This is an optimization exercise on Yosys and OpenROAD, whose aim is small area, not a production implementation.
RTL that was checked went through simulation tests only; none was proved equivalent to the original.
Some runs may be left out. An edit can pass the tests and still lose a function that they never use.
The RTL of runs 6 to 12 was laid out without a check of its function.

**Run 1: wire density map**

Bar = 20 um. The die is cut into 21 by 21 equal tiles; white is low, dark blue is high, scaled to the fullest tile. Values are wire area over tile area, all layers added.
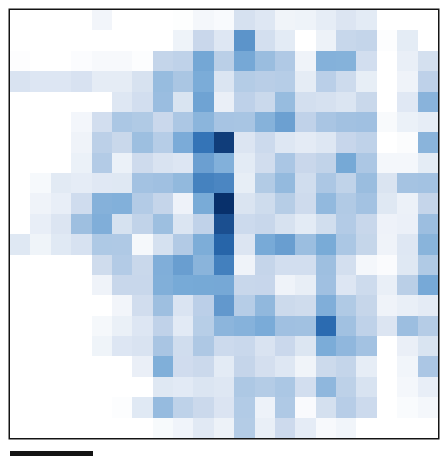
**Run 1: the whole layout, all layers**

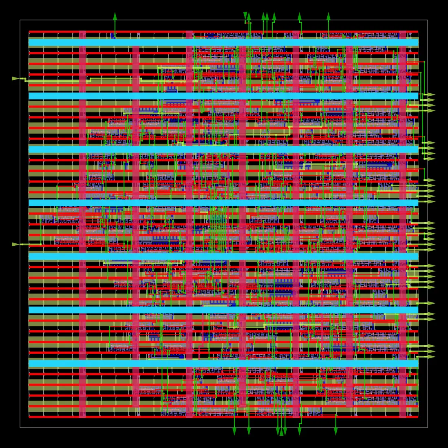
**Run 1: clock wires, drivers and flops**

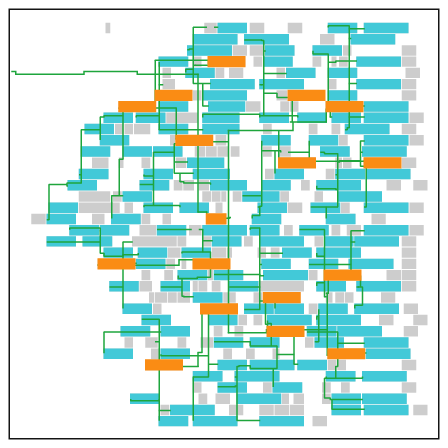
<file path="flow/config.mk">
export PLATFORM = sky130hd
export DESIGN_NAME = Spi_to_pnb_top
export DESIGN_NICKNAME = Spi_to_pnb_top
export VERILOG_FILES = /design/flow/design.v
export SDC_FILE = /design/flow/constraint.sdc
export NUM_CORES = 4
export LEC_CHECK = 0
export CAP_MARGIN = 20
export CORE_MARGIN = 2
export CORE_UTILIZATION = 40
export SLEW_MARGIN = 20
</file>
<file path="flow/constraint.sdc">
create_clock -name core_clock -period 10.0 [get_ports {inter_fpga_comms_sck}]
set_input_delay 2.0000 -clock core_clock [delete_from_list [all_inputs] [get_ports {inter_fpga_comms_sck}]]
set_output_delay 2.0000 -clock core_clock [all_outputs]
set_load 0.01 [all_outputs]
</file>
<file path="flow/design.v">
module crc_check(
input clk,
input rstn,
input start,
output done
);
reg [5:0] cnt;
wire low_zero = (cnt[4:0] == 5'd0);
wire fb = (cnt[5] ^ cnt[4]) & ~low_zero;
always @(posedge clk or negedge rstn)
if (~rstn)
    cnt <= 6'd0;
else if (start)
    cnt <= 6'b000011;
else
    cnt <= {cnt[4:0], fb};
assign done = cnt[5] & low_zero;
endmodule
module Protocol_analysis(
input sck,
input [40:0] pay_bits,
input vld,
input crc_zero,
input rstn,
output [40:0] payload,
output pvld
);
reg [40:0] payload_r;
reg ok;
reg pvld_r;
wire done;
always @(posedge sck)
if (vld) begin
    payload_r <= pay_bits;
    ok        <= crc_zero & ~done;
end
always @(posedge sck or negedge rstn)
if (!rstn)
    pvld_r <= 1'b0;
else
    pvld_r <= done & ok;
crc_check u_crc_check(
.clk(sck),
.rstn(rstn),
.start(vld),
.done(done)
);
assign payload = payload_r;
assign pvld    = pvld_r;
endmodule
module Spi_to_pnb_trans(
output sdo
);
assign sdo = 1'b0;
endmodule
module Spi_to_pnb_rev(
input sck,
input cs,
input sdi,
output [40:0] pay_bits,
output vld,
output crc_zero
);
reg [80:0] data_r;
reg [7:0]  crc_r;
always @(posedge sck) begin
    data_r[80:65] <= data_r[79:64];
    if (cs) begin
        data_r[64:0] <= 65'b0;
        crc_r        <= 8'b0;
    end else begin
        data_r[64:0] <= {data_r[63:0], sdi};
        crc_r        <= {crc_r[6:0], 1'b0}
                      ^ (crc_r[7]    ? 8'h07 : 8'h00)
                      ^ (data_r[7]   ? 8'h80 : 8'h00)
                      ^ (data_r[64]  ? 8'h13 : 8'h00);
    end
end
assign vld      = (data_r[80:65] == 16'h55ab) && (data_r[7:0] == 8'haa);
assign crc_zero = (crc_r == 8'd0);
assign pay_bits = data_r[56:16];
endmodule
module Spi_to_pnb_top(
inter_fpga_comms_cs,
inter_fpga_comms_sdo,
inter_fpga_comms_sck,
rst_n,
inter_fpga_comms_sdi,
payload,
pvld
);
input inter_fpga_comms_cs, inter_fpga_comms_sdo, inter_fpga_comms_sck, rst_n;
output inter_fpga_comms_sdi;
output [40:0] payload;
output pvld;
wire [40:0] pay_bits;
wire vld;
wire crc_zero;
Spi_to_pnb_rev u_spi_to_pnb_rev(
    .sck(inter_fpga_comms_sck),
    .cs(inter_fpga_comms_cs),
    .sdi(inter_fpga_comms_sdo),
    .pay_bits(pay_bits),
    .vld(vld),
    .crc_zero(crc_zero)
);
Spi_to_pnb_trans u_spi_to_pnb_trans(
    .sdo(inter_fpga_comms_sdi)
);
Protocol_analysis u_protocol_analysis(
    .sck(inter_fpga_comms_sck),
    .pay_bits(pay_bits),
    .vld(vld),
    .crc_zero(crc_zero),
    .rstn(rst_n),
    .payload(payload),
    .pvld(pvld)
);
endmodule
</file>
<file path="flow/run.sh">
#!/bin/bash
# synth_recipe.tcl (not shown) runs the flow's synth.tcl, then flattens the netlist and writes it again
# the make line also repeats each setting of config.mk as NAME=value (left out here)
make -C /OpenROAD-flow-scripts/flow DESIGN_CONFIG=/design/flow/config.mk WORK_HOME=/design/flow/orfs CLKGATE_MAP_FILE= SYNTH_SCRIPT=/design/flow/synth_recipe.tcl finish
</file>
==> impl_metrics.py, run 1 <==
metrics = {
    "grt": {
        "overflow": 0,
        "grt_max_degree": 74,
        "grt_pass1_vias": 1865,
        "grt_pass1_wl_um": 8687,
        "antenna_found_initial": 0,
    },
    "timing": {
        "min_period_ns": 3.396,
        "finalSetupViolations": 0,
        "rsz0062_at_grt": "no",
        "fin_worst_skew_ns": 0.005090,
        "slew_headroom_pct": 36.64,
        "fin_crit_sh_pct": 33.96,
        "fmax_mhz": 294.4,
        "fin_tns_setup_ns": 0,
        "hold_viol_final": 0,
        "drv_slew": 0,
        "worst_slew_pin_slew_ns": 0.9504,
        "fin_hold_ws_ns": 0.3471,
    },
    "worst_setup_path": {
        "cp.arrival_ns": 1.40,
        "worstSetupPathType": "reg -> out",
        "cp-end-kind": "output pin",
        "cpPeakStageDelay_ns": 0.54,
        "critPathSlowestCell": "clkdlybuf4s50_1",
        "crit_chain": "clkdlybuf4s50_1",
        "critPathRequiredTime_ns": 8.00,
        "cp_top_family": "buffers and inverters",
        "reg2regPathDepth": 3,
        "worstPathMaxFanout": 1,
        "cp.depth": 1,
        "critical_path_buf_inv_count": 1,
        "cp-start-kind": "flip-flop",
    },
    "synthesis": {
        "synth_fp_nets": 254,
        "ys_warn_count": 3,
        "synth_area_leader_cell": "dfxtp_1",
        "ys_seq_elements": 138,
        "syn_area_per_cell_um2": 15.88,
        "synth_edf_count": 42,
        "synth_top_area_share_pct": 44.88,
        "synthArstFlopShare_pct": 5.072,
        "ys.flop_type": "dfxtp_1",
        "syn_area_um2": 3970,
        "syn_inst": 250,
        "ys_seq_area_share_pct": 81.06,
        "synthTopCellsByArea": "dfxtp_1 45%, edfxtp_1 32%, nor2b_1 11%",
        "ys_types": 23,
    },
    "placement": {
        "port_buffers": 45,
        "dp_hpwl_um": 2980,
        "gp_congestion": 0.6874,
    },
    "clock_network": {
        "clockRootBuffer": "clkbuf_8",
        "cts_htree_levels": 4,
        "clkTransAtPathRegs_ns": 0.06,
        "cts.sinks": 138,
        "clockBufferDepth": 2,
        "tritoncts.num_buffers": 17,
        "postCtsSetupBuffers": 0,
        "cts_resized": 0,
        "cts_tree": "done",
        "cts_hold_buffers": 0,
    },
    "finish": {
        "multiInputGateArea_um2": 715.7,
        "areaGrowthSynthToFinish_pct": 28.90,
        "antenna_cells": 0,
        "final_nets": 310,
        "layout-drive-gt1-share_pct": 11.29,
        "fill_cells": 797,
        "regArea_um2": 3218,
    },
    "min_path": {
        "hold_class": "reg -> reg",
        "min_path_cells": 0,
    },
    "floorplanning": {
        "core.rowCount": 36,
        "core_area_um2": 9684,
        "initial_core_util_pct": 40.99,
        "dieHeight_um": 103.6,
        "die_x_um": 103.6,
    },
    "run": {
        "drv_cap": 0,
    },
    "route": {
        "postRouteAntennaNets": 0,
        "vias_per_cell": 4.173,
        "drtIter0Drc": 83,
        "drcViolationCount": 0,
        "dr.pass1.iters": 4,
    },
    "status": {
        "outcome": "complete, no violations",
    },
}
-- 'wire density map' (at the start) --
The mean over all tiles is 0.078. The emptiest ninth of the die: lower left. The densest ninth of the die: center. 23% of the tiles are nearly empty. The fullest tile reaches 0.39. 5.2% of the tiles are over half the peak.
WL final: 5146 um
Tot GR Track Use: 10.74%
Vias: 1886
wire per inst: 11.38 um

-- 'the whole layout, all layers' (at the start) --
# IOs: 47
total die area: 10740 um^2

-- 'clock wires, drivers and flops' (at the start) --
Cyan stands for flip-flops, count 138. Green stands for clock wires, length 1370 um. Orange stands for clock-net drivers, count 17.
There are 18 routed clock nets.
latest clock arrival within the worst-skew pair: 0.51 ns

[run 1: metal layers]
layer	vias to the layer above	share of wire, %	global-route usage, %
met3	13	6.6	6.167
li1	946	-	-
met2	51	44	15.33
met1	876	47	12.54
met4	0	2.2	6.371
met5	-	0	0
[run 1: cell families after synthesis]
family / count (synthesis) / synth area share (%)
buffers and inverters: 9 / 0.9456
AOI/OAI and AO/OA: 7 / 1.324
xor gates and xnor gates: 5 / 1.103
and+or+nand+nor: 90 / 15.47
other: 1 / 0.09446
DFF: 138 / 81.06
[run 1: Yosys cell counts, types with 2 or more instances]
master	count
nor2_1	5
clkbuf_1	8
dfxtp_1	89
nor4_1	3
edfxtp_1	42
nand4bb_1	3
nand2_1	2
a21boi_0	3
nor2b_1	71
xnor2_1	4
dfrtp_1	7
nor4_4	2
[run 1: sequential cells by signal (all words and copies together) (netlist names)]
| signal | cells |
|---|---|
| u_spi_to_pnb_rev.data_r | 81 |
| u_protocol_analysis.payload_r | 41 |
| u_spi_to_pnb_rev.crc_r | 8 |
| u_protocol_analysis.u_crc_check.cnt | 6 |
| u_protocol_analysis.ok | 1 |
| u_protocol_analysis.pvld_r | 1 |
[run 1: path summary, 6_finish.rpt]
check / startpoint / end / slack (ns)
worst max-delay path: u_protocol_analysis.payload_r[39] / payload[39] / 6.60
worst min-delay path: u_spi_to_pnb_rev.data_r[69] / u_spi_to_pnb_rev.data_r[70] / 0.35
worst max register to register: u_spi_to_pnb_rev.data_r[67] / u_protocol_analysis.payload_r[36] / 7.71
worst min register to register: u_spi_to_pnb_rev.data_r[69] / u_spi_to_pnb_rev.data_r[70] / 0.35
max in group asynchronous: rst_n / u_protocol_analysis.u_crc_check.cnt[2] / 8.04
min in group asynchronous: rst_n / u_protocol_analysis.u_crc_check.cnt[1] / 1.73
[run 1: placed cells by master (no fill, tap or decap), types with 3 or more instances in the layout]
master	count
dfxtp_1	89
nor2b_1	71
clkdlybuf4s50_1	44
edfxtp_1	42
clkbuf_16	16
dfrtp_1	7
nor2_1	5
xnor2_1	4
clkinv_4	4
nand4bb_1	3
nor4_1	3
a21boi_0	3
clkinv_2	3
[run 1: through the flow]
stage | cells | instance area (um^2) | setup slack [ns] | utilization, %
detailed placement | 420 | 4553 | 7.060 | 47.02
global placement | 420 | 4553 | 7.085 | 47.02
CTS | 452 | 5117 | 6.573 | 52.84
floorplan | 250 | 3970 | 7.277 | -
global route | 452 | 5117 | 6.530 | 52.84
finish | 452 | 5117 | 6.604 | 52.84
[run 1: area by class of cell]
cell class	instances	share of cell area, %
clock inverters	14	2.861
repair buffers	46	8.851
flip-flops and latches	138	62.89
clock buffers	18	8.166
well taps	133	3.252
multi-input cells	103	13.99
**Run 1: where the registers sit**

Other sequential cells in the stronger gray, the rest of the logic in the fainter gray.
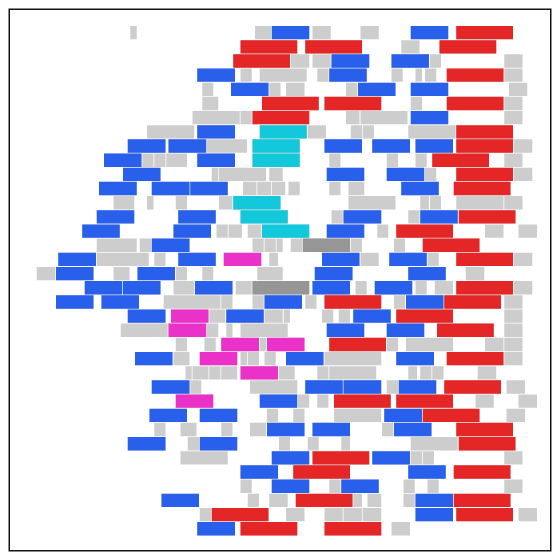

==> run 2, diff against run 1 <==
==> flow/flow/run.sh (new file) <==
#!/bin/bash
# Standard ORFS layout (standard.sh, unchanged synthesis) with:
#  - port buffers of the smallest buffer cell instead of the default pick,
#  - clock tree built from small clock buffers, without dummy load cells.
set -euo pipefail
cd "$(dirname "$0")/.."
export BUFFER_PORTS_ARGS="-buffer_cell sky130_fd_sc_hd__buf_1"
export CTS_ARGS="-sink_clustering_enable -repair_clock_nets -dont_use_dummy_load -buf_list {sky130_fd_sc_hd__clkbuf_1 sky130_fd_sc_hd__clkbuf_2 sky130_fd_sc_hd__clkbuf_4}"
bash standard.sh > flow_standard.log 2>&1
==> flow/standard.sh (new file) <==
#!/bin/bash
# synth_recipe.tcl (not shown) runs the flow's synth.tcl, then flattens the netlist and writes it again
# the make line also repeats each setting of config.mk as NAME=value (left out here)
make -C /OpenROAD-flow-scripts/flow DESIGN_CONFIG=/design/flow/config.mk WORK_HOME=/design/flow/orfs CLKGATE_MAP_FILE= SYNTH_SCRIPT=/design/flow/synth_recipe.tcl "${@:-finish}"
removed: flow/run.sh
**Run 2: where the registers sit**

Other sequential cells in the stronger gray, the rest of the logic in the fainter gray.
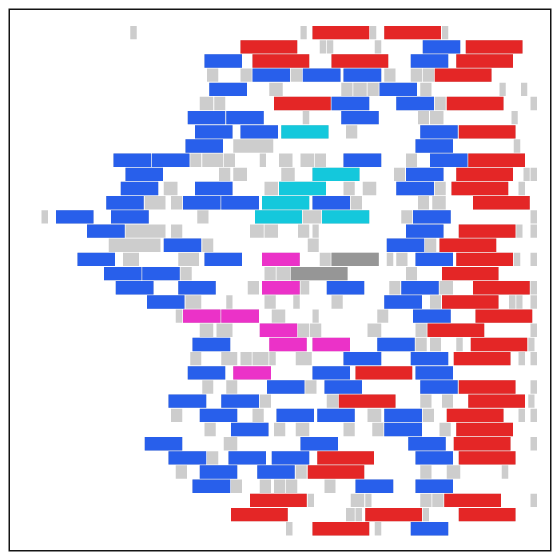
Red stands for u_protocol_analysis.payload_r, flops 41. Blue stands for u_spi_to_pnb_rev.data_r, flops 81. Cyan stands for u_protocol_analysis.u_crc_check.cnt, flops 6. Magenta stands for u_spi_to_pnb_rev.crc_r, flops 8, where center.

**Run 2: clock wires, drivers and flops**

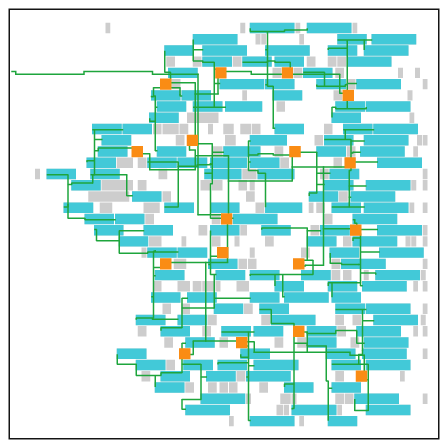
Clock Skews: 0.03838 ns

==> run 2 against run 1 <==
  * Still clean
  * First-iteration DRC count decreased by 16%
  * Maximum frequency up 12%
  * Count of clock-buffer cells in the layout down 1
  * Sequential share of layout area grew 10 points
  * Utilization shrank 7.4 points
  * Clock skew up 0.033 ns
  * Critical path type unchanged
  * Largest cell class unchanged
==> impl_metrics.py, run 2 <==
metrics = {
    "worst_setup_path": {
        "reg2regPathDepth": 3,
        "crit_chain": "buf_1",
        "critical_path_buf_inv_count": 1,
        "cp_top_family": "flip-flops",
        "r2r_slack_ns": 7.73,
        "worstPathMaxFanout": 1,
        "cp.arrival_ns": 1.04,
        "r2r_start": "u_spi_to_pnb_rev.data_r[71]",
        "critPathRequiredTime_ns": 8.00,
        "critPathSlowestCell": "edfxtp_1",
        "cp-start-kind": "flip-flop",
        "rr_endpoint": "u_protocol_analysis.payload_r[0]",
        "cpPeakStageDelay_ns": 0.41,
        "worstSetupPathType": "reg -> out",
        "cp-end-kind": "output pin",
    },
    "placement": {
        "dp.cells": 420,
        "dp_slack_ns": 7.053,
        "gp_congestion": 0.6386,
        "dp_hpwl_um": 2910,
        "port_buffers": 45,
        "place_area_um2": 4278,
    },
    "finish": {
        "largest_reg_flops": 81,
        "layout-drive-gt1-share_pct": 7.566,
        "areaGrowthSynthToFinish_pct": 10.97,
        "final_nets": 310,
        "final_core_util_pct": 45.49,
        "final_cell_mix": "89 x dfxtp_1, 71 x nor2b_1, 44 x buf_1, 42 x edfxtp_1, 17 x clkbuf_4",
        "final_cells": 437,
        "antenna_cells": 0,
        "final_common_cell": "dfxtp_1",
        "top_regs": "u_spi_to_pnb_rev.data_r x81, u_protocol_analysis.payload_r x41, u_spi_to_pnb_rev.crc_r x8",
        "largest_register": "u_spi_to_pnb_rev.data_r",
        "fin_area_um2": 4405,
    },
    "status": {
        "outcome": "complete, no violations",
    },
    "synthesis": {
        "syn_area_per_cell_um2": 15.88,
        "synthArstFlopShare_pct": 5.072,
        "synth_fp_nets": 254,
        "ys_seq_elements": 138,
        "synth_common_cells": "89 x dfxtp_1, 71 x nor2b_1, 42 x edfxtp_1, 8 x clkbuf_1, 7 x dfrtp_1",
        "synth_edf_count": 42,
        "ys_seq_area_share_pct": 81.06,
        "synth.most_common_cell": "dfxtp_1",
        "ys.flop_type": "dfxtp_1",
        "syn_area_um2": 3970,
        "synth_area_leader_cell": "dfxtp_1",
        "ys_types": 23,
        "ys_warn_count": 3,
        "syn_inst": 250,
        "synth_top_area_share_pct": 44.88,
        "synthTopCellsByArea": "dfxtp_1 45%, edfxtp_1 32%, nor2b_1 11%",
    },
    "clock_network": {
        "tritoncts.num_buffers": 17,
        "worstSkewPairLatency_ns": 0.51,
        "clockRootBuffer": "clkbuf_4",
        "clockBufferDepth": 2,
        "clkTransAtPathRegs_ns": 0.11,
        "cts_tree": "done",
        "cts_htree_levels": 4,
        "postCtsSetupBuffers": 0,
        "cts.sinks": 138,
        "cts_resized": 0,
        "cts_hold_buffers": 0,
    },
    "min_path": {
        "min_path_cells": 0,
        "hold_class": "reg -> reg",
        "min-delay-start": "u_spi_to_pnb_rev.data_r[67]",
        "hold_end": "u_spi_to_pnb_rev.data_r[68]",
    },
    "route": {
        "drtIter0Drc": 70,
        "drcViolationCount": 0,
        "dr.pass1.iters": 3,
        "vias_per_cell": 4.213,
        "postRouteAntennaNets": 0,
    },
    "timing": {
        "finalSetupViolations": 0,
        "hold_viol_final": 0,
        "fin_hold_ws_ns": 0.3278,
        "worst_slew_pin_slew_ns": 0.9456,
        "fmax_mhz": 328.9,
        "rsz0062_at_grt": "no",
        "fin_tns_setup_ns": 0,
        "min_period_ns": 3.040,
        "fin_crit_sh_pct": 30.40,
        "slew_headroom_pct": 36.96,
        "setup_ws_ns": 6.960,
        "drv_slew": 0,
    },
    "grt": {
        "grt_pass1_wl_um": 8397,
        "grt_pass1_vias": 1796,
        "grt_max_degree": 74,
        "overflow": 0,
        "antenna_found_initial": 0,
    },
    "floorplanning": {
        "die_x_um": 103.6,
        "io_pins": 47,
        "dieHeight_um": 103.6,
        "dieArea_um2": 10740,
        "initial_core_util_pct": 40.99,
        "core_area_um2": 9684,
    },
    "run": {
        "drv_cap": 0,
    },
}
**Run 2: the whole layout, all layers**

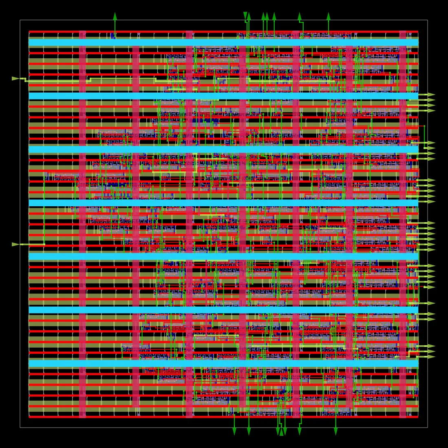
Core Rows: 36
WL final: 4840 um

**Run 2: wire density map**

Bar = 20 um. The die is cut into 21 by 21 equal tiles; white is low, dark blue is high, scaled to the fullest tile. Values are wire area over tile area, all layers added.
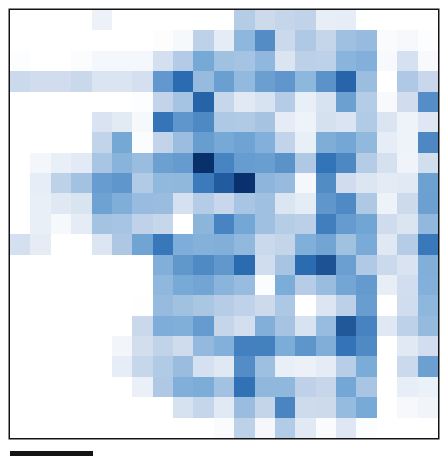
The densest ninth of the die: center. The mean over all tiles is 0.073. 17% of the tiles are over half the peak.
wire per inst: 11.08 um
Tot GR Track Use: 10.26%
Vias: 1841

## run 2: how the worst max path moves through the flow
stage,from,to,slack [ns],depth (start not counted)
floorplan,inter_fpga_comms_cs,u_spi_to_pnb_rev.crc_r[1],7.28,3
global placement,inter_fpga_comms_cs,u_spi_to_pnb_rev.data_r[60],7.08,3
detailed placement,inter_fpga_comms_cs,u_spi_to_pnb_rev.data_r[57],7.05,3
CTS,u_protocol_analysis.payload_r[39],payload[39],6.90,1
global route,u_protocol_analysis.payload_r[39],payload[39],6.86,1
finish,u_protocol_analysis.payload_r[39],payload[39],6.96,1
## run 2: metal layers
metal	share of wire, %	GRT usage, %	up-vias
met1	50	12.59	838
met4	1.9	5.502	0
met5	0	0	-
li1	-	-	939
met3	6.6	5.916	10
met2	42	14.19	54
## run 2: area by class of cell
class,instances,area (um^2)
tap,133,166.4
fill,865,5279
sequential,138,3218
clock buffer,17,127.6
timing repair buffer,46,177.7
multi-input combinational,103,715.7
## run 2: logic make-up after synthesis
logic type      Yosys count  share of synthesized area [%]
buf+inv                   9                         0.9456
flops                   138                          81.06
compound gates            7                          1.324
simple gates             90                          15.47
xor+xnor                  5                          1.103
other cells               1                        0.09446
**Run 2: floorplan with the power grid**

Pins as bars on the die edge. Tap cells in gray.
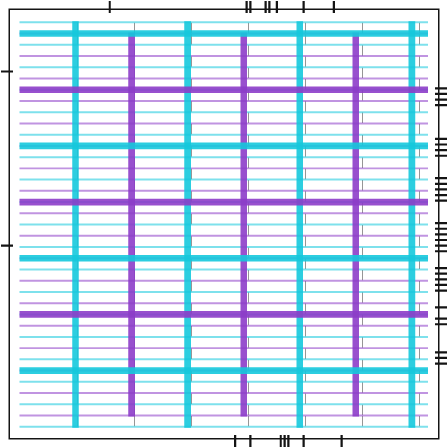

==> run 3, diff against run 2 <==
--- a/flow/design.v
+++ b/flow/design.v
@@ -63,20 +63,24 @@
 );
 reg [80:0] data_r;
 reg [7:0]  crc_r;
+reg [5:0]  tmr;
+wire full = &tmr;
 always @(posedge sck) begin
-    data_r[80:65] <= data_r[79:64];
+    data_r[80:8] <= data_r[79:7];
     if (cs) begin
-        data_r[64:0] <= 65'b0;
-        crc_r        <= 8'b0;
+        data_r[7:0] <= 8'b0;
+        crc_r       <= 8'b0;
+        tmr         <= 6'b111000;
     end else begin
-        data_r[64:0] <= {data_r[63:0], sdi};
-        crc_r        <= {crc_r[6:0], 1'b0}
-                      ^ (crc_r[7]    ? 8'h07 : 8'h00)
-                      ^ (data_r[7]   ? 8'h80 : 8'h00)
-                      ^ (data_r[64]  ? 8'h13 : 8'h00);
+        data_r[7:0] <= {data_r[6:0], sdi};
+        crc_r       <= {crc_r[6:0], 1'b0}
+                     ^ (crc_r[7]            ? 8'h07 : 8'h00)
+                     ^ (data_r[7]           ? 8'h80 : 8'h00)
+                     ^ ((data_r[64] & full) ? 8'h13 : 8'h00);
+        tmr         <= {tmr[4:0], (tmr[5] ^ tmr[4]) | full};
     end
 end
-assign vld      = (data_r[80:65] == 16'h55ab) && (data_r[7:0] == 8'haa);
+assign vld      = full && (data_r[80:65] == 16'h55ab) && (data_r[7:0] == 8'haa);
 assign crc_zero = (crc_r == 8'd0);
 assign pay_bits = data_r[56:16];
 endmodule
--- a/flow/config.mk
+++ b/flow/config.mk
@@ -5,7 +5,8 @@
 export SDC_FILE = /design/flow/constraint.sdc
 export NUM_CORES = 4
 export LEC_CHECK = 0
+export ABC_AREA = 1
 export CAP_MARGIN = 20
 export CORE_MARGIN = 2
-export CORE_UTILIZATION = 40
+export CORE_UTILIZATION = 60
 export SLEW_MARGIN = 20
**Run 3: floorplan with the power grid**

Pins as bars on the die edge. Tap cells in gray.
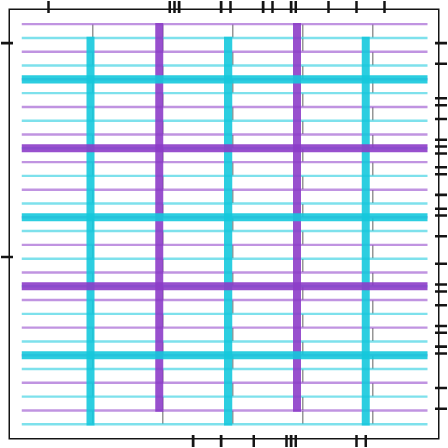
Purple stands for VDD. Cyan stands for VSS.
5 straps on met4. The core has 29 rows. 30 met1 rails follow the rows. 47 signal pins sit on the boundary. 77 tap cells.
area of the core: 6314 um^2
Die X: 84.39 um
die height: 84.39 um

**Run 3: the whole layout, all layers**

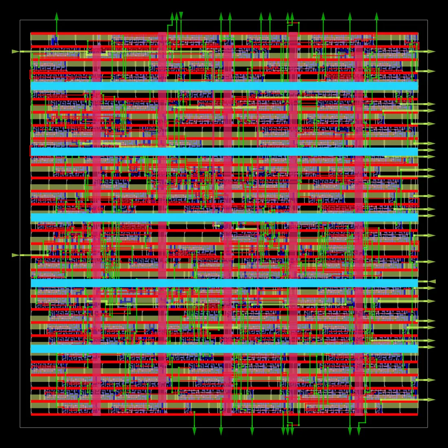
total die area: 7122 um^2
Core Util, Final: 67.52%
post-route insts no fill: 402
Final Cell Area: 4263 um^2
WL final: 4693 um

==> run 3 against run 2 <==
  * Routed wire length decreased by 3.0%
  * First-iteration DRC count increased by 2.9%
  * Largest cell class unchanged
  * Still clean on timing, DRC and antenna
  * Final cell count decreased by 8.0%
  * Highest routed layer unchanged
  * Clock skew about the same
==> impl_metrics.py, run 3 <==
metrics = {
    "status": {
        "outcome": "complete, no violations",
    },
    "timing": {
        "worst_slew_pin_slew_ns": 0.8368,
        "fin_worst_skew_ns": 0.03884,
        "hold_viol_final": 0,
        "slew_headroom_pct": 44.22,
        "fmax_mhz": 333.2,
        "finalSetupViolations": 0,
        "fin_crit_sh_pct": 30.02,
        "rsz0062_at_grt": "no",
        "drv_slew": 0,
    },
    "grt": {
        "grt_pass1_wl_um": 7652,
        "grt_pass1_vias": 1695,
        "grt_use_total_pct": 14.40,
    },
    "clock_network": {
        "clockRootBuffer": "clkbuf_4",
        "tritoncts.num_buffers": 17,
        "cts_htree_levels": 4,
        "postCtsSetupBuffers": 0,
        "worstSkewPairLatency_ns": 0.48,
        "clockBufferDepth": 2,
        "cts_tree": "done",
    },
    "finish": {
        "top_regs": "u_spi_to_pnb_rev.data_r x81, u_protocol_analysis.payload_r x41, u_spi_to_pnb_rev.crc_r x8",
        "areaGrowthSynthToFinish_pct": 9.939,
        "final_nets": 332,
        "layout-drive-gt1-share_pct": 7.692,
        "antenna_cells": 0,
        "fill_cells": 468,
        "largest_register": "u_spi_to_pnb_rev.data_r",
        "largest_reg_flops": 81,
    },
    "worst_setup_path": {
        "worstPathMaxFanout": 1,
        "critPathSlowestCell": "edfxtp_1",
        "cp_top_family": "flip-flops",
        "worstSetupPathType": "reg -> out",
        "critical_path_buf_inv_count": 1,
        "cpPeakStageDelay_ns": 0.41,
        "reg2regPathDepth": 6,
        "cp-end-kind": "output pin",
        "cp.arrival_ns": 1.00,
        "r2r_start": "u_spi_to_pnb_rev.tmr[4]",
    },
    "floorplanning": {
        "initial_core_util_pct": 61.41,
        "core.rowCount": 29,
        "io_pins": 47,
    },
    "route": {
        "postRouteAntennaNets": 0,
        "vias_per_cell": 4.527,
        "drcViolationCount": 0,
    },
    "synthesis": {
        "synth_common_cells": "95 x dfxtp_1, 42 x edfxtp_1, 38 x nor2_1, 29 x inv_1, 27 x nand2_1",
        "ys_warn_count": 3,
        "synth_edf_count": 42,
        "synth_area_leader_cell": "dfxtp_1",
        "synth_fp_nets": 270,
        "ys_types": 23,
        "synthTopCellsByArea": "dfxtp_1 49%, edfxtp_1 33%, dfrtp_1 4.5%",
        "synth_top_area_share_pct": 49.05,
        "syn_inst": 265,
    },
    "min_path": {
        "min_path_cells": 0,
        "min-delay-start": "u_spi_to_pnb_rev.data_r[25]",
        "hold_end": "u_spi_to_pnb_rev.data_r[26]",
        "hold_class": "reg -> reg",
    },
    "placement": {
        "gp_congestion": 0.7542,
        "dp_hpwl_um": 2880,
    },
}
**Run 3: where the registers sit**

Other sequential cells in the stronger gray, the rest of the logic in the fainter gray.
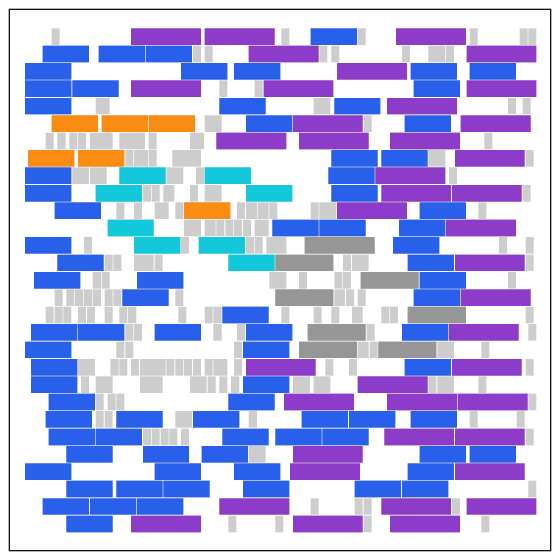
Orange stands for u_spi_to_pnb_rev.tmr, flops 6, where upper left. Purple stands for u_protocol_analysis.payload_r, flops 41. Blue stands for u_spi_to_pnb_rev.data_r, flops 81, where widely spread. Cyan stands for u_spi_to_pnb_rev.crc_r, flops 8.
Seq area share: 78.31%
FF/Latch Area: 3338 um^2

**Run 3: wire density map**

Bar = 20 um. The die is cut into 17 by 17 equal tiles; white is low, dark blue is high, scaled to the fullest tile. Values are wire area over tile area, all layers added.
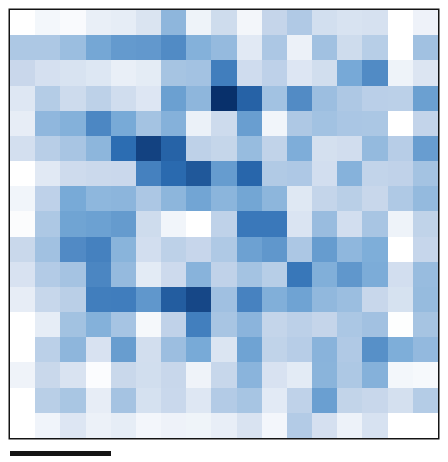
The emptiest ninth of the die: lower left. The mean over all tiles is 0.11. The fullest tile reaches 0.33. 5.5% of the tiles are nearly empty. 18% of the tiles are over half the peak. The densest ninth of the die: center.

run 3: cell types whose count changed after synthesis, moves of 6 or more:
cell      change
nand2_1      +25
nor2_1       +33
inv_1        +29
clkbuf_1      -6
nor2b_1      -71
dfxtp_1       +6
run 3: layer usage:
| layer | global-route usage (%) | vias to the layer above | routed length (um) |
|---|---|---|---|
| met2 | 19.99 | 40 | 2005 |
| met1 | 18.42 | 821 | 2330 |
| met3 | 7.768 | 7 | 278 |
| met4 | 7.359 | 0 | 78 |
| li1 | - | 952 | - |
| met5 | 0 | - | 0 |
run 3: layout make-up:
class	count	area, um^2	share of cell area, %
Clock buffer	17	127.6	2.994
Inverter	29	108.9	2.554
Multi-Input combinational cell	89	415.4	9.745
Sequential cell	144	3338	78.31
Tap cell	77	96.34	2.260
Timing Repair Buffer	46	176.4	4.139
run 3: worst max-delay path by stage:
stage,cells past startpoint,start,end,slack [ns]
6_report,1,u_protocol_analysis.payload_r[6],payload[6],7.00
5_1_grt,1,u_protocol_analysis.payload_r[9],payload[9],6.88
4_1_cts,1,u_protocol_analysis.payload_r[6],payload[6],6.95
3_5_place_dp,4,inter_fpga_comms_cs,u_spi_to_pnb_rev.crc_r[2],6.98
3_3_place_gp,4,inter_fpga_comms_cs,u_spi_to_pnb_rev.crc_r[2],6.99
2_1_floorplan,2,inter_fpga_comms_cs,u_spi_to_pnb_rev.tmr[3],7.43
run 3: metrics by stage:
stage	cell area (um^2)	std cells	worst slack (ns)	utilization (%)
after floorplan	3877	265	7.427	-
final	4263	402	6.998	67.52
after detailed placement	4135	385	6.982	65.50
after global placement	4135	385	6.988	65.50
after global routing	4263	402	6.879	67.52
after CTS	4263	402	6.946	67.52
run 3: cells by family after synthesis:
kind of cell	share of synthesized area (%)
adder cells (fa/ha/maj)	0.3226
flip-flops	86.09
buffers and inverters	3.195
XOR/XNOR	0.4518
other	0.09671
AND/OR/NAND/NOR	9.326
AO/OA/AOI/OAI	0.5161
**Run 3: clock wires, drivers and flops**

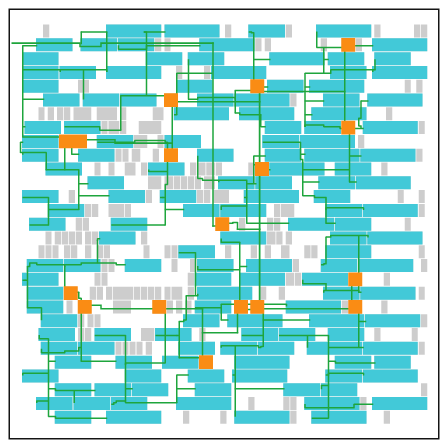

==> run 4, diff against run 3 <==
--- a/flow/config.mk
+++ b/flow/config.mk
@@ -5,7 +5,6 @@
 export SDC_FILE = /design/flow/constraint.sdc
 export NUM_CORES = 4
 export LEC_CHECK = 0
-export ABC_AREA = 1
 export CAP_MARGIN = 20
 export CORE_MARGIN = 2
 export CORE_UTILIZATION = 60
**Run 4: clock wires, drivers and flops**

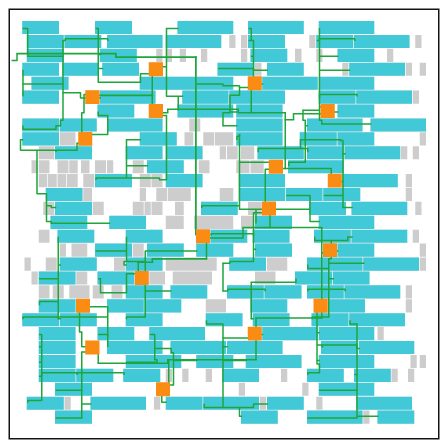
Orange stands for clock-net drivers, count 17. Green stands for clock wires, length 1210 um. Cyan stands for flip-flops, count 144.
There are 18 routed clock nets.
latest clock arrival within the worst-skew pair: 0.48 ns
Clock Skews: 0.03325 ns

**Run 4: wire density map**

Bar = 20 um. The die is cut into 17 by 17 equal tiles; white is low, dark blue is high, scaled to the fullest tile. Values are wire area over tile area, all layers added.
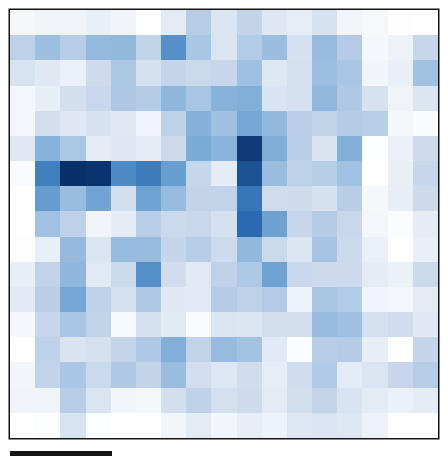
The mean over all tiles is 0.11. 6.6% of the tiles are nearly empty. 6.6% of the tiles are over half the peak.

**Run 4: the whole layout, all layers**

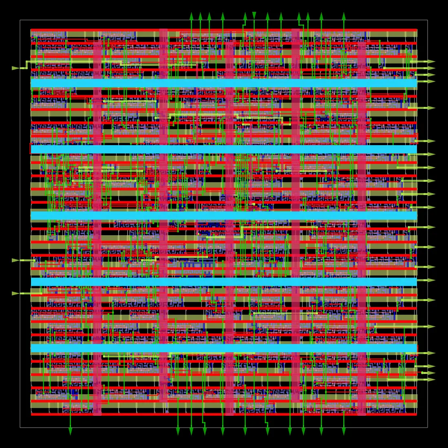
Core Util, Final: 67.10%
post-route insts no fill: 344
Final Cell Area: 4188 um^2
die height: 83.67 um
WL final: 4770 um

**Run 4: floorplan with the power grid**

Pins as bars on the die edge. Tap cells in gray.
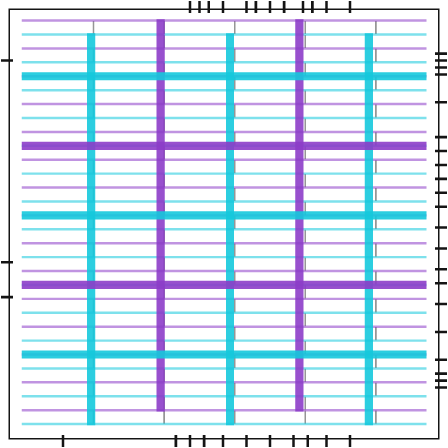
area of the core: 6241 um^2
Die X: 83.67 um

==> run 4 against run 3 <==
  * Worst hold slack better by 0.0098 ns
  * Cell area down 1.8%
  * Die area down 1.7%
  * Still clean on timing, DRC and antenna
  * Clock skew down 0.0056 ns
  * Non-clock buffer count down 1
  * Final cell count down 14%
  * Register-to-register slack worse by 0.38 ns
  * Critical path type unchanged
  * Critical endpoint is now payload[31]
  * First-iteration DRC count down 13%
  * Largest cell class unchanged
  * Routed wire length up 1.6%
==> impl_metrics.py, run 4 <==
metrics = {
    "finish": {
        "antenna_cells": 0,
        "top_regs": "u_spi_to_pnb_rev.data_r x81, u_protocol_analysis.payload_r x41, u_spi_to_pnb_rev.crc_r x8",
        "final_nets": 274,
        "layout-drive-gt1-share_pct": 9.363,
        "largest_reg_flops": 81,
        "final_cell_mix": "95 x dfxtp_1, 45 x buf_1, 42 x edfxtp_1, 17 x clkbuf_4, 15 x nor2b_1",
        "areaGrowthSynthToFinish_pct": 9.954,
        "final_common_cell": "dfxtp_1",
        "largest_register": "u_spi_to_pnb_rev.data_r",
    },
    "clock_network": {
        "clockRootBuffer": "clkbuf_4",
        "clockBufferDepth": 2,
        "tritoncts.num_buffers": 17,
        "cts_tree": "done",
        "clkTransAtPathRegs_ns": 0.11,
        "cts_hold_buffers": 0,
        "postCtsSetupBuffers": 0,
        "cts_resized": 0,
        "cts.sinks": 144,
        "cts_htree_levels": 4,
    },
    "placement": {
        "gp_congestion": 0.6551,
        "dp_hpwl_um": 3063,
        "port_buffers": 45,
        "dp_slack_ns": 7.117,
    },
    "synthesis": {
        "synthTopCellsByArea": "dfxtp_1 50%, edfxtp_1 33%, dfrtp_1 4.6%",
        "ys_seq_area_share_pct": 87.65,
        "syn_area_per_cell_um2": 18.31,
        "ys_seq_elements": 144,
        "synth_fp_nets": 213,
        "syn_area_um2": 3809,
        "synthArstFlopShare_pct": 4.861,
        "synth_area_leader_cell": "dfxtp_1",
        "synth.most_common_cell": "dfxtp_1",
        "ys.flop_type": "dfxtp_1",
        "synth_common_cells": "95 x dfxtp_1, 42 x edfxtp_1, 15 x nor2b_1, 7 x dfrtp_1",
        "ys_types": 29,
        "syn_inst": 208,
        "ys_warn_count": 3,
        "synth_edf_count": 42,
        "synth_top_area_share_pct": 49.93,
    },
    "timing": {
        "finalSetupViolations": 0,
        "worst_slew_pin_slew_ns": 0.9915,
        "hold_viol_final": 0,
        "fin_tns_setup_ns": 0,
        "drv_slew": 0,
        "slew_headroom_pct": 33.90,
        "min_period_ns": 3.017,
        "rsz0062_at_grt": "no",
        "fin_crit_sh_pct": 30.17,
        "setup_ws_ns": 6.983,
        "fmax_mhz": 331.5,
    },
    "route": {
        "drcViolationCount": 0,
        "dr_total_vias": 1713,
        "postRouteAntennaNets": 0,
        "dr.pass1.iters": 4,
        "wl_per_cell_um": 13.87,
        "vias_per_cell": 4.980,
        "drtIter0Drc": 63,
    },
    "worst_setup_path": {
        "crit_chain": "buf_1",
        "cp-end-kind": "output pin",
        "cp-start-kind": "flip-flop",
        "critPathSlowestCell": "edfxtp_1",
        "critical_path_buf_inv_count": 1,
        "critPathRequiredTime_ns": 8.00,
        "cp.arrival_ns": 1.02,
        "worstSetupPathType": "reg -> out",
        "cp_top_family": "flip-flops",
        "r2r_slack_ns": 7.65,
        "cpPeakStageDelay_ns": 0.39,
        "worstPathMaxFanout": 1,
    },
    "grt": {
        "grt_use_total_pct": 15.34,
        "grt_pass1_wl_um": 8045,
        "grt_max_degree": 43,
        "overflow": 0,
        "antenna_found_initial": 0,
        "grt_pass1_vias": 1717,
    },
    "status": {
        "outcome": "complete, no violations",
    },
    "floorplanning": {
        "core.rowCount": 29,
        "initial_core_util_pct": 61.03,
        "io_pins": 47,
        "dieArea_um2": 7001,
    },
    "min_path": {
        "hold_class": "reg -> reg",
    },
    "run": {
        "drv_cap": 0,
    },
}
-- run 4: path summary, 6_finish.rpt --
kind / startpoint / endpoint / depth (start not counted)
max: u_protocol_analysis.payload_r[31] / payload[31] / 1
min: u_spi_to_pnb_rev.data_r[41] / u_spi_to_pnb_rev.data_r[42] / 0
max reg2reg: u_spi_to_pnb_rev.tmr[4] / u_protocol_analysis.payload_r[2] / 4
min reg2reg: u_spi_to_pnb_rev.data_r[41] / u_spi_to_pnb_rev.data_r[42] / 0
max in group asynchronous: rst_n / u_protocol_analysis.pvld_r / 1
min in group asynchronous: rst_n / u_protocol_analysis.u_crc_check.cnt[3] / 1
-- run 4: per-layer routing --
layer | track usage, % | wire length [um]
met2 | 21.96 | 2256
met5 | 0 | 0
met3 | 7.418 | 303
met1 | 19.43 | 2149
met4 | 8.065 | 60
-- run 4: cell type report --
class | instances | area [um^2]
sequential | 144 | 3338
fill | 454 | 2053
multi-input combinational | 61 | 456.7
timing repair buffer | 45 | 168.9
clock buffer | 17 | 127.6
tap | 77 | 96.34
-- run 4: stage by stage --
step                      util, %  instances  instance area [um^2]  hold WS, ns
after global placement      65.06        327                  4060       0.3134
after CTS                   67.10        344                  4188       0.3247
after detailed placement    65.06        327                  4060       0.3121
final                       67.10        344                  4188       0.3231
after floorplan                 -        208                  3809       0.3096
after global routing        67.10        344                  4188       0.3250
-- run 4: kinds of logic (layout without fill, tap and decap cells) --
group / Yosys count / after routing / share of synthesized area [%]
adders and majority gates: 1 / 1 / 0.3285
buffers and inverters: 3 / 62 / 0.3944
other: 1 / 1 / 0.09846
AOI/OAI and AO/OA: 14 / 14 / 2.431
and+or+nand+nor: 42 / 42 / 8.410
DFF: 144 / 144 / 87.65
xor gates and xnor gates: 3 / 3 / 0.6900
**Run 4: where the registers sit**

Other sequential cells in the stronger gray, the rest of the logic in the fainter gray.
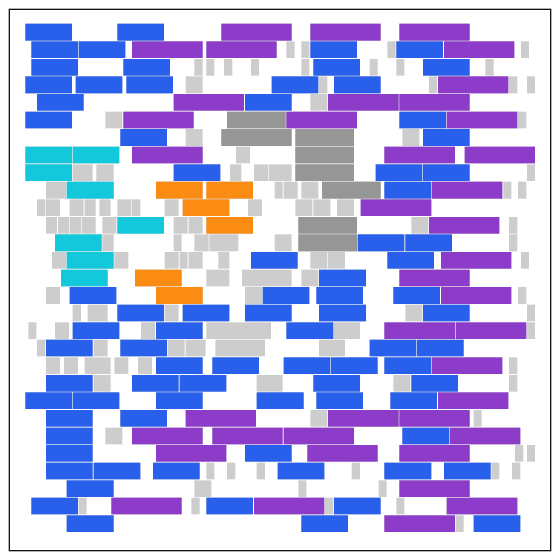

==> run 5, diff against run 4 <==
==> flow/flow/run.sh (replaced) <==
#!/bin/bash
# Standard ORFS layout (standard.sh, unchanged synthesis) with:
#  - port buffers of the smallest buffer cell instead of the default pick,
#  - clock tree built from small clock buffers, without dummy load cells.
set -euo pipefail
cd "$(dirname "$0")/.."
export BUFFER_PORTS_ARGS="-buffer_cell sky130_fd_sc_hd__buf_1"
export CTS_ARGS="-sink_clustering_enable -repair_clock_nets -dont_use_dummy_load -buf_list {sky130_fd_sc_hd__clkbuf_2 sky130_fd_sc_hd__clkbuf_4 sky130_fd_sc_hd__clkbuf_8}"
bash standard.sh > flow_standard.log 2>&1
--- a/flow/config.mk
+++ b/flow/config.mk
@@ -7,5 +7,5 @@
 export LEC_CHECK = 0
 export CAP_MARGIN = 20
 export CORE_MARGIN = 2
-export CORE_UTILIZATION = 60
+export CORE_UTILIZATION = 40
 export SLEW_MARGIN = 20
**Run 5: where the registers sit**

Other sequential cells in the stronger gray, the rest of the logic in the fainter gray.
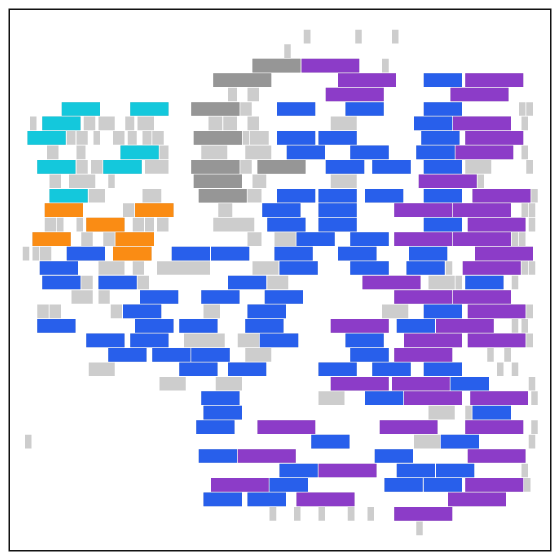
Blue stands for u_spi_to_pnb_rev.data_r, flops 81. Purple stands for u_protocol_analysis.payload_r, flops 41. Orange stands for u_spi_to_pnb_rev.tmr, flops 6, where middle left. Cyan stands for u_spi_to_pnb_rev.crc_r, flops 8, where upper left.
Another 8 sequential cells are not colored.
Seq area share: 76.58%
Core Util, Final: 47.18%

**Run 5: floorplan with the power grid**

Pins as bars on the die edge. Tap cells in gray.
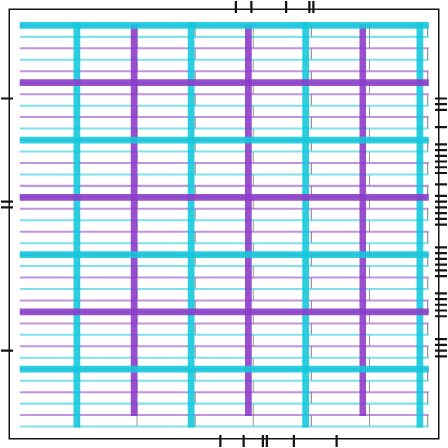
Cyan stands for VSS. Purple stands for VDD.
47 signal pins sit on the boundary. 7 straps on met5. 7 straps on met4. The core has 35 rows. 36 met1 rails follow the rows.

==> run 5 against run 4 <==
  * Register-to-register slack about the same
  * Routed wire length decreased by 3.6%
  * Utilization decreased by 20 points
  * Final cell count increased by 15%
  * Sequential share of layout area decreased by 3.1 points
  * Synthesized cell count unchanged
  * Critical path depth unchanged
  * Highest routed layer unchanged
  * Still clean
  * Critical path type unchanged
  * Worst setup slack improved by 0.067 ns
==> impl_metrics.py, run 5 <==
metrics = {
    "worst_setup_path": {
        "crit_chain": "buf_1",
        "critical_path_buf_inv_count": 1,
        "cpPeakStageDelay_ns": 0.38,
        "cp_top_family": "flip-flops",
        "cp.depth": 1,
        "worstPathMaxFanout": 1,
        "cp-end-kind": "output pin",
    },
    "run": {
        "drv_cap": 0,
    },
    "timing": {
        "fin_tns_setup_ns": 0,
        "fmax_mhz": 339.0,
        "setup_ws_ns": 7.050,
        "fin_crit_sh_pct": 29.50,
    },
    "placement": {
        "dp_hpwl_um": 2829,
        "dp_slack_ns": 7.086,
        "port_buffers": 45,
    },
    "route": {
        "drtIter0Drc": 24,
        "postRouteAntennaNets": 0,
        "drcViolationCount": 0,
    },
    "clock_network": {
        "cts_tree": "done",
        "clkTransAtPathRegs_ns": 0.08,
        "postCtsSetupBuffers": 0,
        "cts.sinks": 144,
        "cts_hold_buffers": 0,
        "cts_resized": 0,
    },
    "finish": {
        "largest_register": "u_spi_to_pnb_rev.data_r",
        "final_cell_mix": "95 x dfxtp_1, 45 x buf_1, 42 x edfxtp_1, 17 x clkbuf_8, 15 x nor2b_1",
        "antenna_cells": 0,
        "final_nets": 274,
        "areaGrowthSynthToFinish_pct": 14.45,
    },
    "synthesis": {
        "ys.flop_type": "dfxtp_1",
        "ys_warn_count": 3,
        "synth.most_common_cell": "dfxtp_1",
        "synth_fa_ha_area_share_pct": 0.3285,
        "synth_edf_count": 42,
        "synth_compound_area_share_pct": 2.431,
        "syn_area_um2": 3809,
        "synth_common_cells": "95 x dfxtp_1, 42 x edfxtp_1, 15 x nor2b_1, 7 x dfrtp_1",
    },
    "grt": {
        "grt_max_degree": 43,
        "grt_pass1_wl_um": 7341,
    },
    "floorplanning": {
        "dieArea_um2": 10320,
        "initial_core_util_pct": 41.22,
        "io_pins": 47,
    },
    "status": {
        "outcome": "complete, no violations",
    },
    "min_path": {
        "min_path_cells": 0,
    },
}
**Run 5: clock wires, drivers and flops**

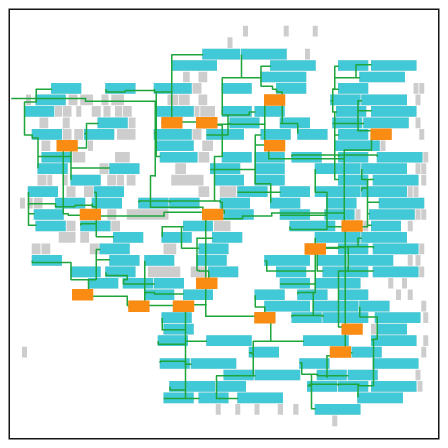
Cyan stands for flip-flops, count 144. Orange stands for clock-net drivers, count 17. Green stands for clock wires, length 1290 um.
Position of the flops: widely spread.

**Run 5: wire density map**

Bar = 20 um. The die is cut into 20 by 20 equal tiles; white is low, dark blue is high, scaled to the fullest tile. Values are wire area over tile area, all layers added.
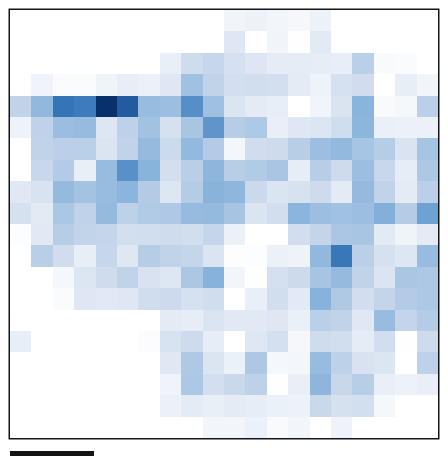
wire per inst: 11.62 um
WL final: 4600 um
Vias: 1709
Tot GR Track Use: 9.933%

## run 5: final timing paths
check	slack [ns]	startpoint	endpoint
hold reg to reg	0.31	u_spi_to_pnb_rev.data_r[12]	u_spi_to_pnb_rev.data_r[13]
setup / recovery	7.05	u_protocol_analysis.payload_r[11]	payload[11]
min in group asynchronous	1.46	rst_n	u_protocol_analysis.u_crc_check.cnt[0]
hold / removal	0.31	u_spi_to_pnb_rev.data_r[12]	u_spi_to_pnb_rev.data_r[13]
setup reg to reg	7.64	u_spi_to_pnb_rev.tmr[4]	u_protocol_analysis.payload_r[4]
max in group asynchronous	8.27	rst_n	u_protocol_analysis.u_crc_check.cnt[1]
## run 5: metrics by stage
| stage | hold WS, ns | cell area (um^2) |
|---|---|---|
| after floorplan | 0.3096 | 3809 |
| after detailed placement | 0.3128 | 4125 |
| after CTS | 0.3171 | 4359 |
| after global placement | 0.3133 | 4125 |
| final | 0.3115 | 4359 |
| after global routing | 0.3197 | 4359 |
## run 5: cells by family after synthesis
group / after synthesis
AND/OR/NAND/NOR: 42
AO/OA/AOI/OAI: 14
other: 1
flip-flops: 144
XOR/XNOR: 3
buffers and inverters: 3
adder cells (fa/ha/maj): 1
## run 5: layout make-up
class / count / area (um^2)
fill: 796 / 4881
multi-input combinational: 61 / 456.7
timing repair buffer: 45 / 168.9
clock buffer: 17 / 234.0
tap: 129 / 161.4
sequential: 144 / 3338
## run 5: layer usage
metal	GRT usage, %	part of all wire, %	vias up
met1	11.53	48	797
met3	6.487	7.9	10
li1	-	-	836
met5	0	0	-
met4	5.613	1.5	0
met2	13.82	43	66
**Run 5: the whole layout, all layers**

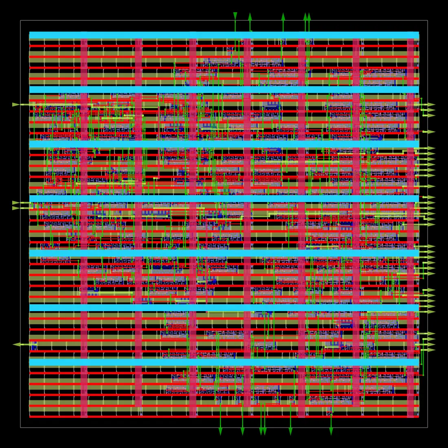

==> run 6, diff against run 5 <==
--- a/flow/design.v
+++ b/flow/design.v
@@ -18,22 +18,23 @@
 endmodule
 module Protocol_analysis(
 input sck,
-input [40:0] pay_bits,
+input [40:0] pay_now,
+input [40:0] pay_old,
 input vld,
 input crc_zero,
 input rstn,
 output [40:0] payload,
 output pvld
 );
-reg [40:0] payload_r;
 reg ok;
+reg second_r;
 reg pvld_r;
 wire done;
 always @(posedge sck)
-if (vld) begin
-    payload_r <= pay_bits;
-    ok        <= crc_zero & ~done;
-end
+if (vld)
+    ok <= crc_zero & ~done;
+always @(posedge sck)
+    second_r <= vld;
 always @(posedge sck or negedge rstn)
 if (!rstn)
     pvld_r <= 1'b0;
@@ -45,7 +46,7 @@
 .start(vld),
 .done(done)
 );
-assign payload = payload_r;
+assign payload = second_r ? pay_now : pay_old;
 assign pvld    = pvld_r;
 endmodule
 module Spi_to_pnb_trans(
@@ -57,16 +58,17 @@
 input sck,
 input cs,
 input sdi,
-output [40:0] pay_bits,
+output [40:0] pay_now,
+output [40:0] pay_old,
 output vld,
 output crc_zero
 );
-reg [80:0] data_r;
+reg [114:0] data_r;
 reg [7:0]  crc_r;
 reg [5:0]  tmr;
 wire full = &tmr;
 always @(posedge sck) begin
-    data_r[80:8] <= data_r[79:7];
+    data_r[114:8] <= data_r[113:7];
     if (cs) begin
         data_r[7:0] <= 8'b0;
         crc_r       <= 8'b0;
@@ -82,7 +84,8 @@
 end
 assign vld      = full && (data_r[80:65] == 16'h55ab) && (data_r[7:0] == 8'haa);
 assign crc_zero = (crc_r == 8'd0);
-assign pay_bits = data_r[56:16];
+assign pay_now  = data_r[57:17];
+assign pay_old  = data_r[114:74];
 endmodule
 module Spi_to_pnb_top(
 inter_fpga_comms_cs,
@@ -97,14 +100,16 @@
 output inter_fpga_comms_sdi;
 output [40:0] payload;
 output pvld;
-wire [40:0] pay_bits;
+wire [40:0] pay_now;
+wire [40:0] pay_old;
 wire vld;
 wire crc_zero;
 Spi_to_pnb_rev u_spi_to_pnb_rev(
     .sck(inter_fpga_comms_sck),
     .cs(inter_fpga_comms_cs),
     .sdi(inter_fpga_comms_sdo),
-    .pay_bits(pay_bits),
+    .pay_now(pay_now),
+    .pay_old(pay_old),
     .vld(vld),
     .crc_zero(crc_zero)
 );
@@ -113,7 +118,8 @@
 );
 Protocol_analysis u_protocol_analysis(
     .sck(inter_fpga_comms_sck),
-    .pay_bits(pay_bits),
+    .pay_now(pay_now),
+    .pay_old(pay_old),
     .vld(vld),
     .crc_zero(crc_zero),
     .rstn(rst_n),
==> flow/flow/run.sh (replaced) <==
#!/bin/bash
# Standard ORFS layout (standard.sh, unchanged synthesis) with:
#  - port buffers of the smallest buffer cell instead of the default pick,
#  - clock tree built from small clock buffers, without dummy load cells.
set -euo pipefail
cd "$(dirname "$0")/.."
export BUFFER_PORTS_ARGS="-buffer_cell sky130_fd_sc_hd__buf_1"
export CTS_ARGS="-sink_clustering_enable -repair_clock_nets -dont_use_dummy_load -buf_list {sky130_fd_sc_hd__clkbuf_8}"
bash standard.sh > flow_standard.log 2>&1
--- a/flow/config.mk
+++ b/flow/config.mk
@@ -7,5 +7,5 @@
 export LEC_CHECK = 0
 export CAP_MARGIN = 20
 export CORE_MARGIN = 2
-export CORE_UTILIZATION = 40
+export CORE_UTILIZATION = 60
 export SLEW_MARGIN = 20
**Run 6: the whole layout, all layers**

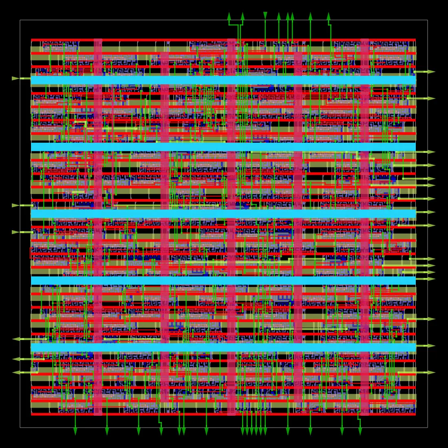
WL final: 4889 um
Final Cell Area: 4204 um^2
Core Util, Final: 70.59%

**Run 6: clock wires, drivers and flops**

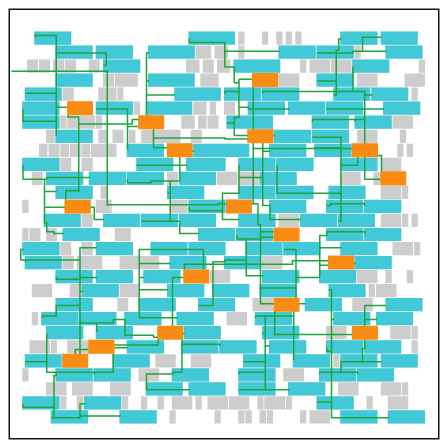
Clock Skews: 0.02096 ns
latest clock arrival within the worst-skew pair: 0.42 ns

**Run 6: where the registers sit**

Other sequential cells in the stronger gray, the rest of the logic in the fainter gray.
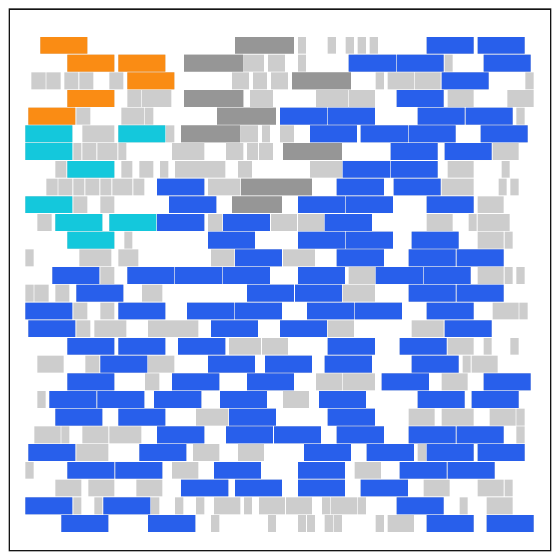
Blue stands for u_spi_to_pnb_rev.data_r, flops 115, where widely spread. Cyan stands for u_spi_to_pnb_rev.crc_r, flops 8. Orange stands for u_spi_to_pnb_rev.tmr, flops 6, where upper left.
Seq area share: 66.82%
FF/Latch Area: 2809 um^2

**Run 6: wire density map**

Bar = 20 um. The die is cut into 17 by 17 equal tiles; white is low, dark blue is high, scaled to the fullest tile. Values are wire area over tile area, all layers added.
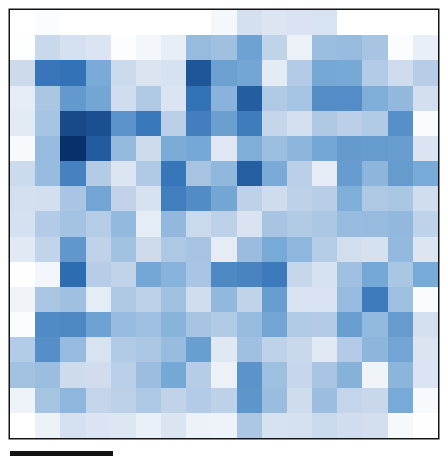
The fullest tile reaches 0.33. 21% of the tiles are over half the peak. The mean over all tiles is 0.11. The densest ninth of the die: center.
wire per inst: 12.97 um
Tot GR Track Use: 15.76%

==> run 6 against run 5 <==
  * Still clean
  * Worst setup slack got worse by 0.96 ns
  * Clock skew shrank 0.018 ns
  * Routed wire length grew 6.3%
  * Synthesized cell count up 19%
  * Critical path depth rose by 1
  * Sequential cell count fell by 6
  * Register-to-register slack improved by 0.54 ns
  * Die area is 33% lower
  * Highest routed layer unchanged
==> impl_metrics.py, run 6 <==
metrics = {
    "route": {
        "dr_total_vias": 1836,
        "drcViolationCount": 0,
        "route.layer.met1.wl_um": 2437,
        "postRouteAntennaNets": 0,
        "vias_per_cell": 4.870,
        "dr_wl_met3_um": 249,
        "dr_wl_met2_um": 2163,
        "drtIter0Drc": 76,
    },
    "status": {
        "outcome": "complete, no violations",
    },
    "finish": {
        "final_cell_mix": "129 x dfxtp_1, 45 x buf_1, 41 x mux2_2, 17 x clkbuf_8, 14 x nor2b_1",
        "largest_register": "u_spi_to_pnb_rev.data_r",
        "final_nets": 309,
        "fill_cells": 433,
        "top_regs": "u_spi_to_pnb_rev.data_r x115, u_spi_to_pnb_rev.crc_r x8",
        "final_common_cell": "dfxtp_1",
        "antenna_cells": 0,
        "areaGrowthSynthToFinish_pct": 12.41,
        "largest_reg_flops": 115,
        "layout-drive-gt1-share_pct": 22.19,
    },
    "synthesis": {
        "synthTopCellsByArea": "dfxtp_1 70%, mux2_2 12%, dfrtp_1 4.7%",
        "synth.most_common_cell": "dfxtp_1",
        "synth_fp_nets": 253,
        "ys_seq_elements": 138,
        "ys_warn_count": 3,
        "syn_area_per_cell_um2": 15.08,
        "synth_top_area_share_pct": 69.59,
        "ys.flop_type": "dfxtp_1",
        "synth_common_cells": "130 x dfxtp_1, 41 x mux2_2, 14 x nor2b_1, 7 x dfrtp_1, 6 x clkbuf_1",
        "syn_area_um2": 3740,
        "syn_inst": 248,
        "ys_seq_area_share_pct": 75.08,
        "synth_edf_count": 1,
        "synth_area_leader_cell": "dfxtp_1",
    },
    "worst_setup_path": {
        "cp.depth": 2,
        "r2r_start": "u_spi_to_pnb_rev.data_r[71]",
        "crit_chain": "mux2_2, buf_1",
        "reg2regPathDepth": 3,
        "cpPeakStageDelay_ns": 0.93,
        "cp_top_family": "flip-flops",
        "cp-start-kind": "flip-flop",
        "critPathSlowestCell": "dfxtp_2",
        "worstSetupPathType": "reg -> out",
        "r2r_slack_ns": 8.18,
        "critical_path_buf_inv_count": 1,
        "rr_endpoint": "u_protocol_analysis.ok",
        "cp.arrival_ns": 1.91,
        "worstPathMaxFanout": 41,
        "cp-end-kind": "output pin",
        "critPathRequiredTime_ns": 8.00,
    },
    "timing": {
        "finalSetupViolations": 0,
        "fin_tns_setup_ns": 0,
        "fin_crit_sh_pct": 39.13,
        "fmax_mhz": 255.6,
        "drv_slew": 0,
        "slew_headroom_pct": 37.95,
        "rsz0062_at_grt": "no",
        "hold_viol_final": 0,
    },
    "run": {
        "drv_cap": 0,
    },
    "grt": {
        "grt_pass1_wl_um": 8335,
        "grt_pass1_vias": 1838,
        "antenna_found_initial": 0,
        "overflow": 0,
        "grt_max_degree": 42,
    },
    "floorplanning": {
        "dieArea_um2": 6881,
        "initial_core_util_pct": 62.79,
        "core_area_um2": 5956,
        "core.rowCount": 28,
        "dieHeight_um": 82.95,
        "die_x_um": 82.95,
        "io_pins": 47,
    },
    "placement": {
        "port_buffers": 45,
        "dp_hpwl_um": 3199,
        "gp_congestion": 0.6702,
    },
    "clock_network": {
        "cts_hold_buffers": 0,
        "clkTransAtPathRegs_ns": 0.06,
        "cts.sinks": 138,
        "cts_htree_levels": 4,
        "clockRootBuffer": "clkbuf_8",
        "cts_resized": 0,
        "postCtsSetupBuffers": 0,
        "cts_tree": "done",
        "tritoncts.num_buffers": 17,
    },
    "min_path": {
        "hold_end": "u_spi_to_pnb_rev.data_r[15]",
        "hold_class": "reg -> reg",
        "min_path_cells": 0,
    },
}
-- run 6: worst register-to-register path, delay by kind of cell (launching register included) --
| kind | cells | cell delay, ns |
|---|---|---|
| flops | 1 | 0.32 |
| simple gates | 3 | 1.21 |
-- run 6: metal layers --
layer / vias up / GRT usage (%)
li1: 944 / -
met4: 0 / 7.601
met3: 4 / 7.753
met1: 851 / 20.32
met2: 37 / 22.14
met5: - / 0
-- run 6: worst max-delay path by stage --
| stage | startpoint | slack, ns | to |
|---|---|---|---|
| floorplan | u_protocol_analysis.second_r | 6.81 | payload[10] |
| global route | u_protocol_analysis.second_r | 5.93 | payload[25] |
| CTS | u_protocol_analysis.second_r | 6.03 | payload[3] |
| detailed placement | u_protocol_analysis.second_r | 6.48 | payload[3] |
| global placement | u_protocol_analysis.second_r | 6.49 | payload[1] |
| finish | u_protocol_analysis.second_r | 6.09 | payload[3] |
-- run 6: cells by family (layout without fill, tap and decap cells) --
| group | Yosys count | after routing | synth area share [%] |
|---|---|---|---|
| other cells | 1 | 1 | 0.1003 |
| mux | 41 | 41 | 12.35 |
| buf+inv | 9 | 63 | 1.004 |
| flops | 138 | 138 | 75.08 |
| fa+ha+maj | 1 | 1 | 0.3345 |
| xor+xnor | 3 | 3 | 0.7027 |
| compound gates | 14 | 14 | 2.509 |
| simple gates | 41 | 41 | 7.929 |
-- run 6: metrics by stage --
stage / instance area (um^2) / setup slack, ns / instances / hold slack [ns]
finish: 4204 / 6.087 / 377 / 0.3201
global route: 4204 / 5.929 / 377 / 0.3246
CTS: 4204 / 6.027 / 377 / 0.3237
detailed placement: 3970 / 6.483 / 360 / 0.3121
global placement: 3970 / 6.486 / 360 / 0.3107
floorplan: 3740 / 6.806 / 248 / 0.3096
-- run 6: area by class of cell --
class,instances,area [um^2],share of cell area [%]
clock buffer,17,234.0,5.565
multi-input combinational,101,894.6,21.28
timing repair buffer,45,168.9,4.018
inverter,1,3.754,0.08929
sequential,138,2809,66.82
tap,75,93.84,2.232
==> run 7, diff against run 6 <==
--- a/flow/flow/run.sh
+++ b/flow/flow/run.sh
@@ -5,5 +5,5 @@
 set -euo pipefail
 cd "$(dirname "$0")/.."
 export BUFFER_PORTS_ARGS="-buffer_cell sky130_fd_sc_hd__buf_1"
-export CTS_ARGS="-sink_clustering_enable -repair_clock_nets -dont_use_dummy_load -buf_list {sky130_fd_sc_hd__clkbuf_8}"
+export CTS_ARGS="-sink_clustering_enable -repair_clock_nets -dont_use_dummy_load -buf_list {sky130_fd_sc_hd__clkbuf_1 sky130_fd_sc_hd__clkbuf_2 sky130_fd_sc_hd__clkbuf_4}"
 bash standard.sh > flow_standard.log 2>&1
**Run 7: the whole layout, all layers**

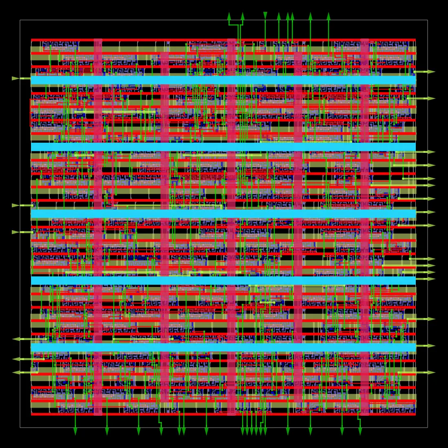
post-route insts no fill: 377
Core Rows: 28
total die area: 6881 um^2
Die X: 82.95 um

**Run 7: where the registers sit**

Other sequential cells in the stronger gray, the rest of the logic in the fainter gray.
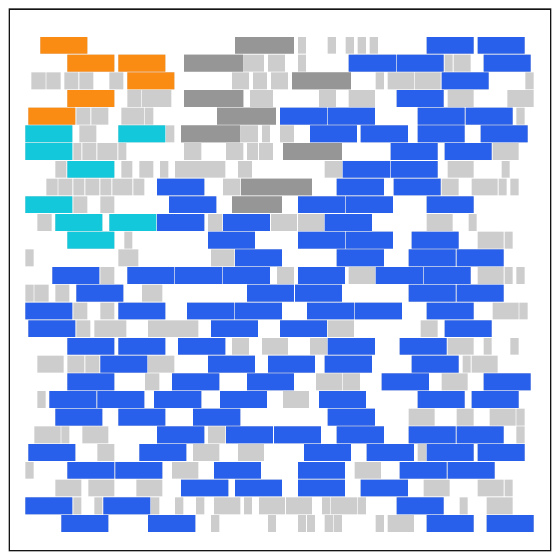
Cyan stands for u_spi_to_pnb_rev.crc_r, flops 8. Blue stands for u_spi_to_pnb_rev.data_r, flops 115, where widely spread. Orange stands for u_spi_to_pnb_rev.tmr, flops 6, where upper left.
Seq area share: 68.55%
Core Util, Final: 68.80%

==> run 7 against run 6 <==
  * Utilization decreased by 1.8 points
  * Maximum frequency decreased by 1.9%
  * Critical path type unchanged
  * Sequential share of layout area increased by 1.7 points
  * Area after synthesis unchanged
  * Still clean on timing, DRC and antenna
  * Cell area decreased by 2.5%
==> impl_metrics.py, run 7 <==
metrics = {
    "grt": {
        "grt_max_degree": 42,
        "antenna_found_initial": 0,
        "overflow": 0,
        "grt_pass1_vias": 1821,
        "grt_pass1_wl_um": 8217,
    },
    "timing": {
        "worst_slew_pin_slew_ns": 0.9240,
        "hold_viol_final": 0,
        "fin_worst_skew_ns": 0.02779,
        "fin_tns_setup_ns": 0,
        "finalSetupViolations": 0,
        "slew_headroom_pct": 38.40,
        "drv_slew": 0,
        "fin_crit_sh_pct": 39.89,
        "fmax_mhz": 250.7,
        "fin_hold_ws_ns": 0.3145,
        "rsz0062_at_grt": "no",
        "min_period_ns": 3.989,
    },
    "worst_setup_path": {
        "cp.arrival_ns": 1.99,
        "worstSetupPathType": "reg -> out",
        "r2r_start": "u_spi_to_pnb_rev.data_r[71]",
        "r2r_slack_ns": 8.19,
        "cp-start-kind": "flip-flop",
        "critical_path_buf_inv_count": 1,
        "cp-end-kind": "output pin",
        "rr_endpoint": "u_protocol_analysis.ok",
        "critPathRequiredTime_ns": 8.00,
        "worstPathMaxFanout": 41,
        "cp_top_family": "flip-flops",
        "critPathSlowestCell": "dfxtp_2",
        "reg2regPathDepth": 3,
        "crit_chain": "mux2_2, buf_1",
        "cpPeakStageDelay_ns": 0.94,
    },
    "finish": {
        "fin_area_um2": 4098,
        "areaGrowthSynthToFinish_pct": 9.568,
        "top_regs": "u_spi_to_pnb_rev.data_r x115, u_spi_to_pnb_rev.crc_r x8",
        "fill_cells": 450,
        "antenna_cells": 0,
        "largest_register": "u_spi_to_pnb_rev.data_r",
        "layout-drive-gt1-share_pct": 22.19,
        "final_cell_mix": "129 x dfxtp_1, 45 x buf_1, 41 x mux2_2, 17 x clkbuf_4, 14 x nor2b_1",
        "final_common_cell": "dfxtp_1",
        "final_nets": 309,
        "largest_reg_flops": 115,
    },
    "placement": {
        "port_buffers": 45,
        "place_area_um2": 3970,
        "gp_congestion": 0.6702,
        "dp_hpwl_um": 3199,
    },
    "synthesis": {
        "syn_inst": 248,
        "synth_top_area_share_pct": 69.59,
        "synth.most_common_cell": "dfxtp_1",
        "ys_seq_elements": 138,
        "ys_seq_area_share_pct": 75.08,
        "syn_area_um2": 3740,
        "synth_fp_nets": 253,
        "synthTopCellsByArea": "dfxtp_1 70%, mux2_2 12%, dfrtp_1 4.7%",
        "synthArstFlopShare_pct": 5.072,
        "synth_common_cells": "130 x dfxtp_1, 41 x mux2_2, 14 x nor2b_1, 7 x dfrtp_1, 6 x clkbuf_1",
        "synth_edf_count": 1,
        "synth_area_leader_cell": "dfxtp_1",
        "syn_area_per_cell_um2": 15.08,
        "ys_types": 33,
        "ys.flop_type": "dfxtp_1",
        "ys_warn_count": 3,
    },
    "route": {
        "postRouteAntennaNets": 0,
        "drtIter0Drc": 56,
        "drcViolationCount": 0,
        "vias_per_cell": 4.912,
        "dr.pass1.iters": 5,
    },
    "clock_network": {
        "tritoncts.num_buffers": 17,
        "clkTransAtPathRegs_ns": 0.12,
        "clockRootBuffer": "clkbuf_4",
        "cts_resized": 0,
        "cts_tree": "done",
        "cts_htree_levels": 4,
        "clockBufferDepth": 2,
        "postCtsSetupBuffers": 0,
        "cts_hold_buffers": 0,
        "worstSkewPairLatency_ns": 0.49,
        "cts.sinks": 138,
    },
    "floorplanning": {
        "io_pins": 47,
        "core_area_um2": 5956,
        "initial_core_util_pct": 62.79,
    },
    "min_path": {
        "hold_end": "u_spi_to_pnb_rev.data_r[38]",
        "hold_class": "reg -> reg",
        "min-delay-start": "u_spi_to_pnb_rev.data_r[37]",
        "min_path_cells": 0,
    },
    "status": {
        "outcome": "complete, no violations",
    },
    "run": {
        "drv_cap": 0,
    },
}
**Run 7: wire density map**

Bar = 20 um. The die is cut into 17 by 17 equal tiles; white is low, dark blue is high, scaled to the fullest tile. Values are wire area over tile area, all layers added.
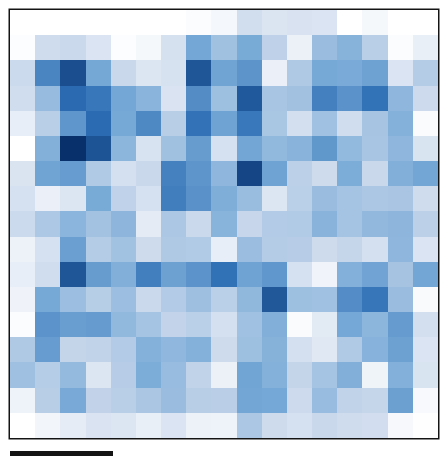
Vias: 1852
Tot GR Track Use: 15.76%
wire per inst: 12.86 um
WL final: 4849 um

**Run 7: clock wires, drivers and flops**

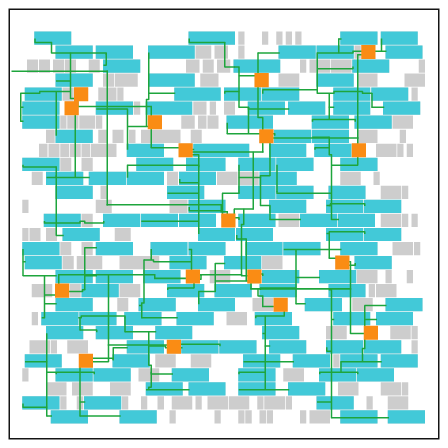
Cyan stands for flip-flops, count 138. Green stands for clock wires, length 1220 um. Orange stands for clock-net drivers, count 17.
There are 18 routed clock nets. Position of the flops: widely spread.

[run 7: cells by family (layout without fill, tap and decap cells)]
| kind of cell | count (synthesis) | after routing | share of synthesized area (%) |
|---|---|---|---|
| other cells | 1 | 1 | 0.1003 |
| buf+inv | 9 | 63 | 1.004 |
| fa+ha+maj | 1 | 1 | 0.3345 |
| mux | 41 | 41 | 12.35 |
| simple gates | 41 | 41 | 7.929 |
| xor+xnor | 3 | 3 | 0.7027 |
| flops | 138 | 138 | 75.08 |
| compound gates | 14 | 14 | 2.509 |
[run 7: stage by stage]
step / worst slack [ns] / utilization [%] / std cells
detailed placement: 6.483 / 66.66 / 360
floorplan: 6.806 / - / 248
CTS: 5.928 / 68.80 / 377
global placement: 6.486 / 66.66 / 360
finish: 6.011 / 68.80 / 377
global route: 5.792 / 68.80 / 377
[run 7: per-layer routing]
metal	vias up	track usage (%)	wire length [um]
li1	947	-	-
met1	860	19.71	2353
met2	43	22.36	2204
met3	2	9.245	265
met4	0	6.259	25
met5	-	0	0
[run 7: final cells by class]
class / instances / area [um^2] / area share, %
multi-input combinational: 101 / 894.6 / 21.83
clock buffer: 17 / 127.6 / 3.114
inverter: 1 / 3.754 / 0.09160
timing repair buffer: 45 / 168.9 / 4.122
sequential: 138 / 2809 / 68.55
tap: 75 / 93.84 / 2.290
[run 7: worst max-delay path by stage]
| stage | from | to | depth (start not counted) | slack, ns |
|---|---|---|---|---|
| after floorplan | u_protocol_analysis.second_r | payload[10] | 3 | 6.81 |
| after global placement | u_protocol_analysis.second_r | payload[1] | 2 | 6.49 |
| after detailed placement | u_protocol_analysis.second_r | payload[3] | 2 | 6.48 |
| after CTS | u_protocol_analysis.second_r | payload[3] | 2 | 5.93 |
| after global routing | u_protocol_analysis.second_r | payload[25] | 2 | 5.79 |
| final | u_protocol_analysis.second_r | payload[3] | 2 | 6.01 |
==> run 8, diff against run 7 <==
--- a/flow/config.mk
+++ b/flow/config.mk
@@ -5,6 +5,7 @@
 export SDC_FILE = /design/flow/constraint.sdc
 export NUM_CORES = 4
 export LEC_CHECK = 0
+export ABC_CLOCK_PERIOD_IN_PS = 10000
 export CAP_MARGIN = 20
 export CORE_MARGIN = 2
 export CORE_UTILIZATION = 60
**Run 8: floorplan with the power grid**

Pins as bars on the die edge. Tap cells in gray.
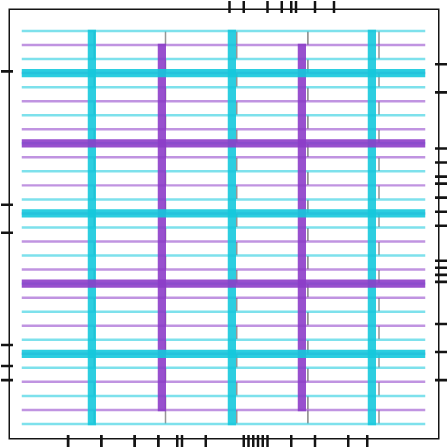
Purple stands for VDD. Cyan stands for VSS.
47 signal pins sit on the boundary. 75 tap cells.

==> run 8 against run 7 <==
  * Still clean on timing, DRC and antenna
  * Count of clock-buffer cells in the layout is the same
  * Worst setup slack is the same
  * Global-route usage is the same
  * Non-clock buffer count is the same
  * Worst hold slack is the same
==> impl_metrics.py, run 8 <==
metrics = {
    "timing": {
        "setup_ws_ns": 6.011,
        "fin_worst_skew_ns": 0.02779,
        "fin_crit_sh_pct": 39.89,
        "hold_viol_final": 0,
        "fmax_mhz": 250.7,
        "min_period_ns": 3.989,
        "fin_tns_setup_ns": 0,
        "worst_slew_pin_slew_ns": 0.9240,
        "rsz0062_at_grt": "no",
    },
    "synthesis": {
        "synth.most_common_cell": "dfxtp_1",
        "ys_warn_count": 3,
        "synth_area_leader_cell": "dfxtp_1",
        "synthTopCellsByArea": "dfxtp_1 70%, mux2_2 12%, dfrtp_1 4.7%",
        "ys_seq_elements": 138,
        "synth_fa_ha_area_share_pct": 0.3346,
        "syn_area_um2": 3740,
        "synth_top_family_by_area": "multiplexers",
        "synth_edf_count": 1,
        "synth_common_cells": "130 x dfxtp_1, 41 x mux2_2, 14 x nor2b_1, 7 x dfrtp_1, 6 x clkbuf_1",
        "synthArstFlopShare_pct": 5.072,
        "synth_fp_nets": 253,
        "synth-xor-area-share_pct": 0.7026,
        "syn_area_per_cell_um2": 15.08,
        "syn_inst": 248,
    },
    "clock_network": {
        "clockRootBuffer": "clkbuf_4",
        "cts_htree_levels": 4,
        "cts_hold_buffers": 0,
        "worstSkewPairLatency_ns": 0.49,
        "postCtsSetupBuffers": 0,
        "clockBufferDepth": 2,
        "tritoncts.num_buffers": 17,
        "cts.sinks": 138,
        "cts_resized": 0,
    },
    "floorplanning": {
        "initial_core_util_pct": 62.79,
        "dieArea_um2": 6881,
        "dieHeight_um": 82.95,
    },
    "worst_setup_path": {
        "worstPathMaxFanout": 41,
        "cp.arrival_ns": 1.99,
        "r2r_start": "u_spi_to_pnb_rev.data_r[71]",
        "cp-end-kind": "output pin",
        "r2r_slack_ns": 8.19,
        "rr_endpoint": "u_protocol_analysis.ok",
        "crit_start": "u_protocol_analysis.second_r",
        "reg2regPathDepth": 3,
        "cp-start-kind": "flip-flop",
        "worstSetupPathType": "reg -> out",
    },
    "grt": {
        "grt_pass1_wl_um": 8217,
        "overflow": 0,
        "grt_max_degree": 42,
        "grt_pass1_vias": 1821,
    },
    "finish": {
        "final_nets": 309,
        "largest_reg_flops": 115,
        "top_regs": "u_spi_to_pnb_rev.data_r x115, u_spi_to_pnb_rev.crc_r x8",
        "antenna_cells": 0,
        "final_cell_mix": "129 x dfxtp_1, 45 x buf_1, 41 x mux2_2, 17 x clkbuf_4, 14 x nor2b_1",
        "layout-drive-gt1-share_pct": 22.19,
    },
    "run": {
        "drv_cap": 0,
    },
    "route": {
        "drcViolationCount": 0,
        "drtIter0Drc": 56,
        "dr.pass1.iters": 5,
        "vias_per_cell": 4.912,
    },
    "min_path": {
        "min_path_cells": 0,
        "min-delay-start": "u_spi_to_pnb_rev.data_r[37]",
        "hold_class": "reg -> reg",
    },
    "status": {
        "outcome": "complete, no violations",
    },
    "placement": {
        "dp_hpwl_um": 3199,
        "dp_slack_ns": 6.483,
    },
}
run 8: through the flow:
step / cells / cell area [um^2] / util, % / hold WS [ns]
final: 377 / 4098 / 68.80 / 0.3145
after global routing: 377 / 4098 / 68.80 / 0.3138
after CTS: 377 / 4098 / 68.80 / 0.3071
after detailed placement: 360 / 3970 / 66.66 / 0.3121
after global placement: 360 / 3970 / 66.66 / 0.3107
after floorplan: 248 / 3740 / - / 0.3096
run 8: final cells by class:
cell class / count / area [um^2] / share of cell area, %
Clock buffer: 17 / 127.6 / 3.114
Inverter: 1 / 3.754 / 0.09160
Multi-Input combinational cell: 101 / 894.6 / 21.83
Sequential cell: 138 / 2809 / 68.55
Tap cell: 75 / 93.84 / 2.290
Timing Repair Buffer: 45 / 168.9 / 4.122
run 8: per-layer routing:
layer	global-route usage [%]	share of wire, %	vias to the layer above
met4	6.259	0.52	0
li1	-	-	947
met2	22.36	45	43
met5	0	0	-
met3	9.245	5.5	2
met1	19.71	49	860
run 8: cells by family after synthesis:
family / count (synthesis)
AND/OR/NAND/NOR: 41
buffers and inverters: 9
other: 1
XOR/XNOR: 3
AO/OA/AOI/OAI: 14
adder cells (fa/ha/maj): 1
multiplexers: 41
flip-flops: 138
run 8: worst max-delay path by stage:
stage	end
2_1_floorplan	payload[10]
3_3_place_gp	payload[1]
3_5_place_dp	payload[3]
4_1_cts	payload[3]
5_1_grt	payload[25]
6_report	payload[3]
run 8: critical path, cell delays in order (launching register included):
cell	delay [ns]
dfxtp_2	0.94
mux2_2	0.43
buf_1	0.13
==> run 9, diff against run 8 <==
--- a/flow/design.v
+++ b/flow/design.v
@@ -28,13 +28,16 @@
 );
 reg ok;
 reg second_r;
+reg first_r;
 reg pvld_r;
 wire done;
 always @(posedge sck)
 if (vld)
     ok <= crc_zero & ~done;
-always @(posedge sck)
+always @(posedge sck) begin
     second_r <= vld;
+    first_r  <= ~vld;
+end
 always @(posedge sck or negedge rstn)
 if (!rstn)
     pvld_r <= 1'b0;
@@ -46,7 +49,7 @@
 .start(vld),
 .done(done)
 );
-assign payload = second_r ? pay_now : pay_old;
+assign payload = (pay_now & {41{second_r}}) | (pay_old & {41{first_r}});
 assign pvld    = pvld_r;
 endmodule
 module Spi_to_pnb_trans(
--- a/flow/config.mk
+++ b/flow/config.mk
@@ -5,7 +5,6 @@
 export SDC_FILE = /design/flow/constraint.sdc
 export NUM_CORES = 4
 export LEC_CHECK = 0
-export ABC_CLOCK_PERIOD_IN_PS = 10000
 export CAP_MARGIN = 20
 export CORE_MARGIN = 2
 export CORE_UTILIZATION = 60
**Run 9: the whole layout, all layers**

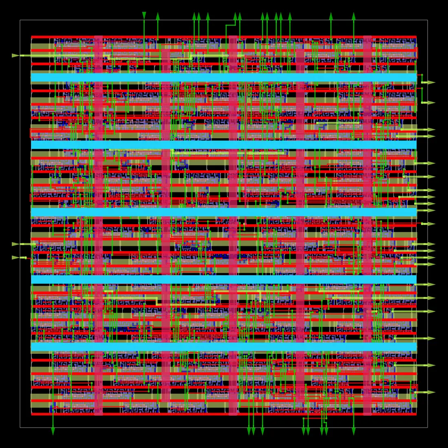
Final Cell Area: 4033 um^2
Die X: 82.32 um
post-route insts no fill: 381
die height: 82.32 um

**Run 9: floorplan with the power grid**

Pins as bars on the die edge. Tap cells in gray.
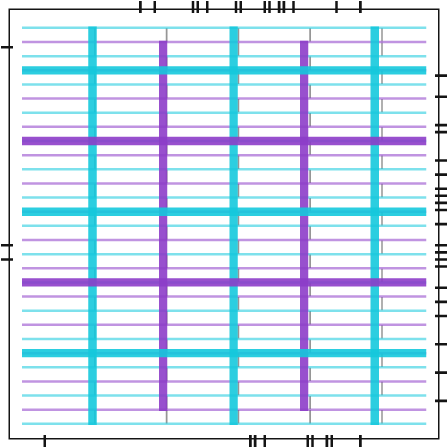
area of the core: 5921 um^2

**Run 9: where the registers sit**

Other sequential cells in the stronger gray, the rest of the logic in the fainter gray.
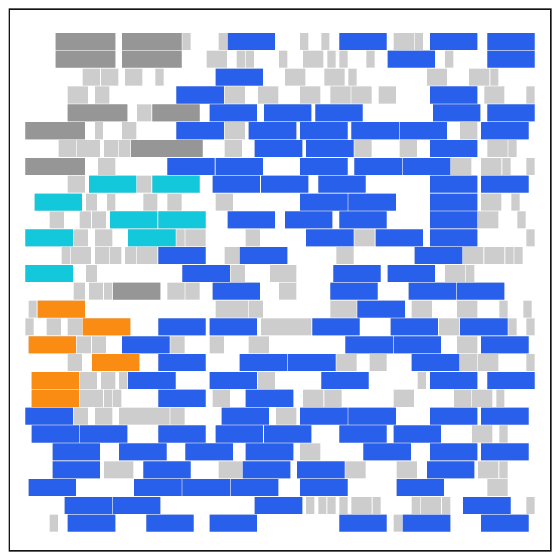
Blue stands for u_spi_to_pnb_rev.data_r, flops 115, where widely spread. Orange stands for u_spi_to_pnb_rev.tmr, flops 6. Cyan stands for u_spi_to_pnb_rev.crc_r, flops 8, where middle left.
Seq area share: 70.12%
FF/Latch Area: 2828 um^2
Core Util, Final: 68.11%

**Run 9: clock wires, drivers and flops**

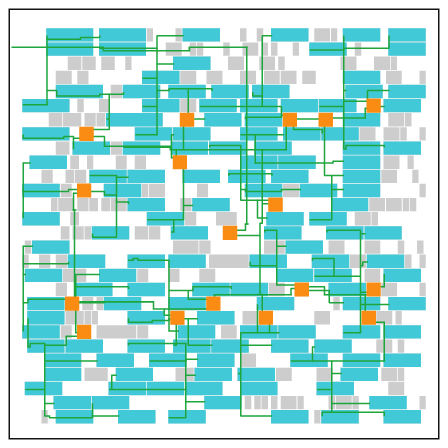
Green stands for clock wires, length 1240 um. Cyan stands for flip-flops, count 139. Orange stands for clock-net drivers, count 17.
Position of the flops: widely spread. There are 18 routed clock nets.

==> run 9 against run 8 <==
  * Final cell count up 1.1%
  * Count of clock-buffer cells in the layout unchanged
  * Sequential cell count up 1
  * Die area down 1.5%
  * Clock skew down 0.0037 ns
  * Worst setup slack better by 0.25 ns
  * Via count up 5.6%
==> impl_metrics.py, run 9 <==
metrics = {
    "synthesis": {
        "synthTopCellsByArea": "dfxtp_1 71%, a22o_1 9.8%, dfrtp_1 4.8%",
        "ys_seq_elements": 139,
        "ys_types": 32,
        "synthArstFlopShare_pct": 5.036,
        "synth_edf_count": 1,
        "syn_area_per_cell_um2": 14.43,
        "synth_common_cells": "131 x dfxtp_1, 41 x a22o_1, 14 x nor2b_1, 12 x clkbuf_1, 7 x dfrtp_1",
        "ys_seq_area_share_pct": 76.84,
        "synth.most_common_cell": "dfxtp_1",
        "syn_inst": 255,
        "ys.flop_type": "dfxtp_1",
        "synth_fp_nets": 260,
        "synth_area_leader_cell": "dfxtp_1",
        "ys_warn_count": 3,
        "synth_top_area_share_pct": 71.27,
        "syn_area_um2": 3680,
    },
    "finish": {
        "final_common_cell": "dfxtp_1",
        "final_nets": 313,
        "layout-drive-gt1-share_pct": 8.824,
        "fill_cells": 451,
        "antenna_cells": 0,
        "largest_register": "u_spi_to_pnb_rev.data_r",
        "top_regs": "u_spi_to_pnb_rev.data_r x115, u_spi_to_pnb_rev.crc_r x8",
        "areaGrowthSynthToFinish_pct": 9.589,
        "final_cell_mix": "131 x dfxtp_1, 45 x buf_1, 41 x a22o_1, 17 x clkbuf_4, 14 x nor2b_1",
        "largest_reg_flops": 115,
    },
    "clock_network": {
        "worstSkewPairLatency_ns": 0.47,
        "cts_resized": 0,
        "clkTransAtPathRegs_ns": 0.10,
        "tritoncts.num_buffers": 17,
        "postCtsSetupBuffers": 0,
        "cts.sinks": 139,
        "cts_hold_buffers": 0,
        "clockRootBuffer": "clkbuf_4",
        "cts_tree": "done",
        "cts_htree_levels": 4,
        "clockBufferDepth": 2,
    },
    "timing": {
        "min_period_ns": 3.735,
        "fin_tns_setup_ns": 0,
        "rsz0062_at_grt": "no",
        "fin_worst_skew_ns": 0.02413,
        "worst_slew_pin_slew_ns": 0.8548,
        "hold_viol_final": 0,
        "fin_crit_sh_pct": 37.35,
        "slew_headroom_pct": 43.01,
        "drv_slew": 0,
        "finalSetupViolations": 0,
        "setup_ws_ns": 6.265,
        "fmax_mhz": 267.7,
    },
    "worst_setup_path": {
        "cp-start-kind": "flip-flop",
        "cp_top_family": "buffers and inverters",
        "critPathRequiredTime_ns": 8.00,
        "worstPathMaxFanout": 33,
        "critical_path_buf_inv_count": 2,
        "critPathSlowestCell": "dfxtp_1",
        "cp-end-kind": "output pin",
        "worstSetupPathType": "reg -> out",
        "crit_chain": "buf_4, a22o_1, buf_1",
        "cpPeakStageDelay_ns": 0.51,
        "cp.arrival_ns": 1.74,
    },
    "route": {
        "dr_total_vias": 1956,
        "wl_um": 5313,
        "wl_per_cell_um": 13.94,
        "vias_per_cell": 5.134,
        "postRouteAntennaNets": 0,
        "drcViolationCount": 0,
        "drtIter0Drc": 66,
        "dr.pass1.iters": 4,
    },
    "placement": {
        "port_buffers": 45,
        "gp_congestion": 0.6934,
        "dp_slack_ns": 6.756,
        "dp_hpwl_um": 3408,
    },
    "grt": {
        "grt_use_total_pct": 17.28,
        "grt_pass1_wl_um": 8300,
        "antenna_found_initial": 0,
        "overflow": 0,
        "grt_max_degree": 42,
        "grt_pass1_vias": 1815,
    },
    "min_path": {
        "hold_class": "reg -> reg",
    },
    "floorplanning": {
        "initial_core_util_pct": 62.15,
        "core.rowCount": 28,
        "io_pins": 47,
        "dieArea_um2": 6776,
    },
    "run": {
        "drv_cap": 0,
    },
    "status": {
        "outcome": "complete, no violations",
    },
}
## run 9: cell count changes after synthesis
cell / previous run / this run
nand2_1: 2 / 3
mux2_2: 41 / 0
clkbuf_1: 6 / 12
a22o_1: 0 / 41
dfxtp_1: 130 / 131
buf_1: 1 / 0
## run 9: per-stage QoR
step | hold WS [ns] | area [um^2] | utilization (%) | cells
floorplan | 0.3096 | 3680 | - | 255
global placement | 0.3105 | 3905 | 65.96 | 364
detailed placement | 0.3132 | 3905 | 65.96 | 364
CTS | 0.3242 | 4033 | 68.11 | 381
global route | 0.3260 | 4033 | 68.11 | 381
finish | 0.3250 | 4033 | 68.11 | 381
## run 9: path summary, 6_finish.rpt
| kind | slack [ns] | endpoint | start | cells after the start |
|---|---|---|---|---|
| setup / recovery | 6.26 | payload[2] | u_protocol_analysis.second_r | 3 |
| hold / removal | 0.32 | u_spi_to_pnb_rev.data_r[114] | u_spi_to_pnb_rev.data_r[113] | 0 |
| setup reg to reg | 8.13 | u_protocol_analysis.ok | u_spi_to_pnb_rev.data_r[71] | 3 |
| hold reg to reg | 0.32 | u_spi_to_pnb_rev.data_r[114] | u_spi_to_pnb_rev.data_r[113] | 0 |
| max in group asynchronous | 8.34 | u_protocol_analysis.u_crc_check.cnt[4] | rst_n | 1 |
| min in group asynchronous | 1.41 | u_protocol_analysis.u_crc_check.cnt[2] | rst_n | 1 |
## run 9: layout make-up
| class | instances | area (um^2) | area share (%) |
|---|---|---|---|
| clock buffers | 17 | 127.6 | 3.165 |
| flip-flops and latches | 139 | 2828 | 70.12 |
| inverters | 1 | 3.754 | 0.09308 |
| well taps | 75 | 93.84 | 2.327 |
| repair buffers | 47 | 183.9 | 4.561 |
| multi-input cells | 102 | 795.8 | 19.73 |
## run 9: routing by layer
| metal | up-vias | GRT usage (%) | wire, um |
|---|---|---|---|
| met5 | - | 0 | 0 |
| met4 | 0 | 8.000 | 51 |
| met3 | 4 | 8.587 | 243 |
| met2 | 45 | 23.87 | 2276 |
| met1 | 906 | 22.62 | 2741 |
| li1 | 1001 | - | - |
## run 9: kinds of logic after synthesis
kind of cell    after synthesis  synth area share (%)
xor+xnor                      3                0.7142
other cells                   1                0.1019
buf+inv                      14                 1.530
flops                       139                 76.84
simple gates                 42                 8.161
compound gates               55                 12.31
fa+ha+maj                     1                0.3400
**Run 9: wire density map**

Bar = 20 um. The die is cut into 16 by 16 equal tiles; white is low, dark blue is high, scaled to the fullest tile. Values are wire area over tile area, all layers added.
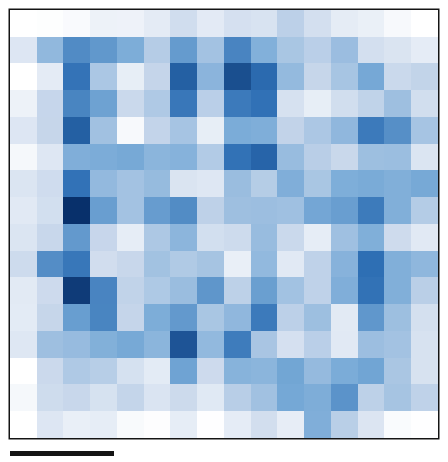

==> run 10, diff against run 9 <==
==> flow/flow/run.sh (replaced) <==
#!/bin/bash
# Standard ORFS layout (standard.sh, unchanged synthesis) with:
#  - port buffers of the smallest buffer cell instead of the default pick,
#  - clock tree built from small clock buffers, without dummy load cells.
set -euo pipefail
cd "$(dirname "$0")/.."
export BUFFER_PORTS_ARGS="-buffer_cell sky130_fd_sc_hd__buf_1"
export CTS_ARGS="-repair_clock_nets -dont_use_dummy_load -buf_list {sky130_fd_sc_hd__clkbuf_8 sky130_fd_sc_hd__clkbuf_16}"
bash standard.sh > flow_standard.log 2>&1
**Run 10: wire density map**

Bar = 20 um. The die is cut into 16 by 16 equal tiles; white is low, dark blue is high, scaled to the fullest tile. Values are wire area over tile area, all layers added.
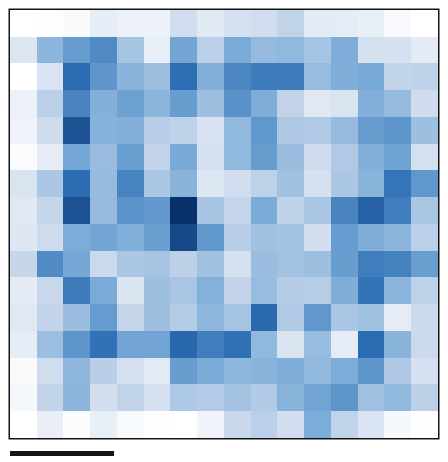
The densest ninth of the die: middle right. 24% of the tiles are over half the peak. 3.1% of the tiles are nearly empty.

**Run 10: where the registers sit**

Other sequential cells in the stronger gray, the rest of the logic in the fainter gray.
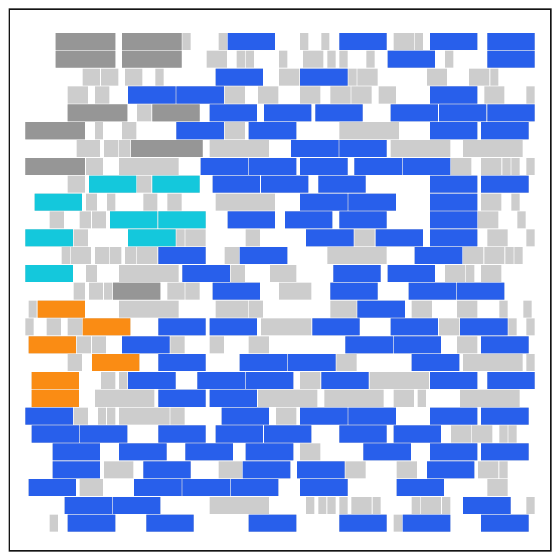
Core Util, Final: 72.95%
Seq area share: 65.47%

**Run 10: the whole layout, all layers**

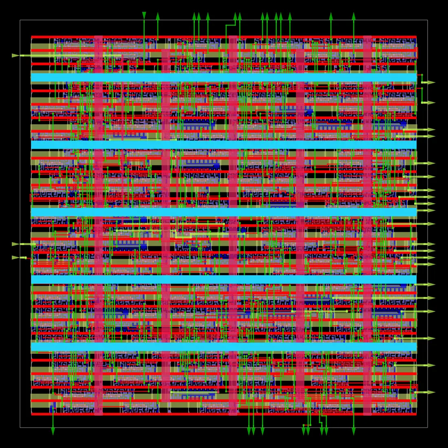
Final Cell Area: 4319 um^2
total die area: 6776 um^2
WL final: 5526 um

**Run 10: clock wires, drivers and flops**

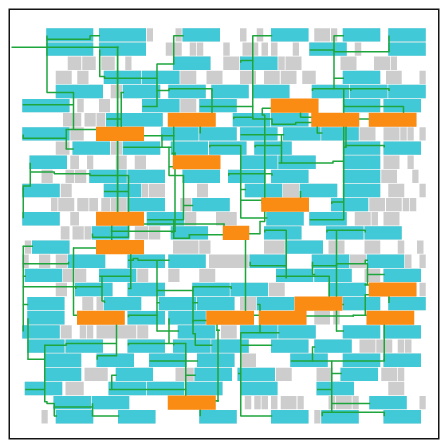
latest clock arrival within the worst-skew pair: 0.49 ns
Clock Skews: 0.01229 ns

==> run 10 against run 9 <==
  * Area after synthesis stayed put
  * Worst setup slack lost 0.028 ns
  * Sequential share of layout area fell by 4.7 points
  * Still clean on timing, DRC and antenna
  * Sequential cell count did not move
  * First-iteration DRC count up 9.1%
  * Maximum frequency is 0.74% lower
  * Utilization increased by 4.8 points
  * Worst hold slack barely moved
==> impl_metrics.py, run 10 <==
metrics = {
    "synthesis": {
        "ys_seq_area_share_pct": 76.84,
        "syn_inst": 255,
        "ys_seq_elements": 139,
        "ys.flop_type": "dfxtp_1",
        "synth_fp_nets": 260,
        "synth_common_cells": "131 x dfxtp_1, 41 x a22o_1, 14 x nor2b_1, 12 x clkbuf_1, 7 x dfrtp_1",
        "synth_top_area_share_pct": 71.27,
        "synthArstFlopShare_pct": 5.036,
        "syn_area_um2": 3680,
        "synth_edf_count": 1,
        "ys_warn_count": 3,
        "ys_types": 32,
        "syn_area_per_cell_um2": 14.43,
        "synth.most_common_cell": "dfxtp_1",
        "synthTopCellsByArea": "dfxtp_1 71%, a22o_1 9.8%, dfrtp_1 4.8%",
        "synth_area_leader_cell": "dfxtp_1",
    },
    "min_path": {
        "hold_class": "reg -> reg",
    },
    "route": {
        "vias_per_cell": 5.163,
        "drtIter0Drc": 72,
        "postRouteAntennaNets": 0,
        "wl_per_cell_um": 14.50,
        "drcViolationCount": 0,
        "dr_total_vias": 1967,
        "dr.pass1.iters": 4,
    },
    "floorplanning": {
        "initial_core_util_pct": 62.15,
        "die_x_um": 82.32,
        "core.rowCount": 28,
        "core_area_um2": 5921,
        "io_pins": 47,
        "dieHeight_um": 82.32,
    },
    "grt": {
        "grt_max_degree": 42,
        "grt_pass1_wl_um": 8528,
        "antenna_found_initial": 0,
        "grt_pass1_vias": 1857,
        "grt_use_total_pct": 17.83,
        "overflow": 0,
    },
    "timing": {
        "min_period_ns": 3.763,
        "rsz0062_at_grt": "no",
        "hold_viol_final": 0,
        "drv_slew": 0,
        "setup_ws_ns": 6.237,
        "fin_hold_ws_ns": 0.3253,
        "fin_tns_setup_ns": 0,
        "finalSetupViolations": 0,
        "fin_crit_sh_pct": 37.63,
        "fmax_mhz": 265.7,
        "worst_slew_pin_slew_ns": 0.8376,
        "slew_headroom_pct": 44.16,
    },
    "finish": {
        "final_nets": 313,
        "layout-drive-gt1-share_pct": 8.824,
        "largest_register": "u_spi_to_pnb_rev.data_r",
        "final_cell_mix": "131 x dfxtp_1, 45 x buf_1, 41 x a22o_1, 16 x clkbuf_16, 14 x nor2b_1",
        "antenna_cells": 0,
        "largest_reg_flops": 115,
        "final_common_cell": "dfxtp_1",
        "areaGrowthSynthToFinish_pct": 17.37,
        "top_regs": "u_spi_to_pnb_rev.data_r x115, u_spi_to_pnb_rev.crc_r x8",
    },
    "worst_setup_path": {
        "cp.arrival_ns": 1.76,
        "cp-end-kind": "output pin",
        "worstSetupPathType": "reg -> out",
        "cp-start-kind": "flip-flop",
        "worstPathMaxFanout": 33,
        "critPathRequiredTime_ns": 8.00,
    },
    "placement": {
        "port_buffers": 45,
        "dp_hpwl_um": 3408,
        "gp_congestion": 0.6934,
        "dp_slack_ns": 6.756,
    },
    "run": {
        "drv_cap": 0,
    },
    "clock_network": {
        "cts_resized": 0,
        "cts_htree_levels": 4,
        "postCtsSetupBuffers": 0,
        "clkTransAtPathRegs_ns": 0.05,
        "cts_tree": "done",
        "clockRootBuffer": "clkbuf_8",
        "clockBufferDepth": 2,
        "cts_hold_buffers": 0,
        "cts.sinks": 139,
        "tritoncts.num_buffers": 17,
    },
    "status": {
        "outcome": "complete, no violations",
    },
}
## run 10: cell counts after synthesis
No cell type changed its count.
## run 10: routing by layer
layer | part of all wire [%] | up-vias | GRT usage (%)
met1 | 50 | 939 | 22.52
met4 | 1.1 | 0 | 9.500
met3 | 3.7 | 6 | 7.935
li1 | - | 989 | -
met2 | 45 | 33 | 25.65
met5 | 0 | - | 0
## run 10: cells by family after synthesis
logic type,Yosys count,share of synthesized area (%)
buffers and inverters,14,1.530
other,1,0.1019
XOR/XNOR,3,0.7142
AND/OR/NAND/NOR,42,8.161
flip-flops,139,76.84
adder cells (fa/ha/maj),1,0.3400
AO/OA/AOI/OAI,55,12.31
## run 10: path summary, 6_finish.rpt
check / startpoint / endpoint / slack [ns] / cells after the start
max in group asynchronous: rst_n / u_protocol_analysis.u_crc_check.cnt[4] / 8.35 / 1
hold reg to reg: u_spi_to_pnb_rev.data_r[12] / u_spi_to_pnb_rev.data_r[13] / 0.33 / 0
setup / recovery: u_protocol_analysis.second_r / payload[2] / 6.24 / 3
min in group asynchronous: rst_n / u_protocol_analysis.u_crc_check.cnt[2] / 1.39 / 1
hold / removal: u_spi_to_pnb_rev.data_r[12] / u_spi_to_pnb_rev.data_r[13] / 0.33 / 0
setup reg to reg: u_spi_to_pnb_rev.data_r[71] / u_protocol_analysis.ok / 8.13 / 3
## run 10: cell type report
class / count / area (um^2)
clock buffer: 17 / 414.1
inverter: 1 / 3.754
sequential: 139 / 2828
fill: 408 / 1602
timing repair buffer: 47 / 183.9
multi-input combinational: 102 / 795.8
tap: 75 / 93.84
## run 10: worst max-delay path, stage by stage, from the launching register on
cell and delay, ns:
dfxtp_1 0.50, buf_4 0.39, a22o_1 0.22, buf_1 0.15
## run 10: through the flow
stage                     utilization, %  cell area (um^2)  instances
after floorplan                        -              3680        255
after global placement             65.96              3905        364
after detailed placement           65.96              3905        364
after CTS                          72.95              4319        381
after global routing               72.95              4319        381
final                              72.95              4319        381
==> run 11, diff against run 10 <==
--- a/flow/flow/run.sh
+++ b/flow/flow/run.sh
@@ -5,5 +5,5 @@
 set -euo pipefail
 cd "$(dirname "$0")/.."
 export BUFFER_PORTS_ARGS="-buffer_cell sky130_fd_sc_hd__buf_1"
-export CTS_ARGS="-repair_clock_nets -dont_use_dummy_load -buf_list {sky130_fd_sc_hd__clkbuf_8 sky130_fd_sc_hd__clkbuf_16}"
+export CTS_ARGS="-sink_clustering_enable -repair_clock_nets -dont_use_dummy_load -sink_clustering_size 40 -sink_clustering_max_diameter 200 -buf_list {sky130_fd_sc_hd__clkbuf_4 sky130_fd_sc_hd__clkbuf_8 sky130_fd_sc_hd__clkbuf_16}"
 bash standard.sh > flow_standard.log 2>&1
==> run 11 against run 10 <==
  * Sequential share of layout area unchanged
  * Clock skew unchanged
  * Routed wire length unchanged
  * Count of clock-buffer cells in the layout unchanged
  * Non-clock buffer count unchanged
  * Worst hold slack unchanged
  * Utilization unchanged
  * Critical endpoint unchanged
==> impl_metrics.py, run 11 <==
metrics = {
    "floorplanning": {
        "io_pins": 47,
        "core_area_um2": 5921,
        "die_x_um": 82.32,
        "dieArea_um2": 6776,
    },
    "worst_setup_path": {
        "crit_chain": "buf_4, a22o_1, buf_1",
        "cp.arrival_ns": 1.76,
        "cp.depth": 3,
        "worstSetupPathType": "reg -> out",
        "cpPeakStageDelay_ns": 0.50,
        "cp_top_family": "buffers and inverters",
    },
    "route": {
        "wl_um": 5526,
        "vias_per_cell": 5.163,
        "wl_per_cell_um": 14.50,
        "dr_wl_met2_um": 2484,
        "drtIter0Drc": 72,
    },
    "synthesis": {
        "ys_warn_count": 3,
        "ys_types": 32,
        "ys.flop_type": "dfxtp_1",
        "ys_seq_elements": 139,
        "syn_area_per_cell_um2": 14.43,
        "synth-xor-area-share_pct": 0.7140,
        "syn_inst": 255,
        "synth_area_leader_cell": "dfxtp_1",
        "synthTopCellsByArea": "dfxtp_1 71%, a22o_1 9.8%, dfrtp_1 4.8%",
        "synthArstFlopShare_pct": 5.036,
        "synth_compound_area_share_pct": 12.31,
    },
    "clock_network": {
        "worstSkewPairLatency_ns": 0.49,
        "postCtsSetupBuffers": 0,
        "clockRootBuffer": "clkbuf_8",
        "cts_hold_buffers": 0,
        "cts_tree": "done",
        "cts_htree_levels": 4,
        "clkTransAtPathRegs_ns": 0.05,
        "tritoncts.num_buffers": 17,
        "cts.sinks": 139,
    },
    "grt": {
        "antenna_found_initial": 0,
        "grt_max_degree": 42,
        "grt_pass1_vias": 1857,
    },
    "finish": {
        "final_cell_mix": "131 x dfxtp_1, 45 x buf_1, 41 x a22o_1, 16 x clkbuf_16, 14 x nor2b_1",
        "antenna_cells": 0,
        "final_common_cell": "dfxtp_1",
        "largest_reg_flops": 115,
        "final_cells": 381,
        "fill_cells": 408,
    },
    "timing": {
        "finalSetupViolations": 0,
        "fin_tns_setup_ns": 0,
        "fin_crit_sh_pct": 37.63,
        "drv_slew": 0,
        "fmax_mhz": 265.7,
        "setup_ws_ns": 6.237,
        "min_period_ns": 3.763,
    },
    "placement": {
        "gp_congestion": 0.6934,
        "dp_hpwl_um": 3408,
        "dp.cells": 364,
    },
    "status": {
        "outcome": "complete, no violations",
    },
    "min_path": {
        "hold_end": "u_spi_to_pnb_rev.data_r[13]",
        "min-delay-start": "u_spi_to_pnb_rev.data_r[12]",
    },
}
run 11: cell counts in the layout (fill, tap and decap cells not counted):
Identical to the previous run, type by type.
run 11: through the flow:
step	util (%)	instance area (um^2)	hold slack [ns]
after floorplan	-	3680	0.3096
after global placement	65.96	3905	0.3105
after detailed placement	65.96	3905	0.3132
after CTS	72.95	4319	0.3274
after global routing	72.95	4319	0.3328
final	72.95	4319	0.3253
run 11: worst reg2reg max path: stages, from the launching register on:
cell and delay (ns):
dfxtp_1 0.31, or4b_4 0.54, nor4_4 0.51, and2_1 0.23
run 11: worst max-delay path by stage:
| stage | slack [ns] | endpoint | start |
|---|---|---|---|
| final | 6.24 | payload[2] | u_protocol_analysis.second_r |
| after global routing | 6.12 | payload[7] | u_protocol_analysis.second_r |
| after CTS | 6.21 | payload[2] | u_protocol_analysis.second_r |
| after detailed placement | 6.76 | payload[2] | u_protocol_analysis.second_r |
| after global placement | 6.77 | payload[2] | u_protocol_analysis.second_r |
| after floorplan | 7.06 | payload[28] | u_protocol_analysis.second_r |
run 11: logic make-up after synthesis:
| logic type | count (synthesis) |
|---|---|
| flip-flops | 139 |
| AO/OA/AOI/OAI | 55 |
| AND/OR/NAND/NOR | 42 |
| buffers and inverters | 14 |
| XOR/XNOR | 3 |
| adder cells (fa/ha/maj) | 1 |
| other | 1 |
run 11: area by class of cell:
class	count	area, um^2	area share (%)
timing repair buffer	47	183.9	4.258
sequential	139	2828	65.47
multi-input combinational	102	795.8	18.42
clock buffer	17	414.1	9.589
inverter	1	3.754	0.08691
tap	75	93.84	2.173
run 11: routing by layer:
layer / vias to the layer above / global-route usage, %
met2: 33 / 25.65
li1: 989 / -
met1: 939 / 22.52
met4: 0 / 9.500
met5: - / 0
met3: 6 / 7.935
==> run 12, diff against run 11 <==
==> flow/flow/run.sh (replaced) <==
#!/bin/bash
# Standard ORFS layout (standard.sh, unchanged synthesis) with:
#  - port buffers of the smallest buffer cell instead of the default pick,
#  - clock tree built from small clock buffers, without dummy load cells.
set -euo pipefail
cd "$(dirname "$0")/.."
export BUFFER_PORTS_ARGS="-buffer_cell sky130_fd_sc_hd__buf_1"
export CTS_ARGS="-sink_clustering_enable -repair_clock_nets -dont_use_dummy_load -sink_buffer_max_cap_derate 1.0 -buf_list {sky130_fd_sc_hd__clkbuf_1 sky130_fd_sc_hd__clkbuf_2 sky130_fd_sc_hd__clkbuf_4}"
bash standard.sh > flow_standard.log 2>&1
**Run 12: clock wires, drivers and flops**

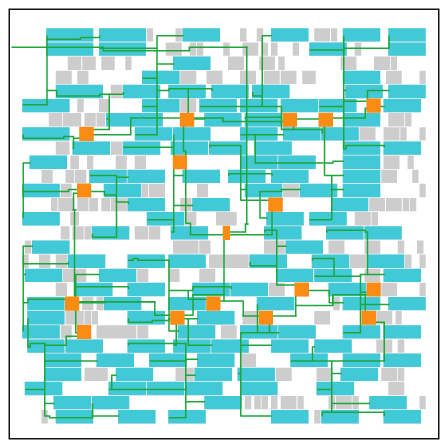
Cyan stands for flip-flops, count 139. Orange stands for clock-net drivers, count 17. Green stands for clock wires, length 1260 um.
Position of the flops: widely spread. There are 18 routed clock nets.

**Run 12: where the registers sit**

Other sequential cells in the stronger gray, the rest of the logic in the fainter gray.
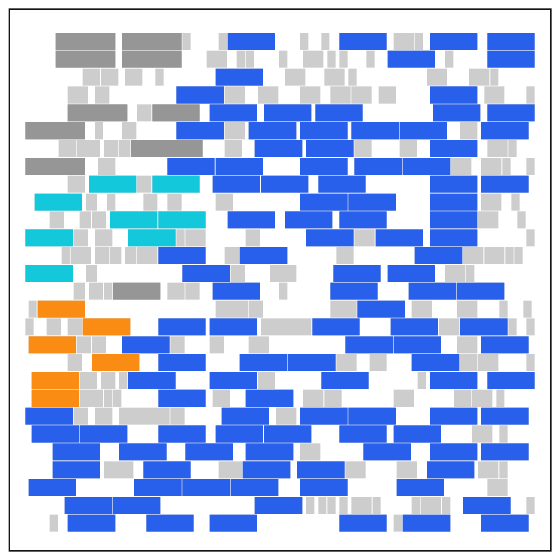
Blue stands for u_spi_to_pnb_rev.data_r, flops 115, where widely spread. Orange stands for u_spi_to_pnb_rev.tmr, flops 6. Cyan stands for u_spi_to_pnb_rev.crc_r, flops 8, where middle left.
Another 10 sequential cells are not colored.

==> run 12 against run 11 <==
  * Still clean
  * Via count shrank 1.0%
  * Utilization shrank 4.9 points
  * Sequential cell count is the same
  * Global-route usage shrank 0.48 points
  * Non-clock buffer count is the same
  * Maximum frequency shrank 11%
  * Largest cell class unchanged
==> impl_metrics.py, run 12 <==
metrics = {
    "status": {
        "outcome": "complete, no violations",
    },
    "synthesis": {
        "syn_area_per_cell_um2": 14.43,
        "synth_edf_count": 1,
        "ys_seq_elements": 139,
        "synthTopCellsByArea": "dfxtp_1 71%, a22o_1 9.8%, dfrtp_1 4.8%",
        "syn_inst": 255,
    },
    "worst_setup_path": {
        "worstSetupPathType": "reg -> out",
        "worstPathMaxFanout": 33,
        "cpPeakStageDelay_ns": 0.52,
        "reg2regPathDepth": 3,
        "cp-end-kind": "output pin",
        "cp.arrival_ns": 2.21,
        "critPathSlowestCell": "dfxtp_1",
    },
    "finish": {
        "final_cell_mix": "131 x dfxtp_1, 45 x buf_1, 41 x a22o_1, 16 x clkbuf_4, 14 x nor2b_1",
        "areaGrowthSynthToFinish_pct": 9.486,
        "top_regs": "u_spi_to_pnb_rev.data_r x115, u_spi_to_pnb_rev.crc_r x8",
        "final_common_cell": "dfxtp_1",
    },
    "placement": {
        "gp_congestion": 0.6934,
        "dp_hpwl_um": 3408,
        "port_buffers": 45,
    },
    "timing": {
        "finalSetupViolations": 0,
        "fin_worst_skew_ns": 0.02493,
        "drv_slew": 0,
        "worst_slew_pin_slew_ns": 0.8549,
        "hold_viol_final": 0,
        "min_period_ns": 4.209,
    },
    "route": {
        "dr_total_vias": 1947,
        "vias_per_cell": 5.110,
    },
    "min_path": {
        "hold_class": "reg -> reg",
    },
    "clock_network": {
        "cts.sinks": 139,
        "tritoncts.num_buffers": 17,
        "cts_hold_buffers": 0,
        "postCtsSetupBuffers": 0,
    },
    "grt": {
        "antenna_found_initial": 0,
        "overflow": 0,
        "grt_max_degree": 42,
        "grt_pass1_wl_um": 8300,
        "grt_pass1_vias": 1810,
    },
    "floorplanning": {
        "dieArea_um2": 6776,
        "core.rowCount": 28,
        "dieHeight_um": 82.32,
    },
}
**Run 12: the whole layout, all layers**

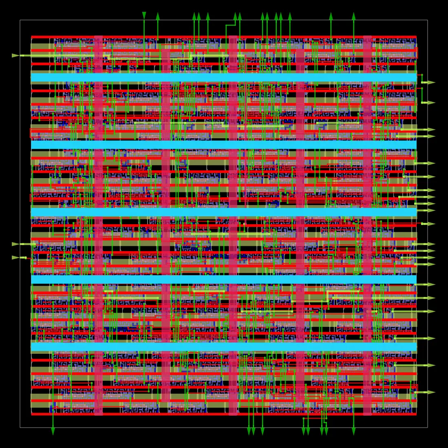
Final Cell Area: 4029 um^2
Core Util, Final: 68.05%

**Run 12: wire density map**

Bar = 20 um. The die is cut into 16 by 16 equal tiles; white is low, dark blue is high, scaled to the fullest tile. Values are wire area over tile area, all layers added.
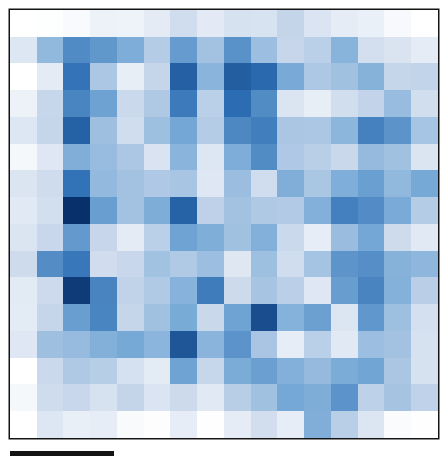
The mean over all tiles is 0.12. 21% of the tiles are over half the peak. The fullest tile reaches 0.36.

run 12: cell types whose count changed in the layout (fill, tap and decap cells not counted):
| cell | change |
|---|---|
| clkbuf_4 | +16 |
| clkbuf_16 | -16 |
| clkbuf_8 | -1 |
| clkbuf_1 | +1 |
run 12: path summary, 6_finish.rpt:
path	endpoint	slack [ns]	from
max	payload[2]	5.79	u_protocol_analysis.second_r
min	u_spi_to_pnb_rev.data_r[114]	0.33	u_spi_to_pnb_rev.data_r[113]
max reg2reg	u_protocol_analysis.ok	8.13	u_spi_to_pnb_rev.data_r[71]
min reg2reg	u_spi_to_pnb_rev.data_r[114]	0.33	u_spi_to_pnb_rev.data_r[113]
max in group asynchronous	u_protocol_analysis.u_crc_check.cnt[4]	8.80	rst_n
min in group asynchronous	u_protocol_analysis.u_crc_check.cnt[2]	0.94	rst_n
run 12: metal layers:
layer / global-route usage [%] / vias to the layer above / part of all wire, %
met4: 8.000 / 0 / 0.95
li1: - / 997 / -
met1: 22.62 / 900 / 52
met3: 8.913 / 4 / 4.6
met2: 23.87 / 46 / 43
met5: 0 / - / 0
run 12: per-stage QoR:
stage / hold slack, ns / std cells / setup WS [ns] / cell area [um^2]
6_report: 0.3270 / 381 / 5.791 / 4029
5_1_grt: 0.3272 / 381 / 5.493 / 4029
4_1_cts: 0.3256 / 381 / 5.689 / 4029
3_5_place_dp: 0.3132 / 364 / 6.756 / 3905
3_3_place_gp: 0.3105 / 364 / 6.768 / 3905
2_1_floorplan: 0.3096 / 255 / 7.055 / 3680
run 12: logic make-up after synthesis:
kind of cell	share of synthesized area, %
adder cells (fa/ha/maj)	0.3400
AND/OR/NAND/NOR	8.161
AO/OA/AOI/OAI	12.31
other	0.1019
flip-flops	76.84
XOR/XNOR	0.7142
buffers and inverters	1.530
run 12: area by class of cell:
type / count / area (um^2)
Multi-Input combinational cell: 102 / 795.8
Fill cell: 451 / 1892
Clock buffer: 17 / 123.9
Tap cell: 75 / 93.84
Inverter: 1 / 3.754
Timing Repair Buffer: 47 / 183.9
Sequential cell: 139 / 2828
run 12: critical path, delay by kind of cell, from the launching register on:
kind / cells / cell delay [ns]
AO/OA/AOI/OAI: 1 / 0.22
flip-flops: 1 / 0.52
buffers and inverters: 2 / 0.53

==> static timing again, ports no longer ideal <==
How much do the figures lean on ideal ports? The routed layouts below were timed once more, with nothing changed but the port constraints.
Step 1: set_driving_cell puts a clkbuf_16 on inter_fpga_comms_sck and a buf_2 on each other input, an assumption about the parent block.
Step 2 moves the port delays by t, midway between the first and last clock arrival at a register: inputs arrive t later, outputs are due t later. That takes back most of the time a late clock gives input paths.
a / b / c = ideal / step 1 / step 2; a / b = the first two.
run	shift t [ns]	setup slack, ns	slew at the worst register clock pin (ns)	worst data-port slew with drivers (ns)
run 1	0.540	6.604 / 6.573 / 7.067	0.06 / 0.06	0.04
run 2	0.521	6.960 / 6.931 / 7.086	0.11 / 0.11	0.04
run 3	0.488	6.998 / 6.971 / 6.976	0.12 / 0.12	0.03
run 4	0.491	6.983 / 6.956 / 7.080	0.11 / 0.11	0.03
run 5	0.439	7.050 / 7.021 / 7.078	0.09 / 0.09	0.03
run 6	0.429	6.087 / 6.059 / 6.488	0.08 / 0.08	0.03
run 7	0.496	6.011 / 5.984 / 6.480	0.12 / 0.12	0.03
run 8	0.496	6.011 / 5.984 / 6.480	0.12 / 0.12	0.03
run 9	0.484	6.265 / 6.234 / 6.718	0.11 / 0.11	0.03
run 10	0.512	6.237 / 6.207 / 6.719	0.06 / 0.06	0.03
run 11	0.512	6.237 / 6.207 / 6.719	0.06 / 0.06	0.03
run 12	0.949	5.791 / 5.758 / 6.706	0.12 / 0.12	0.03
After both steps every run listed still meets setup and hold. For run 3, which loses most, drivers alone change the setup slack by -0.027 ns; drivers and shift together by -0.022 ns.
